This is an optimization exercise on Yosys and OpenROAD, whose aim is small area, a short achievable clock period and few clock cycles, not a production implementation. The RTL was checked by simulation tests, not by an equivalence proof against the original design. Not every run is shown, and edits may drop behaviour that the tests do not exercise. Power figures rest on the tool's default switching activity, not on a simulated workload.

==> design.v <==
`timescale 1ns/1ps
module pc_reg (
    input  wire        clk,
    input  wire        reset,
    input  wire        update_n,  
    input  wire [31:0] pc_in,
    output reg  [31:0] pc_out
);
    always @(posedge clk or posedge reset) begin
        if (reset)
            pc_out <= 32'h0;
        else if (!update_n)
            pc_out <= pc_in;
    end
endmodule
module regs (
    input  wire        clk,
    input  wire        rst,
    input  wire        reg_write,
    input  wire [4:0]  rs1_addr,
    input  wire [4:0]  rs2_addr,
    input  wire [4:0]  wt_addr,
    input  wire [31:0] wt_data,
    output wire [31:0] rs1_data,
    output wire [31:0] rs2_data
);
    reg [31:0] register [1:31];
    assign rs1_data = (rs1_addr == 5'd0) ? 32'h0 : register[rs1_addr];
    assign rs2_data = (rs2_addr == 5'd0) ? 32'h0 : register[rs2_addr];
    integer i;
    always @(negedge clk or posedge rst) begin
        if (rst) begin
            for (i = 1; i < 32; i = i + 1)
                register[i] <= 32'h0;
        end else if ((wt_addr != 5'd0) && reg_write)
            register[wt_addr] <= wt_data;
    end
endmodule
module immgen (
    input  wire [2:0]  ImmSel,
    input  wire [31:7] instr,
    output reg  [31:0] immediate
);
    always @(*) begin
        case (ImmSel)
            3'b000:  immediate = {{20{instr[31]}}, instr[31:20]};                                 
            3'b001:  immediate = {{20{instr[31]}}, instr[31:25], instr[11:7]};                    
            3'b010:  immediate = {{19{instr[31]}}, instr[31], instr[7], instr[30:25], instr[11:8], 1'b0};  
            3'b011:  immediate = {{11{instr[31]}}, instr[31], instr[19:12], instr[20], instr[30:21], 1'b0};  
            3'b100:  immediate = {instr[31:12], 12'b0};                                        
            default: immediate = 32'h0;
        endcase
    end
endmodule
module controller (
    input  wire [4:0] opcode,
    input  wire [2:0] fun3,
    input  wire       fun7,
    output reg  [2:0] ImmSel,
    output reg  [3:0] ALUControl,
    output reg        ALUSrcB,
    output reg        PCTarget,
    output reg        Branch,
    output reg        InverseBranch,
    output reg        MemRW,
    output reg  [2:0] RWType,
    output reg        Jump,
    output reg  [1:0] MemtoReg,
    output reg        RegWrite
);
    always @(*) begin
        ImmSel = 3'b000;
        ALUControl = 4'b0000;
        ALUSrcB = 1'b0;
        PCTarget = 1'b0;
        Branch = 1'b0;
        InverseBranch = 1'b0;
        MemRW = 1'b0;
        RWType = 3'b010;
        Jump = 1'b0;
        MemtoReg = 2'd0;
        RegWrite = 1'b0;
        case (opcode)
        5'b01100: begin  
            ALUSrcB = 1'b0;
            ALUControl = {fun7, fun3};
            RegWrite = 1'b1;
            MemtoReg = 2'd0;
        end
        5'b00100: begin  
            ImmSel = 3'b000;
            ALUSrcB = 1'b1;
            ALUControl = {fun3 == 3'b101 ? fun7 : 1'b0, fun3};
            RegWrite = 1'b1;
            MemtoReg = 2'd0;
        end
        5'b00000: begin  
            ImmSel = 3'b000;
            ALUSrcB = 1'b1;
            ALUControl = 4'b0000;
            MemRW = 1'b0;
            RWType = fun3;
            RegWrite = 1'b1;
            MemtoReg = 2'd1;
        end
        5'b11001: begin  
            ImmSel = 3'b000;
            ALUSrcB = 1'b1;
            ALUControl = 4'b0000;
            PCTarget = 1'b1;
            Jump = 1'b1;
            RegWrite = 1'b1;
            MemtoReg = 2'd2;
        end
        5'b01000: begin  
            ImmSel = 3'b001;
            ALUSrcB = 1'b1;
            ALUControl = 4'b0000;
            MemRW = 1'b1;
            RWType = fun3;
        end
        5'b11000: begin  
            ImmSel = 3'b010;
            ALUSrcB = 1'b0;
            case (fun3)
                3'b000: ALUControl = 4'b1000;  
                3'b001: ALUControl = 4'b1000;  
                3'b100: ALUControl = 4'b0010;  
                3'b101: ALUControl = 4'b0010;  
                3'b110: ALUControl = 4'b0011;  
                3'b111: ALUControl = 4'b0011;  
                default: ALUControl = 4'b0000;
            endcase
            Branch = 1'b1;
            InverseBranch = fun3[0] ^ fun3[2];
            PCTarget = 1'b0;
        end
        5'b11011: begin  
            ImmSel = 3'b011;
            PCTarget = 1'b0;
            Jump = 1'b1;
            RegWrite = 1'b1;
            MemtoReg = 2'd2;
        end
        5'b01101: begin  
            ImmSel = 3'b100;
            RegWrite = 1'b1;
            MemtoReg = 2'd3;
        end
        5'b00101: begin  
            ImmSel = 3'b100;
            PCTarget = 1'b0;
            RegWrite = 1'b1;
            MemtoReg = 2'd2;
        end
        default: ;
        endcase
    end
endmodule
module alu (
    input  wire [31:0] a,
    input  wire [3:0]  op,
    input  wire [31:0] b,
    output reg  [31:0] result,
    output wire        zero
);
    always @(*) begin
        case (op)
            4'b0000: result = a + b;
            4'b1000: result = a - b;
            4'b0001: result = a << b[4:0];
            4'b0010: result = ($signed(a) < $signed(b)) ? 32'd1 : 32'd0;
            4'b0011: result = (a < b) ? 32'd1 : 32'd0;
            4'b0100: result = a ^ b;
            4'b0101: result = a >> b[4:0];
            4'b1101: result = $signed(a) >>> b[4:0];
            4'b0110: result = a | b;
            4'b0111: result = a & b;
            default: result = 32'h0;
        endcase
    end
    assign zero = (result == 32'h0);
endmodule
module hazard_unit (
    input  wire [4:0] id_rs1_addr,
    input  wire [4:0] id_rs2_addr,
    input  wire [4:0] id_opcode,
    input  wire       ex_Load,
    input  wire       ex_PCSrc,
    input  wire [4:0] ex_rd_addr,
    output wire       Stall,
    output wire       Flush
);
    wire rs1_in_use = (id_rs1_addr != 5'd0) &&
        (id_opcode == 5'b01100 || id_opcode == 5'b00100 || id_opcode == 5'b00000 ||
         id_opcode == 5'b01000 || id_opcode == 5'b11000 || id_opcode == 5'b11001);
    wire rs2_in_use = (id_rs2_addr != 5'd0) &&
        (id_opcode == 5'b01100 || id_opcode == 5'b01000 || id_opcode == 5'b11000);
    assign Stall = ex_Load && ((id_rs1_addr == ex_rd_addr && rs1_in_use) ||
                               (id_rs2_addr == ex_rd_addr && rs2_in_use));
    assign Flush = ex_PCSrc;
endmodule
module forwarding_unit (
    input  wire       mem_RegWrite,
    input  wire [4:0] mem_rd_addr,
    input  wire       wb_RegWrite,
    input  wire [4:0] wb_rd_addr,
    input  wire [4:0] ex_rs1_addr,
    input  wire [4:0] ex_rs2_addr,
    output reg  [1:0] rs1,   
    output reg  [1:0] rs2
);
    always @(*) begin
        if (mem_RegWrite && mem_rd_addr != 5'd0 && mem_rd_addr == ex_rs1_addr)
            rs1 = 2'b01;
        else if (wb_RegWrite && wb_rd_addr != 5'd0 && wb_rd_addr == ex_rs1_addr)
            rs1 = 2'b10;
        else
            rs1 = 2'b00;
        if (mem_RegWrite && mem_rd_addr != 5'd0 && mem_rd_addr == ex_rs2_addr)
            rs2 = 2'b01;
        else if (wb_RegWrite && wb_rd_addr != 5'd0 && wb_rd_addr == ex_rs2_addr)
            rs2 = 2'b10;
        else
            rs2 = 2'b00;
    end
endmodule
module memory_handler (
    input  wire        MemRW,
    input  wire [2:0]  RWType,
    input  wire [31:0] addr,
    input  wire [31:0] wdata,
    output reg  [31:0] rdata,
    input  wire [31:0] mem_rdata,
    output reg  [31:0] mem_wdata,
    output reg  [3:0]  mem_we
);
    wire [1:0] where = addr[1:0];
    wire [7:0]  byte_sel = mem_rdata[{where, 3'b000} +: 8];
    wire [15:0] half_sel = mem_rdata[{where[1], 4'b0000} +: 16];
    always @(*) begin
        if (MemRW == 1'b0) begin
            case (RWType)
                3'b000:  rdata = {{24{byte_sel[7]}}, byte_sel};
                3'b100:  rdata = {24'b0, byte_sel};
                3'b001:  rdata = {{16{half_sel[15]}}, half_sel};
                3'b101:  rdata = {16'b0, half_sel};
                3'b010:  rdata = mem_rdata;
                default: rdata = 32'h0;
            endcase
            mem_wdata = 32'h0;
            mem_we = 4'b0000;
        end else begin
            case (RWType)
                3'b000: begin
                    mem_wdata = {4{wdata[7:0]}};
                    mem_we = 4'b0001 << where;
                end
                3'b001: begin
                    mem_wdata = {2{wdata[15:0]}};
                    mem_we = 4'b0011 << where;
                end
                3'b010: begin
                    mem_wdata = wdata;
                    mem_we = 4'b1111;
                end
                default: begin
                    mem_wdata = 32'h0;
                    mem_we = 4'b0000;
                end
            endcase
            rdata = 32'h0;
        end
    end
endmodule
module cpu (
    input  wire        clk,
    input  wire        reset,
    output wire [31:0] imem_addr,
    input  wire [31:0] imem_data,
    output wire [3:0]  dmem_we,
    output wire [11:2] dmem_addr,
    output wire [31:0] dmem_wdata,
    input  wire [31:0] dmem_rdata
);
    wire Stall, Flush;
    wire        ex_PCSrc;
    wire [31:0] ex_pc_target;
    wire [31:0] if_pc;
    pc_reg pc_instance (
        .clk(clk), .reset(reset), .update_n(Stall),
        .pc_in(ex_PCSrc ? ex_pc_target : if_pc + 32'd4),
        .pc_out(if_pc)
    );
    assign imem_addr = if_pc;
    reg [31:0] id_pc, id_instr;
    always @(posedge clk or posedge reset) begin
        if (reset) begin
            id_pc <= 32'h0;
            id_instr <= 32'h00000013;
        end else if (Flush) begin
            id_pc <= 32'h0;
            id_instr <= 32'h00000013;
        end else if (!Stall) begin
            id_pc <= if_pc;
            id_instr <= imem_data;
        end
    end
    wire [2:0]  d_ImmSel;
    wire [3:0]  d_ALUControl;
    wire        d_ALUSrcB, d_PCTarget, d_Branch, d_InverseBranch, d_MemRW, d_Jump, d_RegWrite;
    wire [2:0]  d_RWType;
    wire [1:0]  d_MemtoReg;
    controller controller_instance (
        .opcode(id_instr[6:2]), .fun3(id_instr[14:12]), .fun7(id_instr[30]),
        .ImmSel(d_ImmSel), .ALUControl(d_ALUControl), .ALUSrcB(d_ALUSrcB),
        .PCTarget(d_PCTarget), .Branch(d_Branch), .InverseBranch(d_InverseBranch),
        .MemRW(d_MemRW), .RWType(d_RWType), .Jump(d_Jump),
        .MemtoReg(d_MemtoReg), .RegWrite(d_RegWrite)
    );
    wire        wb_RegWrite;
    wire [4:0]  wb_rd_addr;
    wire [31:0] wb_rd_data;
    wire [31:0] d_rs1_data, d_rs2_data, d_imm;
    regs regs_instance (
        .clk(clk), .rst(reset),
        .rs1_addr(id_instr[19:15]), .rs2_addr(id_instr[24:20]),
        .rs1_data(d_rs1_data), .rs2_data(d_rs2_data),
        .reg_write(wb_RegWrite), .wt_addr(wb_rd_addr), .wt_data(wb_rd_data)
    );
    immgen immgen_instance (.ImmSel(d_ImmSel), .instr(id_instr[31:7]), .immediate(d_imm));
    reg [31:0] ex_pc, ex_rs1_data, ex_rs2_data, ex_imm;
    reg [4:0]  ex_rs1_addr, ex_rs2_addr, ex_rd_addr;
    reg [3:0]  ex_ALUControl;
    reg        ex_ALUSrcB, ex_PCTarget, ex_Branch, ex_InverseBranch, ex_MemRW, ex_Jump, ex_RegWrite;
    reg [2:0]  ex_RWType;
    reg [1:0]  ex_MemtoReg;
    always @(posedge clk or posedge reset) begin
        if (reset) begin
            ex_pc <= 32'h0; ex_rs1_data <= 32'h0; ex_rs2_data <= 32'h0; ex_imm <= 32'h0;
            ex_rs1_addr <= 5'd0; ex_rs2_addr <= 5'd0; ex_rd_addr <= 5'd0;
            ex_ALUControl <= 4'b0000; ex_ALUSrcB <= 1'b0; ex_PCTarget <= 1'b0;
            ex_Branch <= 1'b0; ex_InverseBranch <= 1'b0; ex_MemRW <= 1'b0;
            ex_RWType <= 3'b010; ex_Jump <= 1'b0; ex_MemtoReg <= 2'd0; ex_RegWrite <= 1'b0;
        end else if (Stall || Flush) begin
            ex_pc <= 32'h0; ex_rs1_data <= 32'h0; ex_rs2_data <= 32'h0; ex_imm <= 32'h0;
            ex_rs1_addr <= 5'd0; ex_rs2_addr <= 5'd0; ex_rd_addr <= 5'd0;
            ex_ALUControl <= 4'b0000; ex_ALUSrcB <= 1'b0; ex_PCTarget <= 1'b0;
            ex_Branch <= 1'b0; ex_InverseBranch <= 1'b0; ex_MemRW <= 1'b0;
            ex_RWType <= 3'b010; ex_Jump <= 1'b0; ex_MemtoReg <= 2'd0; ex_RegWrite <= 1'b0;
        end else begin
            ex_pc <= id_pc; ex_rs1_data <= d_rs1_data; ex_rs2_data <= d_rs2_data; ex_imm <= d_imm;
            ex_rs1_addr <= id_instr[19:15]; ex_rs2_addr <= id_instr[24:20]; ex_rd_addr <= id_instr[11:7];
            ex_ALUControl <= d_ALUControl; ex_ALUSrcB <= d_ALUSrcB; ex_PCTarget <= d_PCTarget;
            ex_Branch <= d_Branch; ex_InverseBranch <= d_InverseBranch; ex_MemRW <= d_MemRW;
            ex_RWType <= d_RWType; ex_Jump <= d_Jump; ex_MemtoReg <= d_MemtoReg; ex_RegWrite <= d_RegWrite;
        end
    end
    wire        mem_RegWrite;
    wire [4:0]  mem_rd_addr_w;
    wire [31:0] mem_fwd_data;
    wire [1:0]  fwd_rs1, fwd_rs2;
    forwarding_unit forwarding_instance (
        .mem_RegWrite(mem_RegWrite), .mem_rd_addr(mem_rd_addr_w),
        .wb_RegWrite(wb_RegWrite), .wb_rd_addr(wb_rd_addr),
        .ex_rs1_addr(ex_rs1_addr), .ex_rs2_addr(ex_rs2_addr),
        .rs1(fwd_rs1), .rs2(fwd_rs2)
    );
    reg [31:0] fd_rs1_data, fd_rs2_data;
    always @(*) begin
        case (fwd_rs1)
            2'b01:   fd_rs1_data = mem_fwd_data;
            2'b10:   fd_rs1_data = wb_rd_data;
            default: fd_rs1_data = ex_rs1_data;
        endcase
        case (fwd_rs2)
            2'b01:   fd_rs2_data = mem_fwd_data;
            2'b10:   fd_rs2_data = wb_rd_data;
            default: fd_rs2_data = ex_rs2_data;
        endcase
    end
    wire [31:0] ex_alu_result;
    wire        ex_zero;
    alu alu_instance (
        .a(fd_rs1_data), .b(ex_ALUSrcB ? ex_imm : fd_rs2_data),
        .op(ex_ALUControl), .result(ex_alu_result), .zero(ex_zero)
    );
    assign ex_pc_target = ex_PCTarget ? ex_alu_result : ex_pc + ex_imm;
    assign ex_PCSrc = ex_Jump || (ex_Branch & (ex_InverseBranch ^ ex_zero));
    hazard_unit hazard_instance (
        .id_rs1_addr(id_instr[19:15]), .id_rs2_addr(id_instr[24:20]), .id_opcode(id_instr[6:2]),
        .ex_Load(ex_RegWrite && ex_MemtoReg == 2'd1), .ex_PCSrc(ex_PCSrc), .ex_rd_addr(ex_rd_addr),
        .Stall(Stall), .Flush(Flush)
    );
    reg [31:0] mem_rs2_data, mem_pc_incr, mem_pc_target, mem_alu_result, mem_imm;
    reg [4:0]  mem_rd_addr;
    reg        mem_MemRW, mem_Jump, mem_RegWrite_r;
    reg [2:0]  mem_RWType;
    reg [1:0]  mem_MemtoReg;
    always @(posedge clk or posedge reset) begin
        if (reset) begin
            mem_rs2_data <= 32'h0; mem_pc_incr <= 32'h0; mem_pc_target <= 32'h0;
            mem_alu_result <= 32'h0; mem_imm <= 32'h0; mem_rd_addr <= 5'd0;
            mem_MemRW <= 1'b0; mem_RWType <= 3'b010; mem_Jump <= 1'b0;
            mem_MemtoReg <= 2'd0; mem_RegWrite_r <= 1'b0;
        end else begin
            mem_rs2_data <= fd_rs2_data; mem_pc_incr <= ex_pc + 32'd4; mem_pc_target <= ex_pc_target;
            mem_alu_result <= ex_alu_result; mem_imm <= ex_imm; mem_rd_addr <= ex_rd_addr;
            mem_MemRW <= ex_MemRW; mem_RWType <= ex_RWType; mem_Jump <= ex_Jump;
            mem_MemtoReg <= ex_MemtoReg; mem_RegWrite_r <= ex_RegWrite;
        end
    end
    wire [31:0] mem_data_in;
    memory_handler memory_handler_instance (
        .MemRW(mem_MemRW), .RWType(mem_RWType), .addr(mem_alu_result), .wdata(mem_rs2_data),
        .rdata(mem_data_in), .mem_rdata(dmem_rdata), .mem_wdata(dmem_wdata), .mem_we(dmem_we)
    );
    assign dmem_addr = mem_alu_result[11:2];
    wire [31:0] mem_pc_write = mem_Jump ? mem_pc_incr : mem_pc_target;
    assign mem_RegWrite = mem_RegWrite_r;
    assign mem_rd_addr_w = mem_rd_addr;
    assign mem_fwd_data = (mem_MemtoReg == 2'd2) ? mem_pc_write :
                          (mem_MemtoReg == 2'd3) ? mem_imm : mem_alu_result;
    reg [31:0] wb_alu_result, wb_data_in, wb_pc_write, wb_imm;
    reg [4:0]  wb_rd_addr_r;
    reg [1:0]  wb_MemtoReg;
    reg        wb_RegWrite_r;
    always @(posedge clk or posedge reset) begin
        if (reset) begin
            wb_alu_result <= 32'h0; wb_data_in <= 32'h0; wb_pc_write <= 32'h0; wb_imm <= 32'h0;
            wb_rd_addr_r <= 5'd0; wb_MemtoReg <= 2'd0; wb_RegWrite_r <= 1'b0;
        end else begin
            wb_alu_result <= mem_alu_result; wb_data_in <= mem_data_in; wb_pc_write <= mem_pc_write;
            wb_imm <= mem_imm; wb_rd_addr_r <= mem_rd_addr; wb_MemtoReg <= mem_MemtoReg;
            wb_RegWrite_r <= mem_RegWrite_r;
        end
    end
    assign wb_RegWrite = wb_RegWrite_r;
    assign wb_rd_addr = wb_rd_addr_r;
    assign wb_rd_data = (wb_MemtoReg == 2'd0) ? wb_alu_result :
                        (wb_MemtoReg == 2'd1) ? wb_data_in :
                        (wb_MemtoReg == 2'd2) ? wb_pc_write : wb_imm;
endmodule
==> run.sh <==
#!/bin/bash
# synth_recipe.tcl (not shown) runs the flow's synth.tcl, then flattens the netlist and writes it again
# the make line also repeats each setting of config.mk as NAME=value (left out here)
make -C /OpenROAD-flow-scripts/flow DESIGN_CONFIG=/design/flow/config.mk WORK_HOME=/design/flow/orfs CLKGATE_MAP_FILE= SYNTH_SCRIPT=/design/flow/synth_recipe.tcl finish
==> config.mk <==
export PLATFORM = sky130hd
export DESIGN_NAME = cpu
export DESIGN_NICKNAME = cpu
export VERILOG_FILES = /design/flow/design.v
export SDC_FILE = /design/flow/constraint.sdc
export NUM_CORES = 4
export LEC_CHECK = 0
export CAP_MARGIN = 20
export CORE_MARGIN = 2
export CORE_UTILIZATION = 40
export SLEW_MARGIN = 20
==> constraint.sdc <==
create_clock -name core_clock -period 10.0 [get_ports {clk}]
set_input_delay 2.0000 -clock core_clock [delete_from_list [all_inputs] [get_ports {clk}]]
set_output_delay 2.0000 -clock core_clock [all_outputs]
set_load 0.01 [all_outputs]
run_1/io_placement.png
The bar under the picture is 100 um long. Pins as bars across the die edge, other pins in grey.
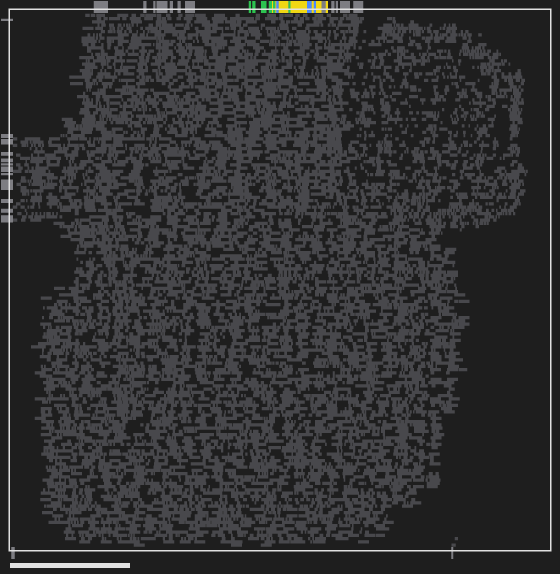
blue -> dmem_we  # pins 4, direction output, edge top
yellow -> dmem_rdata  # pins 32, direction input, edge top
green -> dmem_addr  # pins 10, direction output, edge top

run_1/detail.png
The bar under the picture is 10 um long. Window x 211 to 241, y 211 to 241 um. Cells in grey, sequential cells in the stronger grey; small squares are vias.
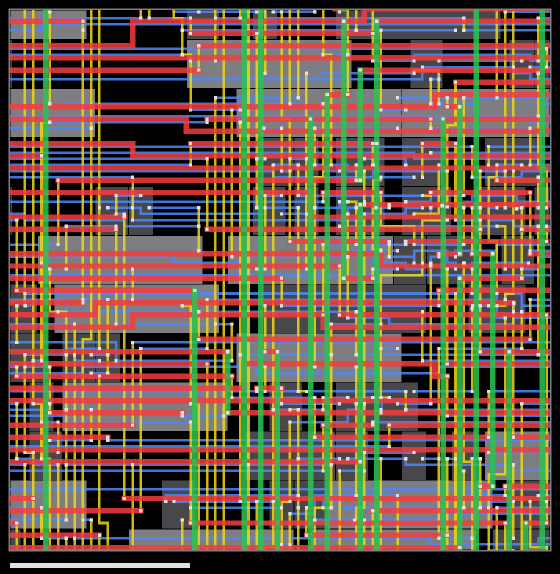
red -> metal 3
green -> metal 4
yellow -> metal 2
blue -> metal 1
netlist names of flops here include = regs_instance.register (10)
cells with their middle in the window = 49
sequential cells in the window = 10
most frequent = nand2_1 (11), o21ai_0 (11), dfrtn_1 (10)

==> flow_summary.json, run 1 <==
{
  "synth_compound_area_share_pct": 24.6,
  "synthMostInstantiatedCell": "nand2_1",
  "yosysTopAreaCellShare_pct": 30.9,
  "syn-num-nets": 8943,
  "dp_cells": 11101,
  "finalSetupTns_ps": 0,
  "hold_class": "reg -> reg",
  "nNonClkInverters": 142,
  "antenna_found_initial": 28,
  "whs_ps": 360,
  "grt_overflow": 0,
  "cts.clk_slew.worst_paths_ps": 60,
  "seq_cell_count": 1554,
  "post_cts_buffers": 0,
  "crit_end": "pc_instance.pc_out[4]$_DFFE_PP0N_",
  "first_pass_iters": 11,
  "cts_tree": "done",
  "drt-total-wl_um": 394000,
  "die-area_um2": 204000,
  "multi_input_gates": 6275,
  "syn2layout_area_growth_pct": 14.2,
  "use_met2_pct": 51.1,
  "critPathKind": "reg -> reg",
  "vias": 78180,
  "route.top_layer_used": "met5",
  "synth_cells": 8744,
  "peakVddDrop_mv": 0.181,
  "clk_latency_ps": 840,
  "yosys.area_share.simple_pct": 14.8,
  "finalHoldViolations": 0,
  "synth.distinct_cells": 96,
  "wirelength_met1_um": 150000,
  "cts_root_buf": "clkbuf_16",
  "tightest_slew_ps": 1360,
  "critPathLaunch": "wb_rd_addr_r[2]$_DFF_PP0_",
  "vias_per_cell": 6.84,
  "yosysSeqAreaShare_pct": 48.5,
  "drive_gt1_share_pct": 10.9,
  "synthAdderAreaFrac_pct": 2.10,
  "skew_ps": 99.1,
  "grtUsageMet3_pct": 14.7,
  "hold_depth": 0,
  "grt_max_degree": 109,
  "fin_cells": 11428,
  "final_antenna_net_count": 0,
  "ys_ff_latch": 1554,
  "multi_input_area_um2": 38700,
  "p_leak_nw": 39.1,
  "clk_share_pct": 6.34,
  "final_nets": 8811,
  "start_util_pct": 40.2,
  "regToRegSetupSlack_ps": 320,
  "period_share_pct": 96.8,
  "cts_hold_buf": 0,
  "run_status": "timing/DRC/antenna clean",
  "die_y_um": 452,
  "synth_ff_type": "dfrtn_1",
  "most-common-layout-cells": "nand2_1, o21ai_0, dfrtn_1",
  "max_freq_mhz": 103,
  "hold_start": "mem_imm[29]$_DFF_PP0_",
  "synthXorXnorAreaFrac_pct": 1.15,
  "cts_buffers": 161,
  "n_antenna_cell": 26,
  "worst-path-max-fanout": 24,
  "setup_ws_ps": 319,
  "rows": 164,
  "synth_mux_area_share_pct": 4.47,
  "ys.warnings.count": 9,
  "cp_common_cell": "buf_4",
  "ys_top_cells_by_area": "dfrtn_1, dfrtp_1, o21ai_0",
  "place_congestion": 1.02,
  "maxCapViolCount": 0,
  "syn_avg_cell_area_um2": 9.18,
  "reg2reg_to": "pc_instance.pc_out[4]$_DFFE_PP0N_",
  "worstPathArrival_ps": 10440,
  "start_kind": "flip-flop",
  "setup_violations": 0,
  "netlist_top_cells_count": "nand2_1, o21ai_0, dfrtn_1",
  "drtIter0Drc": 14211,
  "synth_top_family_by_area": "compound AO/OA/AOI/OAI gates",
  "clockBufferCount": 224,
  "synth-edff-count": 0,
  "multi_input_area_share_pct": 42.3,
  "dpl.hpwl_um": 245000,
  "hold-path-endpoint": "wb_imm[29]$_DFF_PP0_",
  "cts_buffer_depth": 3,
  "period_needed_ps": 9680,
  "grt_pass1_vias": 72782,
  "layout_commonest_cell": "nand2_1",
  "cts_repair_resize_count": 0,
  "synth.cell_area_um2": 80200,
  "rsz0062_at_grt": "false",
  "grt_pass1_wl_um": 553000,
  "synthArstFlopShare_pct": 100,
  "powerDensity_nw_per_um2": 242,
  "wl_met3_um": 58000,
  "worstRegToRegCells": 31,
  "die_w_um": 452,
  "max_stage_delay_ps": 960,
  "sh_seq_area_pct": 42.4,
  "n_tap_cell": 2656,
  "buf_share_pct": 4.68,
  "dp_slack_ps": 736,
  "io_buffers": 141,
  "grt_usage_pct": 37.7,
  "drc_errors": 0,
  "buffers": 478,
  "cp.required_ps": 10760,
  "slew_viol_final": 0,
  "cts.sinks": 1554,
  "fin_util_pct": 45.9,
  "fillers": 18712,
  "gr-max-usage-layer": "met2",
  "largest_class": "sequential cells",
  "maxSlewHeadroom_pct": 8.60,
  "grt_util_met1_pct": 50.3,
  "cp-end-kind": "flip-flop",
  "ios": 144,
  "dr_wl_met2_um": 155000,
  "r2r-start": "wb_rd_addr_r[2]$_DFF_PP0_",
  "regArea_um2": 38900,
  "coreArea_um2": 200000,
  "crit_slowest_cell": "dfrtp_1",
  "yosys.area.top_type": "dfrtn_1",
  "htree_num_levels": 4,
  "wl_per_cell_um": 34.4
}
Testbench counts for the RTL of run 1, summed over its fixed seeds: cycles 101,441.
run_1/layer_met1.png
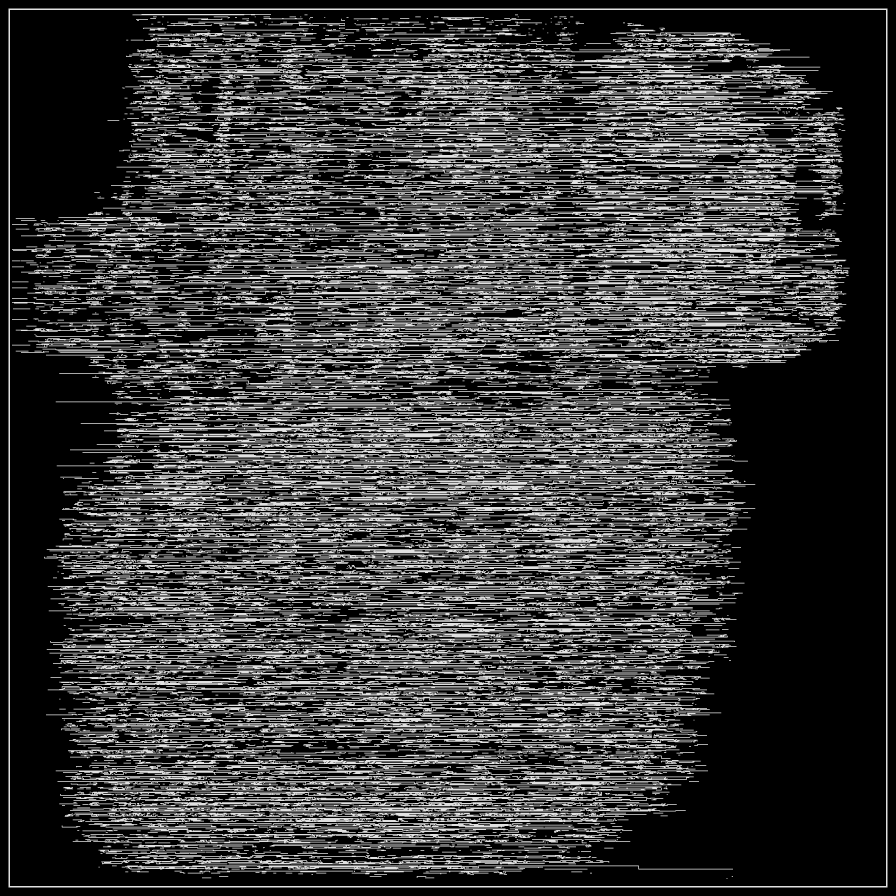
longest straight run = 145 um
share of all routed wire = 38%
nets with wire on the layer = 8,324

-- run 1: power breakdown --
group | total [mW] | internal [mW] | switching, mW
combinational | 6.57 | 2.13 | 4.44
clock | 6.66 | 3.94 | 2.72
sequential | 8.96 | 7.70 | 1.26
total | 22.2 | 13.8 | 8.42
-- run 1: through the flow --
stage / cell area, um2 / power [mW]
finish: 91700 / 22.2
global route: 91600 / 22.9
CTS: 91500 / 21.9
detailed placement: 85600 / 15.3
global placement: 85600 / 15.1
floorplan: 80200 / 12.4
-- run 1: sequential cells by signal, indices dropped and copies added, names as in the netlist, 5 cells and up --
signal,cells
wb_alu_result,32
mem_pc_target,32
mem_imm,32
regs_instance.register,992
wb_pc_write,32
wb_data_in,32
pc_instance.pc_out,32
id_pc,32
mem_alu_result,32
mem_rd_addr,5
mem_pc_incr,32
ex_rd_addr,5
ex_rs1_addr,5
ex_rs2_addr,5
ex_rs1_data,32
mem_rs2_data,32
wb_imm,32
id_instr,30
ex_rs2_data,32
ex_imm,32
ex_pc,32
wb_rd_addr_r,5
-- run 1: worst max-delay path: cells and delay by family, from the launching register on --
family          cells  cell delay, ps
compound gates     10            1910
flops               1             960
simple gates       11            4400
buf+inv             9            2020
fa+ha+maj           1             260
## Run 2: files that changed since run 1, shown whole
==> design.v <==
`timescale 1ns/1ps
module cpu (
    input  wire        clk,
    input  wire        reset,
    output wire [31:0] imem_addr,
    input  wire [31:0] imem_data,
    output wire [3:0]  dmem_we,
    output wire [11:2] dmem_addr,
    output wire [31:0] dmem_wdata,
    input  wire [31:0] dmem_rdata
);
    reg  [31:0] pc;
    wire [31:0] pc4 = pc + 32'd4;
    wire        redirect;
    wire [31:0] redirect_pc;
    wire [31:0] f_tgt;
    wire        f_pred;
    assign imem_addr = pc;
    always @(posedge clk or posedge reset) begin
        if (reset)
            pc <= 32'h0;
        else
            pc <= redirect ? redirect_pc : f_pred ? f_tgt : pc4;
    end
    wire [31:0] in = imem_data;
    wire [4:0]  opc = in[6:2];
    wire [2:0]  f3 = in[14:12];
    wire f_lui    = (opc == 5'b01101);
    wire f_auipc  = (opc == 5'b00101);
    wire f_jal    = (opc == 5'b11011);
    wire f_jalr   = (opc == 5'b11001);
    wire f_branch = (opc == 5'b11000);
    wire f_load   = (opc == 5'b00000);
    wire f_store  = (opc == 5'b01000);
    wire f_opimm  = (opc == 5'b00100);
    wire f_op     = (opc == 5'b01100);
    wire f_alu    = f_op | f_opimm;
    wire f_wr     = (f_lui | f_auipc | f_jal | f_jalr | f_load | f_alu) && (in[11:7] != 5'd0);
    reg [31:0] f_imm;
    always @(*) begin
        if (f_lui | f_auipc)
            f_imm = {in[31:12], 12'b0};
        else if (f_jal)
            f_imm = {{12{in[31]}}, in[19:12], in[20], in[30:21], 1'b0};
        else if (f_branch)
            f_imm = {{20{in[31]}}, in[7], in[30:25], in[11:8], 1'b0};
        else if (f_store)
            f_imm = {{21{in[31]}}, in[30:25], in[11:7]};
        else
            f_imm = {{21{in[31]}}, in[30:20]};
    end
    assign f_tgt  = pc + f_imm;
    assign f_pred = f_jal | (f_branch & in[31]);
    reg  [31:0] rf [1:31];
    wire [4:0]  f_rs1 = in[19:15];
    wire [4:0]  f_rs2 = in[24:20];
    reg         x_wr, w_wr;
    reg  [4:0]  x_rd, w_rd;
    reg  [31:0] w_data;
    wire [31:0] x_res;
    wire [31:0] f_rv1 = (f_rs1 == 5'd0) ? 32'h0 :
                        (w_wr && f_rs1 == w_rd) ? w_data : rf[f_rs1];
    wire [31:0] f_rv2 = (f_rs2 == 5'd0) ? 32'h0 :
                        (w_wr && f_rs2 == w_rd) ? w_data : rf[f_rs2];
    wire        byp1 = x_wr && (f_rs1 == x_rd);
    wire        byp2 = x_wr && (f_rs2 == x_rd);
    wire        f_use2 = f_op | f_branch | f_store;
    reg [31:0] x_rv1, x_opb, x_imm, x_alt;
    reg [2:0]  x_f3;
    reg        x_sub, x_sra, x_pred;
    reg        x_jalr, x_branch, x_store;
    reg        s_add, s_sll, s_slt, s_sltu, s_xor, s_sr, s_or, s_and, s_ld, s_alt;
    always @(posedge clk or posedge reset) begin
        if (reset) begin
            x_jalr <= 1'b0; x_branch <= 1'b0; x_store <= 1'b0; x_wr <= 1'b0;
        end else if (redirect) begin
            x_jalr <= 1'b0; x_branch <= 1'b0; x_store <= 1'b0; x_wr <= 1'b0;
        end else begin
            x_jalr <= f_jalr; x_branch <= f_branch; x_store <= f_store; x_wr <= f_wr;
        end
    end
    always @(posedge clk) begin
        x_rv1 <= byp1 ? x_res : f_rv1;
        x_opb <= !f_use2 ? f_imm : byp2 ? x_res : f_rv2;
        x_imm <= f_imm;
        x_alt <= (f_pred | f_jalr) ? pc4 : f_lui ? f_imm : f_tgt;
        x_pred <= f_pred;
        x_rd <= in[11:7];
        x_f3 <= f3;
        x_sub <= f_op & in[30];
        x_sra <= in[30];
        s_add  <= f_alu & (f3 == 3'd0);
        s_sll  <= f_alu & (f3 == 3'd1);
        s_slt  <= f_alu & (f3 == 3'd2);
        s_sltu <= f_alu & (f3 == 3'd3);
        s_xor  <= f_alu & (f3 == 3'd4);
        s_sr   <= f_alu & (f3 == 3'd5);
        s_or   <= f_alu & (f3 == 3'd6);
        s_and  <= f_alu & (f3 == 3'd7);
        s_ld   <= f_load;
        s_alt  <= f_lui | f_auipc | f_jal | f_jalr;
    end
    wire [31:0] a = x_rv1;
    wire [31:0] b = x_opb;
    wire        eq  = (a == b);
    wire        ltu = (a < b);
    wire        lt  = (a[31] ^ b[31]) ? a[31] : ltu;
    wire [31:0] addsub = x_sub ? (a - b) : (a + b);
    wire [31:0] sll = a << b[4:0];
    wire [31:0] srx = $signed({x_sra & a[31], a}) >>> b[4:0];
    wire [31:0] agu = a + x_imm;
    reg taken;
    always @(*) begin
        case (x_f3)
            3'd0: taken = eq;
            3'd1: taken = ~eq;
            3'd4: taken = lt;
            3'd5: taken = ~lt;
            3'd6: taken = ltu;
            default: taken = ~ltu;
        endcase
    end
    assign redirect = x_jalr | (x_branch & (taken ^ x_pred));
    assign redirect_pc = x_jalr ? {agu[31:1], 1'b0} : x_alt;
    wire [1:0] bo = agu[1:0];
    assign dmem_addr = agu[11:2];
    assign dmem_we = !x_store ? 4'b0000 :
                     (x_f3[1:0] == 2'd0) ? (4'b0001 << bo) :
                     (x_f3[1:0] == 2'd1) ? (bo[1] ? 4'b1100 : 4'b0011) : 4'b1111;
    assign dmem_wdata = (x_f3[1:0] == 2'd0) ? {4{b[7:0]}} :
                        (x_f3[1:0] == 2'd1) ? {2{b[15:0]}} : b;
    wire [7:0]  lbyte = bo[1] ? (bo[0] ? dmem_rdata[31:24] : dmem_rdata[23:16])
                              : (bo[0] ? dmem_rdata[15:8]  : dmem_rdata[7:0]);
    wire [15:0] lhalf = bo[1] ? dmem_rdata[31:16] : dmem_rdata[15:0];
    reg  [31:0] ldata;
    always @(*) begin
        case (x_f3[1:0])
            2'd0: ldata = {{24{lbyte[7] & ~x_f3[2]}}, lbyte};
            2'd1: ldata = {{16{lhalf[15] & ~x_f3[2]}}, lhalf};
            default: ldata = dmem_rdata;
        endcase
    end
    assign x_res = ({32{s_add}}  & addsub) |
                   ({32{s_sll}}  & sll) |
                   {31'b0, s_slt & lt} |
                   {31'b0, s_sltu & ltu} |
                   ({32{s_xor}}  & (a ^ b)) |
                   ({32{s_sr}}   & srx) |
                   ({32{s_or}}   & (a | b)) |
                   ({32{s_and}}  & (a & b)) |
                   ({32{s_ld}}   & ldata) |
                   ({32{s_alt}}  & x_alt);
    always @(posedge clk or posedge reset) begin
        if (reset)
            w_wr <= 1'b0;
        else
            w_wr <= x_wr;
    end
    always @(posedge clk) begin
        w_rd <= x_rd;
        w_data <= x_res;
    end
    integer i;
    always @(posedge clk) begin
        for (i = 1; i < 32; i = i + 1)
            if (w_wr && w_rd == i)
                rf[i] <= w_data;
    end
endmodule
==> config.mk <==
export PLATFORM = sky130hd
export DESIGN_NAME = cpu
export DESIGN_NICKNAME = cpu
export VERILOG_FILES = /design/flow/design.v
export SDC_FILE = /design/flow/constraint.sdc
export NUM_CORES = 4
export LEC_CHECK = 0
export CAP_MARGIN = 20
export CORE_MARGIN = 2
export CORE_UTILIZATION = 40
export SETUP_SLACK_MARGIN = 5
export SLEW_MARGIN = 20
run_2/detail.png
The bar under the picture is 10 um long. Window x 185 to 215, y 185 to 215 um. Cells in grey, sequential cells in the stronger grey; small squares are vias.
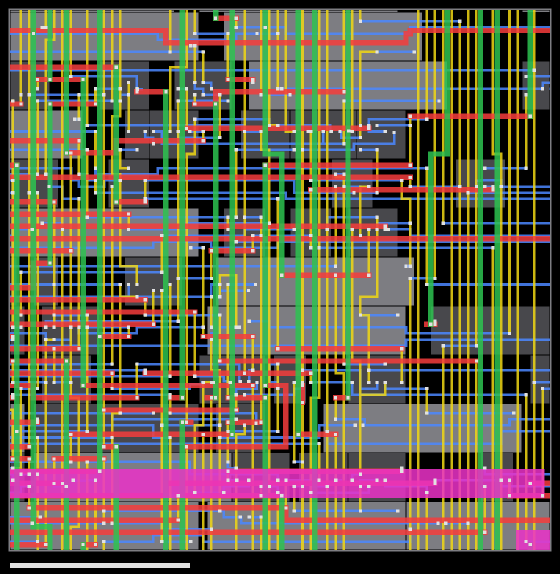
yellow -> metal 2
red -> metal 3
green -> metal 4
blue -> metal 1
magenta -> metal 5
most frequent = edfxtp_1 (11), a22oi_1 (7), a221oi_1 (4)
netlist names of flops here include = rf (11)
sequential cells in the window = 11
cells with their middle in the window = 42

run_2/layer_met1.png
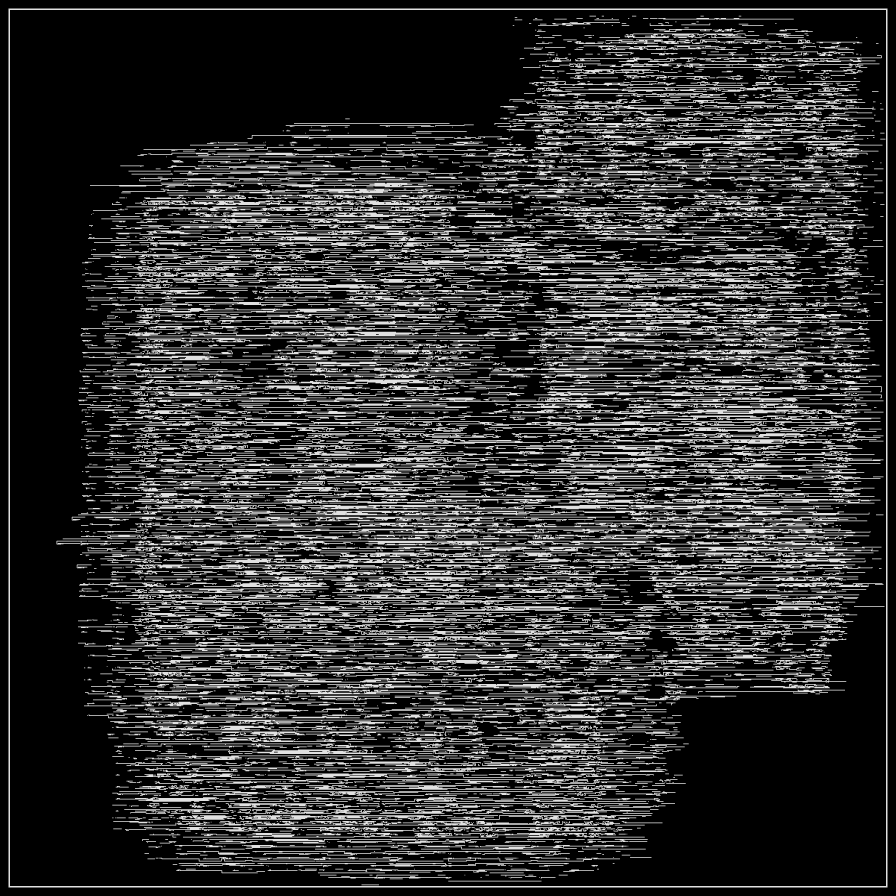
longest straight run = 96.6 um
share of all routed wire = 33%
wire length on this layer = 107 mm
main direction = horizontal

==> flow_summary.json, run 2 <==
{
  "n_tap_cell": 2058,
  "grt_util_met1_pct": 46.9,
  "cts_buffers": 131,
  "syn-num-nets": 5717,
  "start_kind": "input pin",
  "hold_class": "reg -> reg",
  "synthMostInstantiatedCell": "edfxtp_1",
  "cts_tree": "done",
  "run_status": "timing/DRC/antenna clean",
  "cp.required_ps": 10720,
  "whs_ps": 413,
  "cts_buffer_depth": 3,
  "hold-path-endpoint": "w_rd[0]$_DFF_P_",
  "multi_input_area_share_pct": 37.5,
  "maxSlewHeadroom_pct": 18.2,
  "clk_latency_ps": 790,
  "wl_per_cell_um": 41.3,
  "skew_ps": 40.2,
  "grt_overflow": 0,
  "period_share_pct": 52.4,
  "drive_gt1_share_pct": 15.6,
  "netlist_top_cells_count": "edfxtp_1, a22oi_1, nor2_1",
  "first_pass_iters": 14,
  "io_buffers": 141,
  "worst-path-max-fanout": 22,
  "multi_input_gates": 3724,
  "intPower_mw": 10.2,
  "synth_cells": 5487,
  "synthArstFlopShare_pct": 3.05,
  "die-area_um2": 159000,
  "rsz0062_at_grt": "true",
  "buf_share_pct": 5.30,
  "largest_reg_flops": 992,
  "peakVddDrop_mv": 0.178,
  "r2r-start": "x_opb[4]$_DFF_P_",
  "grtUsageMet3_pct": 16.1,
  "clk_share_pct": 6.02,
  "clockPowerShare_pct": 33.6,
  "buffers": 446,
  "htree_num_levels": 4,
  "wl_met3_um": 52500,
  "yosysTopAreaCellShare_pct": 47.6,
  "wirelength_met1_um": 107000,
  "yosysSeqAreaShare_pct": 55.1,
  "largest_class": "sequential cells",
  "cts.clk_slew.worst_paths_ps": 60,
  "hold_start": "x_rd[0]$_DFF_P_",
  "layout_commonest_cell": "edfxtp_1",
  "nNonClkInverters": 142,
  "yosys.area.top_type": "edfxtp_1",
  "syn2layout_area_growth_pct": 17.5,
  "reg2reg_to": "x_opb[31]$_DFF_P_",
  "dr_wl_met2_um": 132000,
  "antenna_found_initial": 18,
  "switching_share_pct": 32.8,
  "crit_slowest_cell": "nor3_1",
  "ys_ff_latch": 1215,
  "combinationalPowerShare_pct": 24.8,
  "vias": 58276,
  "regToRegSetupSlack_ps": 5060,
  "final_nets": 5890,
  "dp_cells": 7456,
  "rows": 145,
  "n_antenna_cell": 14,
  "top_power_group": "registers",
  "sh_seq_area_pct": 46.9,
  "synth.distinct_cells": 95,
  "ios": 144,
  "seq_cell_count": 1215,
  "synth.cell_area_um2": 62500,
  "max_freq_mhz": 191,
  "most-common-layout-cells": "edfxtp_1, a22oi_1, nand2_1",
  "tightest_slew_ps": 1220,
  "p_comb_mw": 3.77,
  "p_seq_mw": 6.30,
  "drtIter0Drc": 13136,
  "fin_util_pct": 47.2,
  "fillers": 13965,
  "powerClk_mw": 5.09,
  "period_needed_ps": 5240,
  "finalHoldViolations": 0,
  "place_congestion": 1.04,
  "vias_per_cell": 7.44,
  "slew_viol_final": 0,
  "grt_pass1_vias": 53598,
  "worstRegToRegCells": 15,
  "p_switching_mw": 4.97,
  "powerDensity_nw_per_um2": 206,
  "route.top_layer_used": "met5",
  "worstPathArrival_ps": 5960,
  "p_leak_nw": 25.5,
  "clockBufferCount": 167,
  "cp_cell_sequence": "dlymetal6s2s_1, buf_12, nand3b_1, nor2_4, buf_4, a22oi_1, nand4_1, nor4_1, nor3_1, a21oi_1, o221ai_1, o21a_1",
  "hold_depth": 0,
  "synth-edff-count": 992,
  "gr-max-usage-layer": "met2",
  "die_w_um": 399,
  "start_util_pct": 40.2,
  "critPathKind": "in -> reg",
  "critPathTopFamily": "simple AND/OR/NAND/NOR gates",
  "setup_violations": 0,
  "multi_input_area_um2": 27500,
  "top_register": "rf",
  "max_stage_delay_ps": 690,
  "cts.sinks": 1215,
  "use_met2_pct": 56.3,
  "power.share.sequential_pct": 41.5,
  "regArea_um2": 34500,
  "ys.warnings.count": 34,
  "final_antenna_net_count": 0,
  "cts_root_buf": "clkbuf_16",
  "maxCapViolCount": 0,
  "grt_max_degree": 54,
  "synth_ff_type": "edfxtp_1",
  "ys_top_cells_by_area": "edfxtp_1, dfxtp_1, a22oi_1",
  "coreArea_um2": 156000,
  "drt-total-wl_um": 323000,
  "drc_errors": 0,
  "finalSetupTns_ps": 0,
  "cp-end-kind": "flip-flop",
  "grt_usage_pct": 39.1,
  "dpl.hpwl_um": 190000,
  "fin_cells": 7838,
  "syn_avg_cell_area_um2": 11.4,
  "die_y_um": 399,
  "cp_num_buf_inv": 3,
  "grt_pass1_wl_um": 434000
}
Testbench counts for the RTL of run 2, summed over its fixed seeds: cycles 87,314.
run 2: timing repair:
action,4_1_cts,5_1_grt
gates resized for setup,178,68
gates cloned,1,3
setup buffers,81,44
hold buffers,0,0
pin swaps,68,54
setup endpoints to repair,139,89
run 2: logic make-up after synthesis:
family	after synthesis	share of synthesized area, %
AO/OA/AOI/OAI	1860	21.9
XOR/XNOR	132	1.85
adder cells (fa/ha/maj)	164	3.33
buffers and inverters	549	3.43
flip-flops	1215	55.1
multiplexers	139	3.74
AND/OR/NAND/NOR	1428	10.7
run 2: stage by stage:
step           area (um2)  setup slack (ps)  power, mW
2_1_floorplan       62800              4770       8.34
3_3_place_gp        67200              3070       9.72
3_5_place_dp        67200              3050       9.74
6_report            73500              4760       15.2
5_1_grt             73500              4940       15.6
4_1_cts             72700              4970       14.9
run 2: worst max-delay path by stage:
stage	from	to	cells past startpoint
floorplan	imem_data[5]	pc[14]$_DFF_PP0_	19
global placement	imem_data[2]	pc[28]$_DFF_PP0_	16
detailed placement	imem_data[2]	pc[31]$_DFF_PP0_	14
CTS	x_rv1[0]$_DFF_P_	dmem_addr[8]	9
global route	imem_data[5]	x_alt[30]$_DFF_P_	20
finish	imem_data[22]	x_opb[9]$_DFF_P_	12
==> run 2 -> run 3 <==
--- a/design.v
+++ b/design.v
@@ -50,7 +50,9 @@
             f_imm = {{21{in[31]}}, in[30:20]};
     end
     assign f_tgt  = pc + f_imm;
-    assign f_pred = f_jal | (f_branch & in[31]);
+    wire   f_same = (in[19:15] == in[24:20]);
+    wire   f_bdir = f_same ? ~(f3[0] ^ f3[2]) : in[31];
+    assign f_pred = f_jal | (f_branch & f_bdir);
     reg  [31:0] rf [1:31];
     wire [4:0]  f_rs1 = in[19:15];
     wire [4:0]  f_rs2 = in[24:20];
@@ -65,7 +67,8 @@
     wire        byp1 = x_wr && (f_rs1 == x_rd);
     wire        byp2 = x_wr && (f_rs2 == x_rd);
     wire        f_use2 = f_op | f_branch | f_store;
-    reg [31:0] x_rv1, x_opb, x_imm, x_alt;
+    reg [31:0] x_rv1, x_opb, x_alt;
+    reg [11:0] x_imm;
     reg [2:0]  x_f3;
     reg        x_sub, x_sra, x_pred;
     reg        x_jalr, x_branch, x_store;
@@ -82,7 +85,7 @@
     always @(posedge clk) begin
         x_rv1 <= byp1 ? x_res : f_rv1;
         x_opb <= !f_use2 ? f_imm : byp2 ? x_res : f_rv2;
-        x_imm <= f_imm;
+        x_imm <= f_imm[11:0];
         x_alt <= (f_pred | f_jalr) ? pc4 : f_lui ? f_imm : f_tgt;
         x_pred <= f_pred;
         x_rd <= in[11:7];
@@ -106,9 +109,15 @@
     wire        ltu = (a < b);
     wire        lt  = (a[31] ^ b[31]) ? a[31] : ltu;
     wire [31:0] addsub = x_sub ? (a - b) : (a + b);
-    wire [31:0] sll = a << b[4:0];
-    wire [31:0] srx = $signed({x_sra & a[31], a}) >>> b[4:0];
-    wire [31:0] agu = a + x_imm;
+    function [31:0] rev(input [31:0] v);
+        integer k;
+        for (k = 0; k < 32; k = k + 1) rev[k] = v[31-k];
+    endfunction
+    wire [31:0] shin = s_sll ? rev(a) : a;
+    wire [31:0] shr = $signed({x_sra & ~s_sll & a[31], shin}) >>> b[4:0];
+    wire [31:0] sll = rev(shr);
+    wire [31:0] srx = shr;
+    wire [31:0] agu = a + {{20{x_imm[11]}}, x_imm};
     reg taken;
     always @(*) begin
         case (x_f3)
==> flow_summary.json, run 3 <==
{
  "max_stage_delay_ps": 710,
  "intPower_mw": 9.77,
  "cts.sinks": 1195,
  "grt_pass1_vias": 52690,
  "synthXorXnorAreaFrac_pct": 2.05,
  "cts_buffer_depth": 3,
  "cts_root_buf": "clkbuf_16",
  "route.top_layer_used": "met5",
  "cp_num_buf_inv": 3,
  "regToRegSetupSlack_ps": 5080,
  "crit_slowest_cell": "nor2_4",
  "finalSetupTns_ps": 0,
  "most-common-layout-cells": "edfxtp_1, a22oi_1, nand2_1",
  "critPathTopFamily": "simple AND/OR/NAND/NOR gates",
  "syn-num-nets": 5729,
  "wl_met3_um": 53600,
  "yosys.area.top_type": "edfxtp_1",
  "first_pass_iters": 13,
  "cp.required_ps": 10680,
  "drive_gt1_share_pct": 14.2,
  "place_congestion": 1.03,
  "hold_class": "reg -> reg",
  "power_mw": 14.6,
  "synth.cell_area_um2": 61400,
  "io_buffers": 141,
  "switching_share_pct": 32.9,
  "synth_ff_type": "edfxtp_1",
  "buf_share_pct": 5.22,
  "syn_avg_cell_area_um2": 11.2,
  "buffers": 429,
  "rows": 143,
  "grt_util_met1_pct": 47.6,
  "coreArea_um2": 152000,
  "peakVddDrop_mv": 0.155,
  "p_comb_mw": 3.53,
  "crit_end": "x_opb[16]$_DFF_P_",
  "ys.warnings.count": 34,
  "synth-edff-count": 992,
  "cp.depth": 12,
  "synthMostInstantiatedCell": "edfxtp_1",
  "yosys.area_share.simple_pct": 11.0,
  "wirelength_met1_um": 107000,
  "vias": 57402,
  "p_switching_mw": 4.79,
  "die-area_um2": 157000,
  "dr_wl_met2_um": 128000,
  "maxSlewHeadroom_pct": 21.1,
  "largest_reg_flops": 992,
  "n_antenna_cell": 15,
  "grt_overflow": 0,
  "layout_commonest_cell": "edfxtp_1",
  "netlist_top_cells_count": "edfxtp_1, a22oi_1, nor2_1",
  "run_status": "timing/DRC/antenna clean",
  "p_leak_nw": 24.7,
  "ys_top_cells_by_area": "edfxtp_1, a22oi_1, dfxtp_1",
  "worst-path-max-fanout": 12,
  "synth_cells": 5500,
  "cts_buffers": 121,
  "hold_depth": 0,
  "grt_max_degree": 65,
  "vias_per_cell": 7.35,
  "antenna_found_initial": 15,
  "final_antenna_net_count": 0,
  "tightest_slew_ps": 1180,
  "powerDensity_nw_per_um2": 203,
  "skew_ps": 58.5,
  "wl_per_cell_um": 40.7,
  "yosysSeqAreaShare_pct": 55.4,
  "rsz0062_at_grt": "true",
  "nNonClkInverters": 138,
  "synthAdderAreaFrac_pct": 3.37,
  "synth_top_family_by_area": "compound AO/OA/AOI/OAI gates",
  "slew_viol_final": 0,
  "power.share.sequential_pct": 42.8,
  "cts_hold_buf": 0,
  "final_nets": 5883,
  "fillers": 13735,
  "critPathLaunch": "imem_data[20]",
  "clk_latency_ps": 790,
  "seq_cell_count": 1195,
  "grtUsageMet3_pct": 16.9,
  "clockBufferCount": 149,
  "yosysTopAreaCellShare_pct": 48.5,
  "multi_input_gates": 3769,
  "setup_violations": 0,
  "p_seq_mw": 6.23,
  "ys_ff_latch": 1195,
  "htree_num_levels": 3,
  "top_register": "rf",
  "synth_mux_area_share_pct": 2.69,
  "largest_class": "sequential cells",
  "hold_start": "x_rd[3]$_DFF_P_",
  "syn2layout_area_growth_pct": 16.8,
  "grt_usage_pct": 38.9,
  "n_tap_cell": 2030,
  "worstRegToRegCells": 13,
  "start_kind": "input pin",
  "regArea_um2": 34100,
  "period_needed_ps": 5150,
  "top_power_group": "registers",
  "period_share_pct": 51.5,
  "cp-end-kind": "flip-flop",
  "use_met2_pct": 54.8,
  "maxCapViolCount": 0,
  "finalHoldViolations": 0,
  "hold-path-endpoint": "w_rd[3]$_DFF_P_",
  "start_util_pct": 40.3,
  "cts_tree": "done",
  "powerClk_mw": 4.81,
  "clk_share_pct": 5.80,
  "drc_errors": 0,
  "r2r-start": "x_opb[2]$_DFF_P_",
  "synthArstFlopShare_pct": 3.10,
  "synth_compound_area_share_pct": 22.0,
  "synth.distinct_cells": 85,
  "multi_input_area_share_pct": 37.1,
  "clockPowerShare_pct": 33.0,
  "worstPathArrival_ps": 5830,
  "critPathKind": "in -> reg",
  "dpl.hpwl_um": 189000,
  "gr-max-usage-layer": "met2",
  "combinationalPowerShare_pct": 24.2,
  "multi_input_area_um2": 26600,
  "grt_pass1_wl_um": 426000,
  "cts.clk_slew.worst_paths_ps": 60,
  "drtIter0Drc": 12837,
  "sh_seq_area_pct": 47.5,
  "reg2reg_to": "x_opb[28]$_DFF_P_",
  "cp_cell_sequence": "clkdlybuf4s50_1, buf_4, nand2_2, nor2_4, buf_4, a22oi_1, nand4_1, nor3_1, nor3_1, a21oi_1, nor2_1, a221o_1",
  "max_freq_mhz": 194
}
Testbench counts for the RTL of run 3, summed over its fixed seeds: cycles 86,159.
[run 3: cell types whose count changed in the layout (fill, tap and decap cells not counted), moves of 14 or more]
cell / change
a221oi_1: -195
a22oi_1: +373
nand4_1: -19
a211oi_1: +24
dfxtp_1: -29
mux4_2: -29
clkbuf_16: -16
a21oi_1: +97
buf_4: -30
a22o_1: -174
o22ai_1: -35
nor2_1: -46
and4_1: +14
[run 3: metrics by stage]
step / setup WS (ps) / area [um2] / utilization [%] / cells / hold slack, ps
6_report: 4850 / 71700 / 47.1 / 7805 / 411
5_1_grt: 4710 / 71700 / 47.1 / 7791 / 423
4_1_cts: 4990 / 71100 / 46.7 / 7757 / 414
3_5_place_dp: 3200 / 66100 / 43.4 / 7466 / 394
3_3_place_gp: 3200 / 66100 / 43.4 / 7464 / 390
2_1_floorplan: 5010 / 61500 / - / 5500 / 373
[run 3: repair_timing]
| item | CTS | global route |
|---|---|---|
| pin swaps | 42 | 29 |
| gates resized for setup | 128 | 104 |
| endpoints found under the hold margin | 0 | 0 |
| setup endpoints to repair | 137 | 75 |
| cloned | 0 | 1 |
| setup buffers | 62 | 31 |
run_3/io_placement.png
The bar under the picture is 100 um long. Pins as bars across the die edge, other pins in grey.
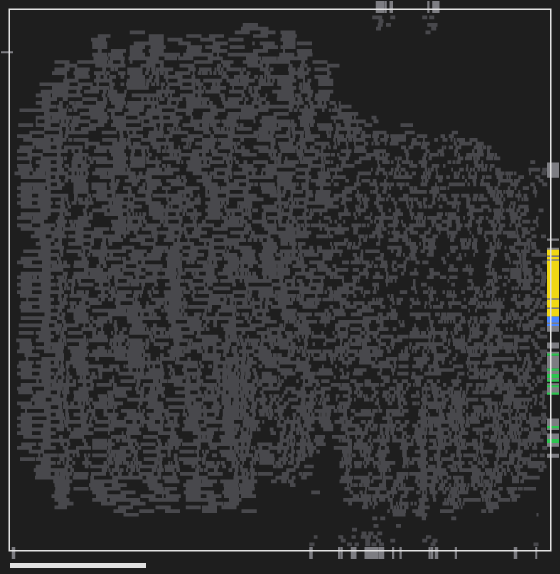
green -> dmem_addr  # pins 10, direction output, edge right
yellow -> dmem_rdata  # pins 32, direction input, edge right
blue -> dmem_we  # pins 4, direction output, edge right
all pins by edge = 94 right, 34 bottom, 15 top, 1 left

run_3/chip.png
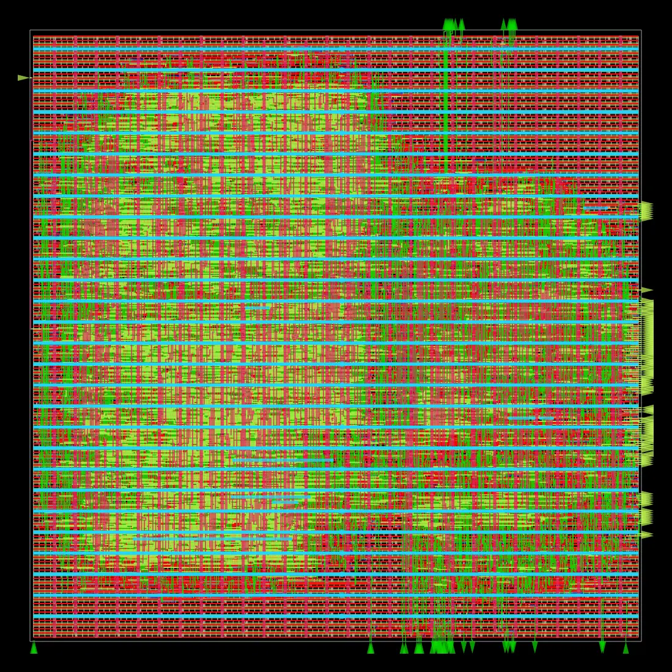
die width: 396 um
cell area after layout: 71,700 um2
Die Ht: 396 um
drt total wl: 318,000 um
Top Ports: 144

==> run 3 -> run 4 <==
--- a/config.mk
+++ b/config.mk
@@ -10,3 +10,4 @@
 export CORE_UTILIZATION = 40
 export SETUP_SLACK_MARGIN = 5
 export SLEW_MARGIN = 20
+export TNS_END_PERCENT = 5
run_4/io_placement.png
The bar under the picture is 100 um long. Pins as bars across the die edge, other pins in grey.
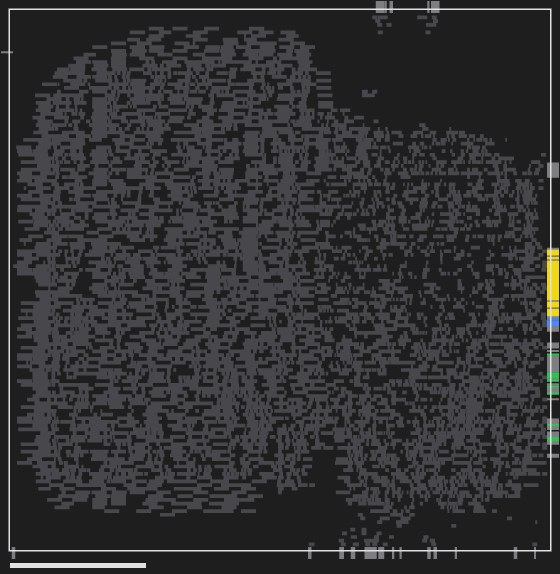
yellow -> dmem_rdata  # pins 32, direction input, edge right
blue -> dmem_we  # pins 4, direction output, edge right
green -> dmem_addr  # pins 10, direction output, edge right

==> flow_summary.json, run 4 <==
{
  "run_status": "timing/DRC/antenna clean",
  "cts_tree": "done",
  "synth_cells": 5500,
  "synth.distinct_cells": 85,
  "cp-end-kind": "flip-flop",
  "seq_cell_count": 1195,
  "cts_buffer_depth": 3,
  "syn_avg_cell_area_um2": 11.2,
  "worstPathArrival_ps": 6120,
  "critPathKind": "in -> reg",
  "synthMostInstantiatedCell": "edfxtp_1",
  "p_comb_mw": 3.44,
  "tightest_slew_ps": 1200,
  "setup_violations": 0,
  "r2r-start": "x_opb[3]$_DFF_P_",
  "grt_max_degree": 55,
  "regToRegSetupSlack_ps": 4890,
  "hold_start": "x_rd[0]$_DFF_P_",
  "final_antenna_net_count": 0,
  "p_leak_nw": 24.5,
  "place_congestion": 1.00,
  "slew_viol_final": 0,
  "start_util_pct": 40.3,
  "cts.clk_slew.worst_paths_ps": 70,
  "hold_depth": 0,
  "cp_cell_sequence": "clkdlybuf4s50_1, buf_4, or3b_2, nor2_4, buf_4, a22oi_1, and4_1, nand4_1, or4_1, o21ai_0, o21ai_1, a22oi_1, a21oi_1",
  "drtIter0Drc": 12656,
  "max_stage_delay_ps": 620,
  "powerClk_mw": 4.98,
  "die_w_um": 396,
  "worst-path-max-fanout": 19,
  "regArea_um2": 34100,
  "intPower_mw": 9.82,
  "largest_class": "sequential cells",
  "critPathLaunch": "imem_data[21]",
  "vias_per_cell": 7.33,
  "yosysTopAreaCellShare_pct": 48.5,
  "skew_ps": 64.3,
  "maxCapViolCount": 0,
  "first_pass_iters": 8,
  "power.share.sequential_pct": 42.7,
  "top_register": "rf",
  "syn-num-nets": 5729,
  "die_y_um": 396,
  "yosys.area.top_type": "edfxtp_1",
  "critPathTopFamily": "simple AND/OR/NAND/NOR gates",
  "dpl.hpwl_um": 189000,
  "syn2layout_area_growth_pct": 16.3,
  "rsz0062_at_grt": "true",
  "grt_usage_pct": 39.2,
  "rows": 143,
  "p_seq_mw": 6.26,
  "combinationalPowerShare_pct": 23.4,
  "grt_overflow": 0,
  "clockPowerShare_pct": 33.9,
  "post_cts_buffers": 48,
  "largest_reg_flops": 992,
  "p_switching_mw": 4.87,
  "hold_class": "reg -> reg",
  "finalSetupTns_ps": 0,
  "maxSlewHeadroom_pct": 20.1,
  "vias": 56799,
  "grt_pass1_vias": 52625,
  "drt-total-wl_um": 319000,
  "layout_commonest_cell": "edfxtp_1",
  "multi_input_area_share_pct": 37.1,
  "cts.sinks": 1195,
  "hold-path-endpoint": "w_rd[0]$_DFF_P_",
  "n_tap_cell": 2030,
  "fin_cells": 7754,
  "period_share_pct": 54.1,
  "cts_hold_buf": 0,
  "most-common-layout-cells": "edfxtp_1, a22oi_1, nand2_1",
  "yosysSeqAreaShare_pct": 55.4,
  "fillers": 13709,
  "multi_input_gates": 3770,
  "switching_share_pct": 33.1,
  "buf_share_pct": 4.70,
  "dp_cells": 7450,
  "clockBufferCount": 170
}
run_4/metal_density.png
40 x 40 tiles, from black (low) to pale yellow (high), scaled to the fullest tile. Values are wire area over tile area, all layers added.
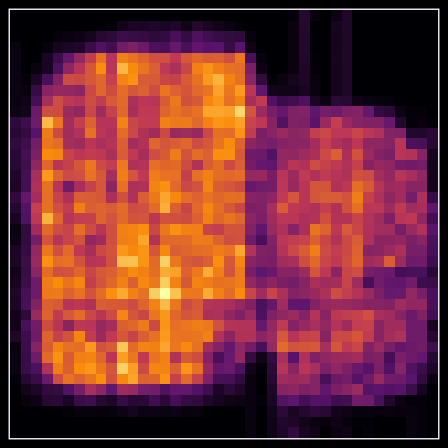
mean over tiles = 0.38
densest ninth of the die = centre
emptiest ninth of the die = upper right
nearly empty tiles = 15%
fullest tile = 1.0

==> run 4: cell counts after synthesis <==
Identical to the previous run, type by type.
==> run 4: stage by stage <==
stage                     utilization, %  power [mW]  hold slack, ps  cell area [um2]  setup slack, ps
final                               46.9        14.7             409            71400             4590
after global routing                46.9        15.1             412            71400             4780
after CTS                           46.7        14.5             410            71100             4730
after detailed placement            43.3        9.54             390            65900             3210
after global placement              43.3        9.51             389            65900             3250
after floorplan                        -        8.13             373            61500             4980
==> run 4: layer usage <==
layer  share of wire [%]  track usage, %  routed length [um]
met5               0.011               0                  35
met4                 9.7            29.0               31000
met3                  16            15.1               51100
met2                  41            56.6              131000
met1                  33            47.5              106000
==> run 4: kinds of logic (layout without fill, tap and decap cells) <==
| logic type | count (synthesis) | in the layout | share of synthesized area, % |
|---|---|---|---|
| compound gates | 1928 | 1928 | 22.0 |
| xor+xnor | 144 | 144 | 2.05 |
| fa+ha+maj | 163 | 163 | 3.37 |
| buf+inv | 537 | 755 | 3.43 |
| flops | 1195 | 1195 | 55.4 |
| mux | 107 | 107 | 2.69 |
| other cells | 0 | 4 | 0 |
| simple gates | 1426 | 1428 | 11.0 |
==> run 4 -> run 5 <==
==> flow/run.sh (new file) <==
#!/bin/bash
# The standard layout (standard.sh: the standard synthesis, floorplan,
# placement, CTS and routing, with the standard flow's clock, constraints and settings),
# run with a tighter setup repair target than config.mk can set: the repair
# aims at 6 ns of slack, and only on the worst 5% of the failing endpoints,
# so that it sizes the critical paths without growing every near-critical one.
# make's output goes to flow_make.log; each ORFS step logs under orfs/logs.
set -euo pipefail
bash standard.sh SETUP_SLACK_MARGIN=6 TNS_END_PERCENT=5 finish > flow_make.log 2>&1
==> standard.sh (new file) <==
#!/bin/bash
# synth_recipe.tcl (not shown) runs the flow's synth.tcl, then flattens the netlist and writes it again
# the make line also repeats each setting of config.mk as NAME=value (left out here)
make -C /OpenROAD-flow-scripts/flow DESIGN_CONFIG=/design/flow/config.mk WORK_HOME=/design/flow/orfs CLKGATE_MAP_FILE= SYNTH_SCRIPT=/design/flow/synth_recipe.tcl "${@:-finish}"
--- a/config.mk
+++ b/config.mk
@@ -8,6 +8,4 @@
 export CAP_MARGIN = 20
 export CORE_MARGIN = 2
 export CORE_UTILIZATION = 40
-export SETUP_SLACK_MARGIN = 5
 export SLEW_MARGIN = 20
-export TNS_END_PERCENT = 5
removed: run.sh
run_5/layer_met1.png
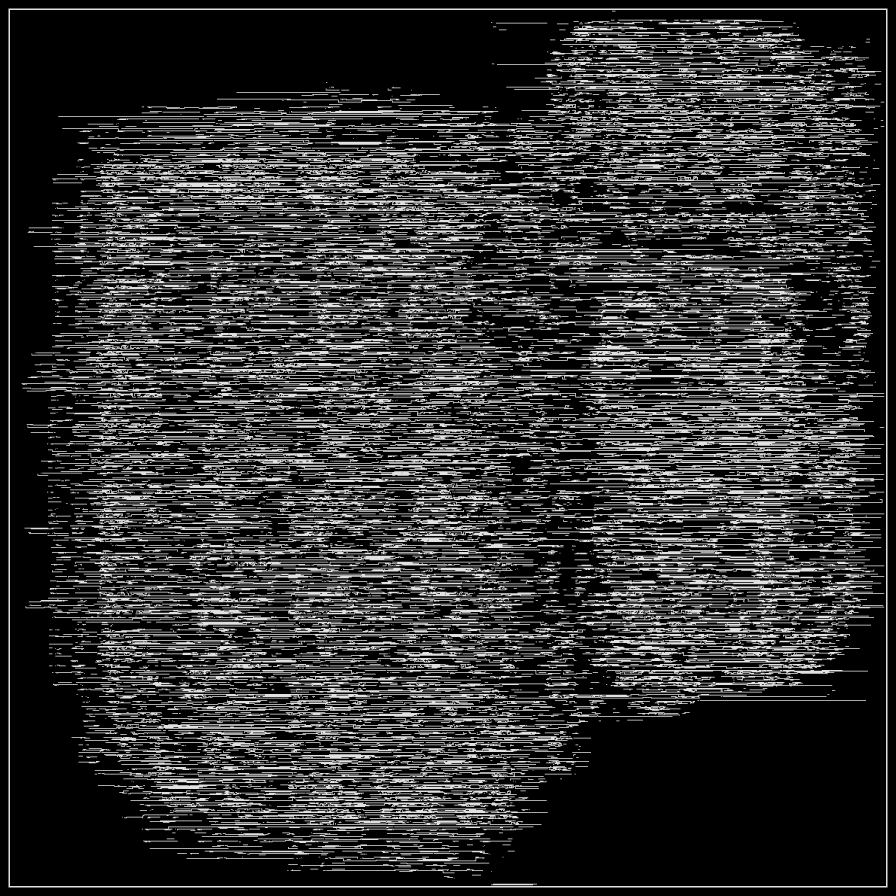
main direction = horizontal
nets with wire on the layer = 5,623
longest straight run = 129 um
share of all routed wire = 33%

==> flow_summary.json, run 5 <==
{
  "run_status": "timing/DRC/antenna clean",
  "cp-end-kind": "primary output",
  "start_kind": "flip-flop",
  "synth.cell_area_um2": 61400,
  "place_area_um2": 66100,
  "setup_ws_ps": 5090,
  "first_pass_iters": 12,
  "top_register": "rf",
  "worstRegToRegCells": 14,
  "top_power_group": "registers",
  "ys_ff_latch": 1195,
  "clockPowerShare_pct": 33.1,
  "syn_avg_cell_area_um2": 11.2,
  "maxSlewHeadroom_pct": 19.1,
  "regToRegSetupSlack_ps": 5280,
  "cts.clk_slew.worst_paths_ps": 60,
  "wl_per_cell_um": 40.6,
  "hold-path-endpoint": "w_rd[2]$_DFF_P_",
  "ys_top_cells_by_area": "edfxtp_1, a22oi_1, dfxtp_1",
  "die_y_um": 396,
  "p_comb_mw": 3.78,
  "fin_util_pct": 48.6,
  "htree_num_levels": 4,
  "drt-total-wl_um": 321000,
  "max_freq_mhz": 204,
  "max_stage_delay_ps": 670,
  "critPathTopFamily": "buffers and inverters",
  "crit_slowest_cell": "clkdlybuf4s50_1",
  "fin_cells": 7909,
  "antenna_found_initial": 19,
  "grt_max_degree": 65,
  "grt_usage_pct": 39.4,
  "final_nets": 5997,
  "hold_class": "reg -> reg",
  "ios": 144,
  "r2r-start": "x_rv1[0]$_DFF_P_",
  "rsz0062_at_grt": "true",
  "p_seq_mw": 6.26,
  "worstPathArrival_ps": 2910,
  "final_antenna_net_count": 0,
  "critPathKind": "reg -> out",
  "vias_per_cell": 7.33,
  "critPathLaunch": "x_f3[0]$_DFF_P_",
  "whs_ps": 426,
  "dpl.hpwl_um": 188000,
  "cp.depth": 4,
  "yosysSeqAreaShare_pct": 55.4,
  "cts_buffer_depth": 3,
  "p_leak_nw": 25.6,
  "skew_ps": 54.3,
  "fillers": 13460,
  "stdcell_area_um2": 74000,
  "cts_tree": "done",
  "drtIter0Drc": 12405,
  "multi_input_area_um2": 27400,
  "cts_root_buf": "clkbuf_16",
  "rows": 143,
  "syn-num-nets": 5729,
  "syn2layout_area_growth_pct": 20.5,
  "cts_buffers": 132,
  "largest_reg_flops": 992,
  "drc_errors": 0,
  "combinationalPowerShare_pct": 25.2,
  "powerClk_mw": 4.97,
  "switching_share_pct": 33.1,
  "synthMostInstantiatedCell": "edfxtp_1",
  "yosys.area.top_type": "edfxtp_1",
  "regArea_um2": 34100,
  "clk_latency_ps": 800,
  "intPower_mw": 10.0,
  "power_mw": 15.0,
  "reg2reg_to": "x_opb[26]$_DFF_P_",
  "drive_gt1_share_pct": 17.5,
  "finalSetupTns_ps": 0,
  "layout_commonest_cell": "edfxtp_1",
  "hold_start": "x_rd[2]$_DFF_P_",
  "die_w_um": 396,
  "die-area_um2": 157000,
  "cts_hold_buf": 0,
  "synth-edff-count": 992,
  "synth_ff_type": "edfxtp_1",
  "worst-path-max-fanout": 23,
  "coreArea_um2": 152000,
  "vias": 57942,
  "slew_viol_final": 0,
  "most-common-layout-cells": "edfxtp_1, a22oi_1, nand2_1",
  "cp.required_ps": 8000,
  "dp_cells": 7449,
  "ys.warnings.count": 34,
  "place_congestion": 1.02,
  "cp_num_buf_inv": 2,
  "setup_violations": 0,
  "dp_slack_ps": 3400,
  "maxCapViolCount": 0,
  "crit_end": "dmem_wdata[26]",
  "synthArstFlopShare_pct": 3.10,
  "synth.distinct_cells": 85,
  "powerDensity_nw_per_um2": 203,
  "power.share.sequential_pct": 41.7,
  "period_share_pct": 49.1,
  "cp_cell_sequence": "buf_4, mux2i_1, o21ai_0, clkdlybuf4s50_1",
  "hold_depth": 0,
  "start_util_pct": 40.3,
  "synth_cells": 5500,
  "grt_overflow": 0,
  "tightest_slew_ps": 1210,
  "yosysTopAreaCellShare_pct": 48.5,
  "period_needed_ps": 4910,
  "io_buffers": 141,
  "grt_pass1_wl_um": 432000,
  "p_switching_mw": 4.97,
  "grt_pass1_vias": 53779,
  "peakVddDrop_mv": 0.191,
  "cts.sinks": 1195,
  "finalHoldViolations": 0,
  "netlist_top_cells_count": "edfxtp_1, a22oi_1, nor2_1"
}
run_5/detail.png
The bar under the picture is 10 um long. Window x 183 to 213, y 183 to 213 um. Cells in grey, sequential cells in the stronger grey; small squares are vias.
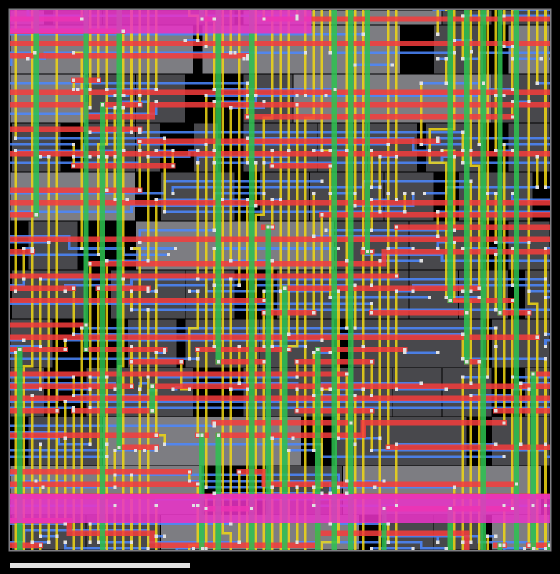
magenta -> metal 5
green -> metal 4
yellow -> metal 2
blue -> metal 1
red -> metal 3
most frequent = buf_4 (18), nor2_4 (17), edfxtp_1 (9)
sequential cells in the window = 9
cells with their middle in the window = 58
netlist names of flops here include = rf (9)

-- run 5: metal layers --
layer  routed length, um  up-vias  part of all wire [%]  global-route usage (%)
li1                    -    22319                     -                       -
met1              105000    27757                    33                    47.3
met2              132000     6029                    41                    57.4
met3               51400     1817                    16                    14.9
met4               32100       20                    10                    29.1
met5                 225        -                 0.070                   0.493
-- run 5: cell type report --
type	instances	area share, %
antenna	10	0.0338
clock buffer	174	4.80
clock inverter	61	1.08
inverter	138	0.713
multi-input combinational	3770	37.0
sequential	1195	46.1
tap	2030	3.43
timing repair buffer	531	6.80
-- run 5: cells by family after synthesis --
| logic type | count (synthesis) | share of synthesized area (%) |
|---|---|---|
| buffers and inverters | 537 | 3.43 |
| XOR/XNOR | 144 | 2.05 |
| multiplexers | 107 | 2.69 |
| AND/OR/NAND/NOR | 1426 | 11.0 |
| adder cells (fa/ha/maj) | 163 | 3.37 |
| flip-flops | 1195 | 55.4 |
| AO/OA/AOI/OAI | 1928 | 22.0 |
-- run 5: what timing repair did --
action	4_1_cts	5_1_grt
setup endpoints to repair	201	194
cloned	6	3
resized for setup	337	179
pin swaps	112	40
setup buffers	148	58
run_5/metal_density.png
40 x 40 tiles, from black (low) to pale yellow (high), scaled to the fullest tile. Values are wire area over tile area, all layers added.
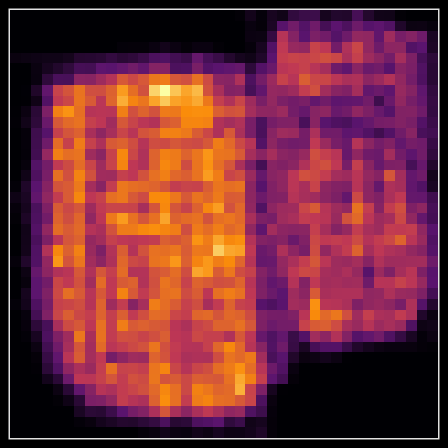

==> run 5 -> run 6 <==
==> flow/run.sh (replaced) <==
#!/bin/bash
# The standard layout (standard.sh: the standard synthesis, floorplan,
# placement, CTS and routing, with the standard flow's clock, constraints and settings)
# with these changes to how the resizer works:
#  - setup repair aims at 6 ns of slack, on the worst 5% of failing endpoints,
#    so it works on the critical paths without growing every other one;
#  - sizing may swap a gate for one of another footprint (the platform allows
#    only same-footprint swaps, which keeps weak gates on critical paths);
#  - the port buffers are plain buf_4 cells instead of the clock delay buffers
#    the resizer picks by default (which then could only be resized to other
#    delay cells). Every port still gets its own buffer.
# make's output goes to flow_make.log; each ORFS step logs under orfs/logs.
set -euo pipefail
bash standard.sh SETUP_SLACK_MARGIN=6 TNS_END_PERCENT=5 MATCH_CELL_FOOTPRINT=0 \
    "BUFFER_PORTS_ARGS=-buffer_cell sky130_fd_sc_hd__buf_4" finish > flow_make.log 2>&1
run_6/metal_density.png
40 x 40 tiles, from black (low) to pale yellow (high), scaled to the fullest tile. Values are wire area over tile area, all layers added.
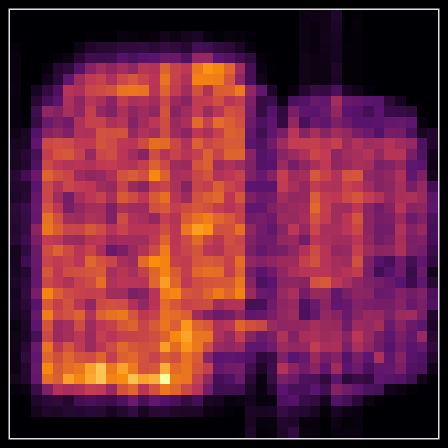
densest ninth of the die = centre
fullest tile = 1.2
tiles over half the peak = 25%

run_6/layer_met1.png
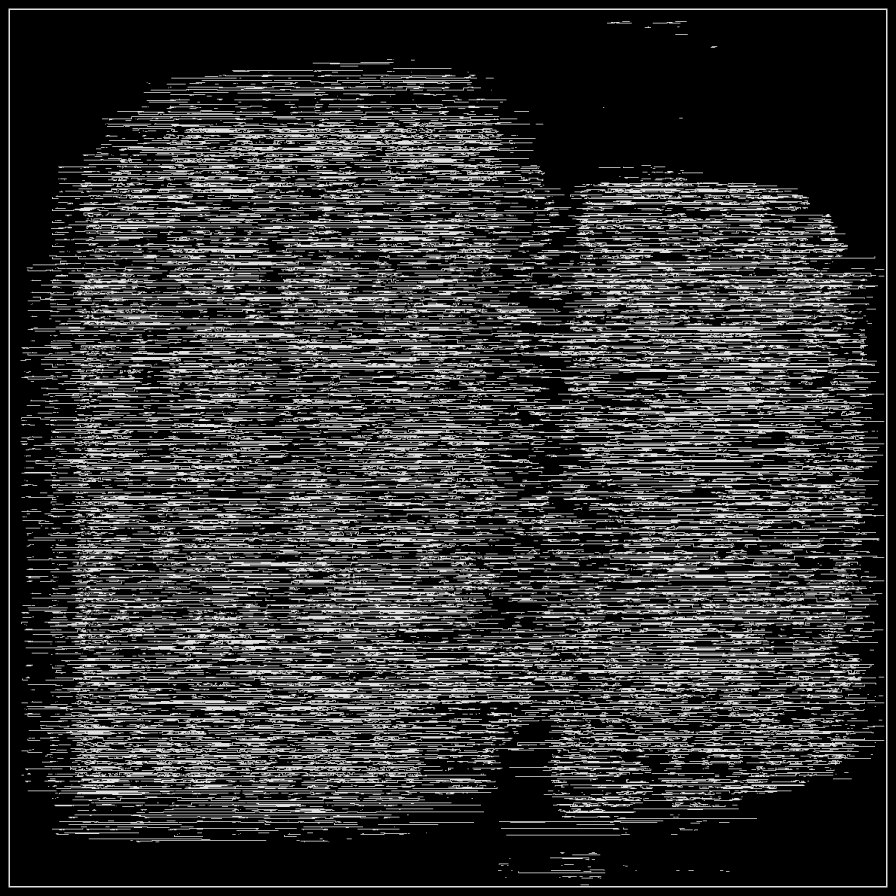
longest straight run = 125 um
wire length on this layer = 106 mm
nets with wire on the layer = 5,535

==> flow_summary.json, run 6 <==
{
  "cp.required_ps": 10710,
  "clockPowerShare_pct": 33.4,
  "fin_util_pct": 47.9,
  "wirelength_met1_um": 106000,
  "p_comb_mw": 3.65,
  "cp_num_buf_inv": 2,
  "dp_slack_ps": 3660,
  "use_met2_pct": 56.5,
  "coreArea_um2": 152000,
  "synth.cell_area_um2": 61400,
  "drtIter0Drc": 12668,
  "switching_share_pct": 33.2,
  "whs_ps": 402,
  "setup_ws_ps": 4870,
  "skew_ps": 66.3,
  "cts_buffer_depth": 3,
  "synth-edff-count": 992,
  "syn2layout_area_growth_pct": 18.7,
  "powerDensity_nw_per_um2": 205,
  "largest_reg_flops": 992,
  "power.share.sequential_pct": 42.1,
  "crit_slowest_cell": "buf_4",
  "period_needed_ps": 5130,
  "synth_compound_area_share_pct": 22.0,
  "tightest_slew_ps": 1190,
  "wl_per_cell_um": 40.9,
  "cp.depth": 12,
  "drt-total-wl_um": 320000,
  "n_tap_cell": 2030,
  "dp_cells": 7450,
  "dr_wl_met2_um": 131000,
  "stdcell_area_um2": 72900,
  "synth_cells": 5500,
  "synth_ff_type": "edfxtp_1",
  "die_w_um": 396,
  "regArea_um2": 34100,
  "place_congestion": 1.02,
  "first_pass_iters": 14,
  "combinationalPowerShare_pct": 24.5,
  "die-area_um2": 157000,
  "peakVddDrop_mv": 0.168,
  "rows": 143,
  "clockBufferCount": 157,
  "final_antenna_net_count": 0,
  "multi_input_gates": 3774,
  "critPathLaunch": "imem_data[24]",
  "cts_buffers": 130,
  "drc_errors": 0,
  "route.top_layer_used": "met5",
  "powerClk_mw": 4.98,
  "maxCapViolCount": 0,
  "regToRegSetupSlack_ps": 5210,
  "synthArstFlopShare_pct": 3.10,
  "cp-end-kind": "flip-flop",
  "finalSetupTns_ps": 0,
  "r2r-start": "x_rv1[9]$_DFF_P_",
  "start_kind": "input pin",
  "hold_depth": 0,
  "run_status": "timing/DRC/antenna clean",
  "n_antenna_cell": 5,
  "synthMostInstantiatedCell": "edfxtp_1",
  "critPathKind": "in -> reg",
  "worstPathArrival_ps": 5830,
  "layout_commonest_cell": "edfxtp_1",
  "vias": 57478,
  "cts.clk_slew.worst_paths_ps": 60,
  "sh_seq_area_pct": 46.8,
  "antenna_found_initial": 7,
  "grt_usage_pct": 39.2,
  "wl_met3_um": 53400,
  "dpl.hpwl_um": 188000,
  "max_stage_delay_ps": 680,
  "grt_pass1_wl_um": 430000,
  "hold_class": "reg -> reg",
  "cts_root_buf": "clkbuf_16",
  "multi_input_area_um2": 27200,
  "finalHoldViolations": 0,
  "ios": 144,
  "yosysTopAreaCellShare_pct": 48.5,
  "seq_cell_count": 1195,
  "yosysSeqAreaShare_pct": 55.4,
  "maxSlewHeadroom_pct": 20.3,
  "io_buffers": 141,
  "ys_top_cells_by_area": "edfxtp_1, a22oi_1, dfxtp_1",
  "cp_cell_sequence": "buf_6, or3b_2, nor2_4, buf_4, a22oi_1, and4_1, nand4_1, or4_1, o21ai_0, o21ai_0, a22oi_1, a21oi_1",
  "p_leak_nw": 25.3,
  "rsz0062_at_grt": "true",
  "ys_ff_latch": 1195,
  "multi_input_area_share_pct": 37.3,
  "most-common-layout-cells": "edfxtp_1, a22oi_1, buf_4",
  "yosys.area_share.simple_pct": 11.0,
  "drive_gt1_share_pct": 18.2,
  "die_y_um": 396,
  "syn_avg_cell_area_um2": 11.2,
  "largest_class": "sequential cells",
  "gr-max-usage-layer": "met2",
  "syn-num-nets": 5729,
  "synth_top_family_by_area": "compound AO/OA/AOI/OAI gates",
  "worst-path-max-fanout": 21,
  "htree_num_levels": 4,
  "grt_max_degree": 64,
  "max_freq_mhz": 195,
  "netlist_top_cells_count": "edfxtp_1, a22oi_1, nor2_1",
  "p_switching_mw": 4.95,
  "cts.sinks": 1195,
  "power_mw": 14.9,
  "critPathTopFamily": "simple AND/OR/NAND/NOR gates",
  "start_util_pct": 40.3,
  "setup_violations": 0,
  "cts_tree": "done",
  "synth.distinct_cells": 85,
  "slew_viol_final": 0,
  "crit_end": "x_opb[6]$_DFF_P_",
  "top_register": "rf",
  "fin_cells": 7838,
  "grtUsageMet3_pct": 16.3,
  "synthXorXnorAreaFrac_pct": 2.05
}
==> run 6: cells by family (layout without fill, tap and decap cells) <==
group / Yosys count / after routing
AOI/OAI and AO/OA: 1928 / 1928
xor gates and xnor gates: 144 / 144
adders and majority gates: 163 / 163
buffers and inverters: 537 / 834
DFF: 1195 / 1195
muxes: 107 / 107
other: 0 / 5
and+or+nand+nor: 1426 / 1432
==> run 6: what timing repair did <==
item | CTS | global route
endpoints found under the setup margin | 190 | 189
pin swaps | 67 | 32
gates cloned | 8 | 4
hold buffers | 0 | 0
setup buffers | 78 | 60
hold endpoints to repair | 0 | 0
resized for setup | 198 | 126
==> run 6: worst min-delay path by stage <==
stage                          startpoint               to  slack (ps)
after detailed placement  x_rd[3]$_DFF_P_  w_rd[3]$_DFF_P_         390
after global placement    x_rd[3]$_DFF_P_  w_rd[3]$_DFF_P_         390
after floorplan           x_rd[2]$_DFF_P_  w_rd[2]$_DFF_P_         370
final                     x_rd[3]$_DFF_P_  w_rd[3]$_DFF_P_         400
after CTS                 x_rd[3]$_DFF_P_  w_rd[3]$_DFF_P_         400
after global routing      x_rd[0]$_DFF_P_  w_rd[0]$_DFF_P_         410

==> layout pictures side by side <==
Layout detail.
The bar under the picture is 10 um long. Window x 183 to 213, y 183 to 213 um. Cells in grey, sequential cells in the stronger grey; small squares are vias.
(a)
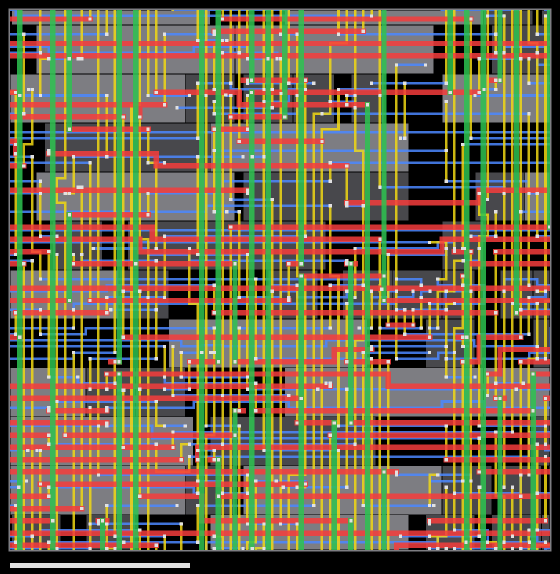
(b)
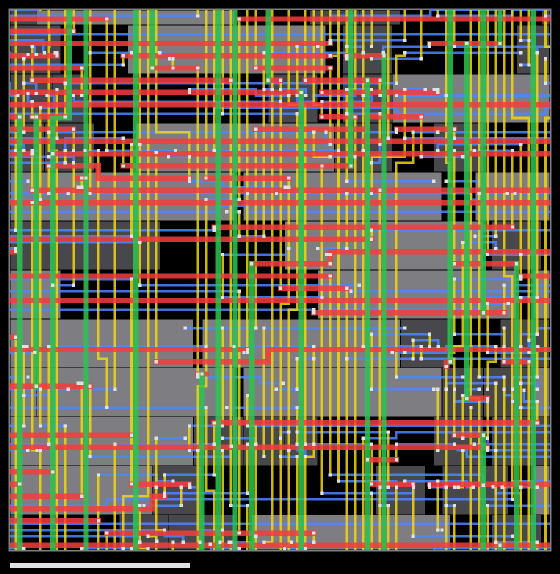
(c)
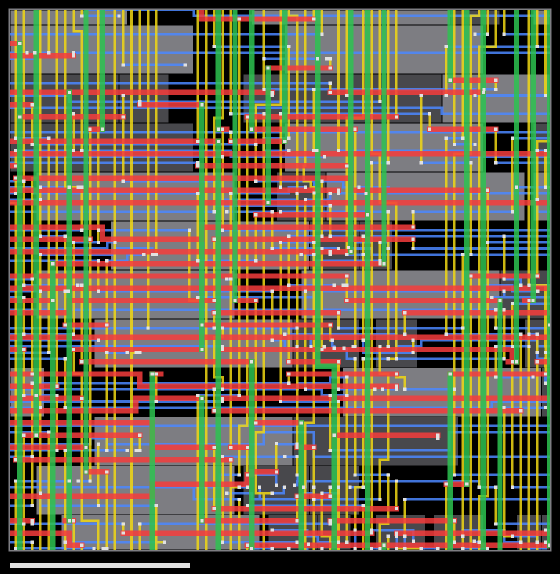
For run 6, see (c).
For run 3, see (a).
For run 4, see (b).

Key to (b):
red -> metal 3
yellow -> metal 2
blue -> metal 1
green -> metal 4
cells with their middle in the window = 41
sequential cells in the window = 14
netlist names of flops here include = rf (14)
most frequent = a22oi_1 (14), edfxtp_1 (14), a222oi_1 (4)

[what the ideal ports hide]
The results above use ideal ports. As a check the final layouts listed here were re-extracted and re-timed, cells and wires unchanged. Step 1 sets driving cells, clkbuf_16 on the clock port and buf_2 on the other inputs (assumed; they add their load-dependent delay and slew). Step 2 also shifts input and output timing later by t, the mid clock arrival at the registers, as if the neighbouring blocks saw the same clock. Three values: no drivers, after step 1, after step 2; two values: the first two.
| run | t (ns) | setup WS [ns] | worst hold slack (ns) | latest minus earliest clock arrival (ns) | slew at the worst register clock pin (ns) |
|---|---|---|---|---|---|
| run 2 | 0.861 | 4.762 / 4.701 / 3.840 | 0.413 / 0.413 / 0.413 | 0.061 / 0.061 | 0.08 / 0.08 |
| run 3 | 0.842 | 4.851 / 4.888 / 4.047 | 0.411 / 0.411 / 0.411 | 0.061 / 0.061 | 0.07 / 0.07 |
| run 4 | 0.853 | 4.592 / 4.618 / 3.765 | 0.409 / 0.409 / 0.409 | 0.072 / 0.071 | 0.07 / 0.07 |
| run 5 | 0.875 | 5.093 / 4.992 / 4.515 | 0.426 / 0.426 / 0.426 | 0.058 / 0.058 | 0.07 / 0.07 |
| run 6 | 0.846 | 4.872 / 4.913 / 4.067 | 0.402 / 0.402 / 0.402 | 0.069 / 0.069 | 0.07 / 0.07 |
After both steps setup and hold are still met in every run listed. The setup slack of run 2, which loses most, moves by -0.061 ns with the drivers and by -0.922 ns with both steps.
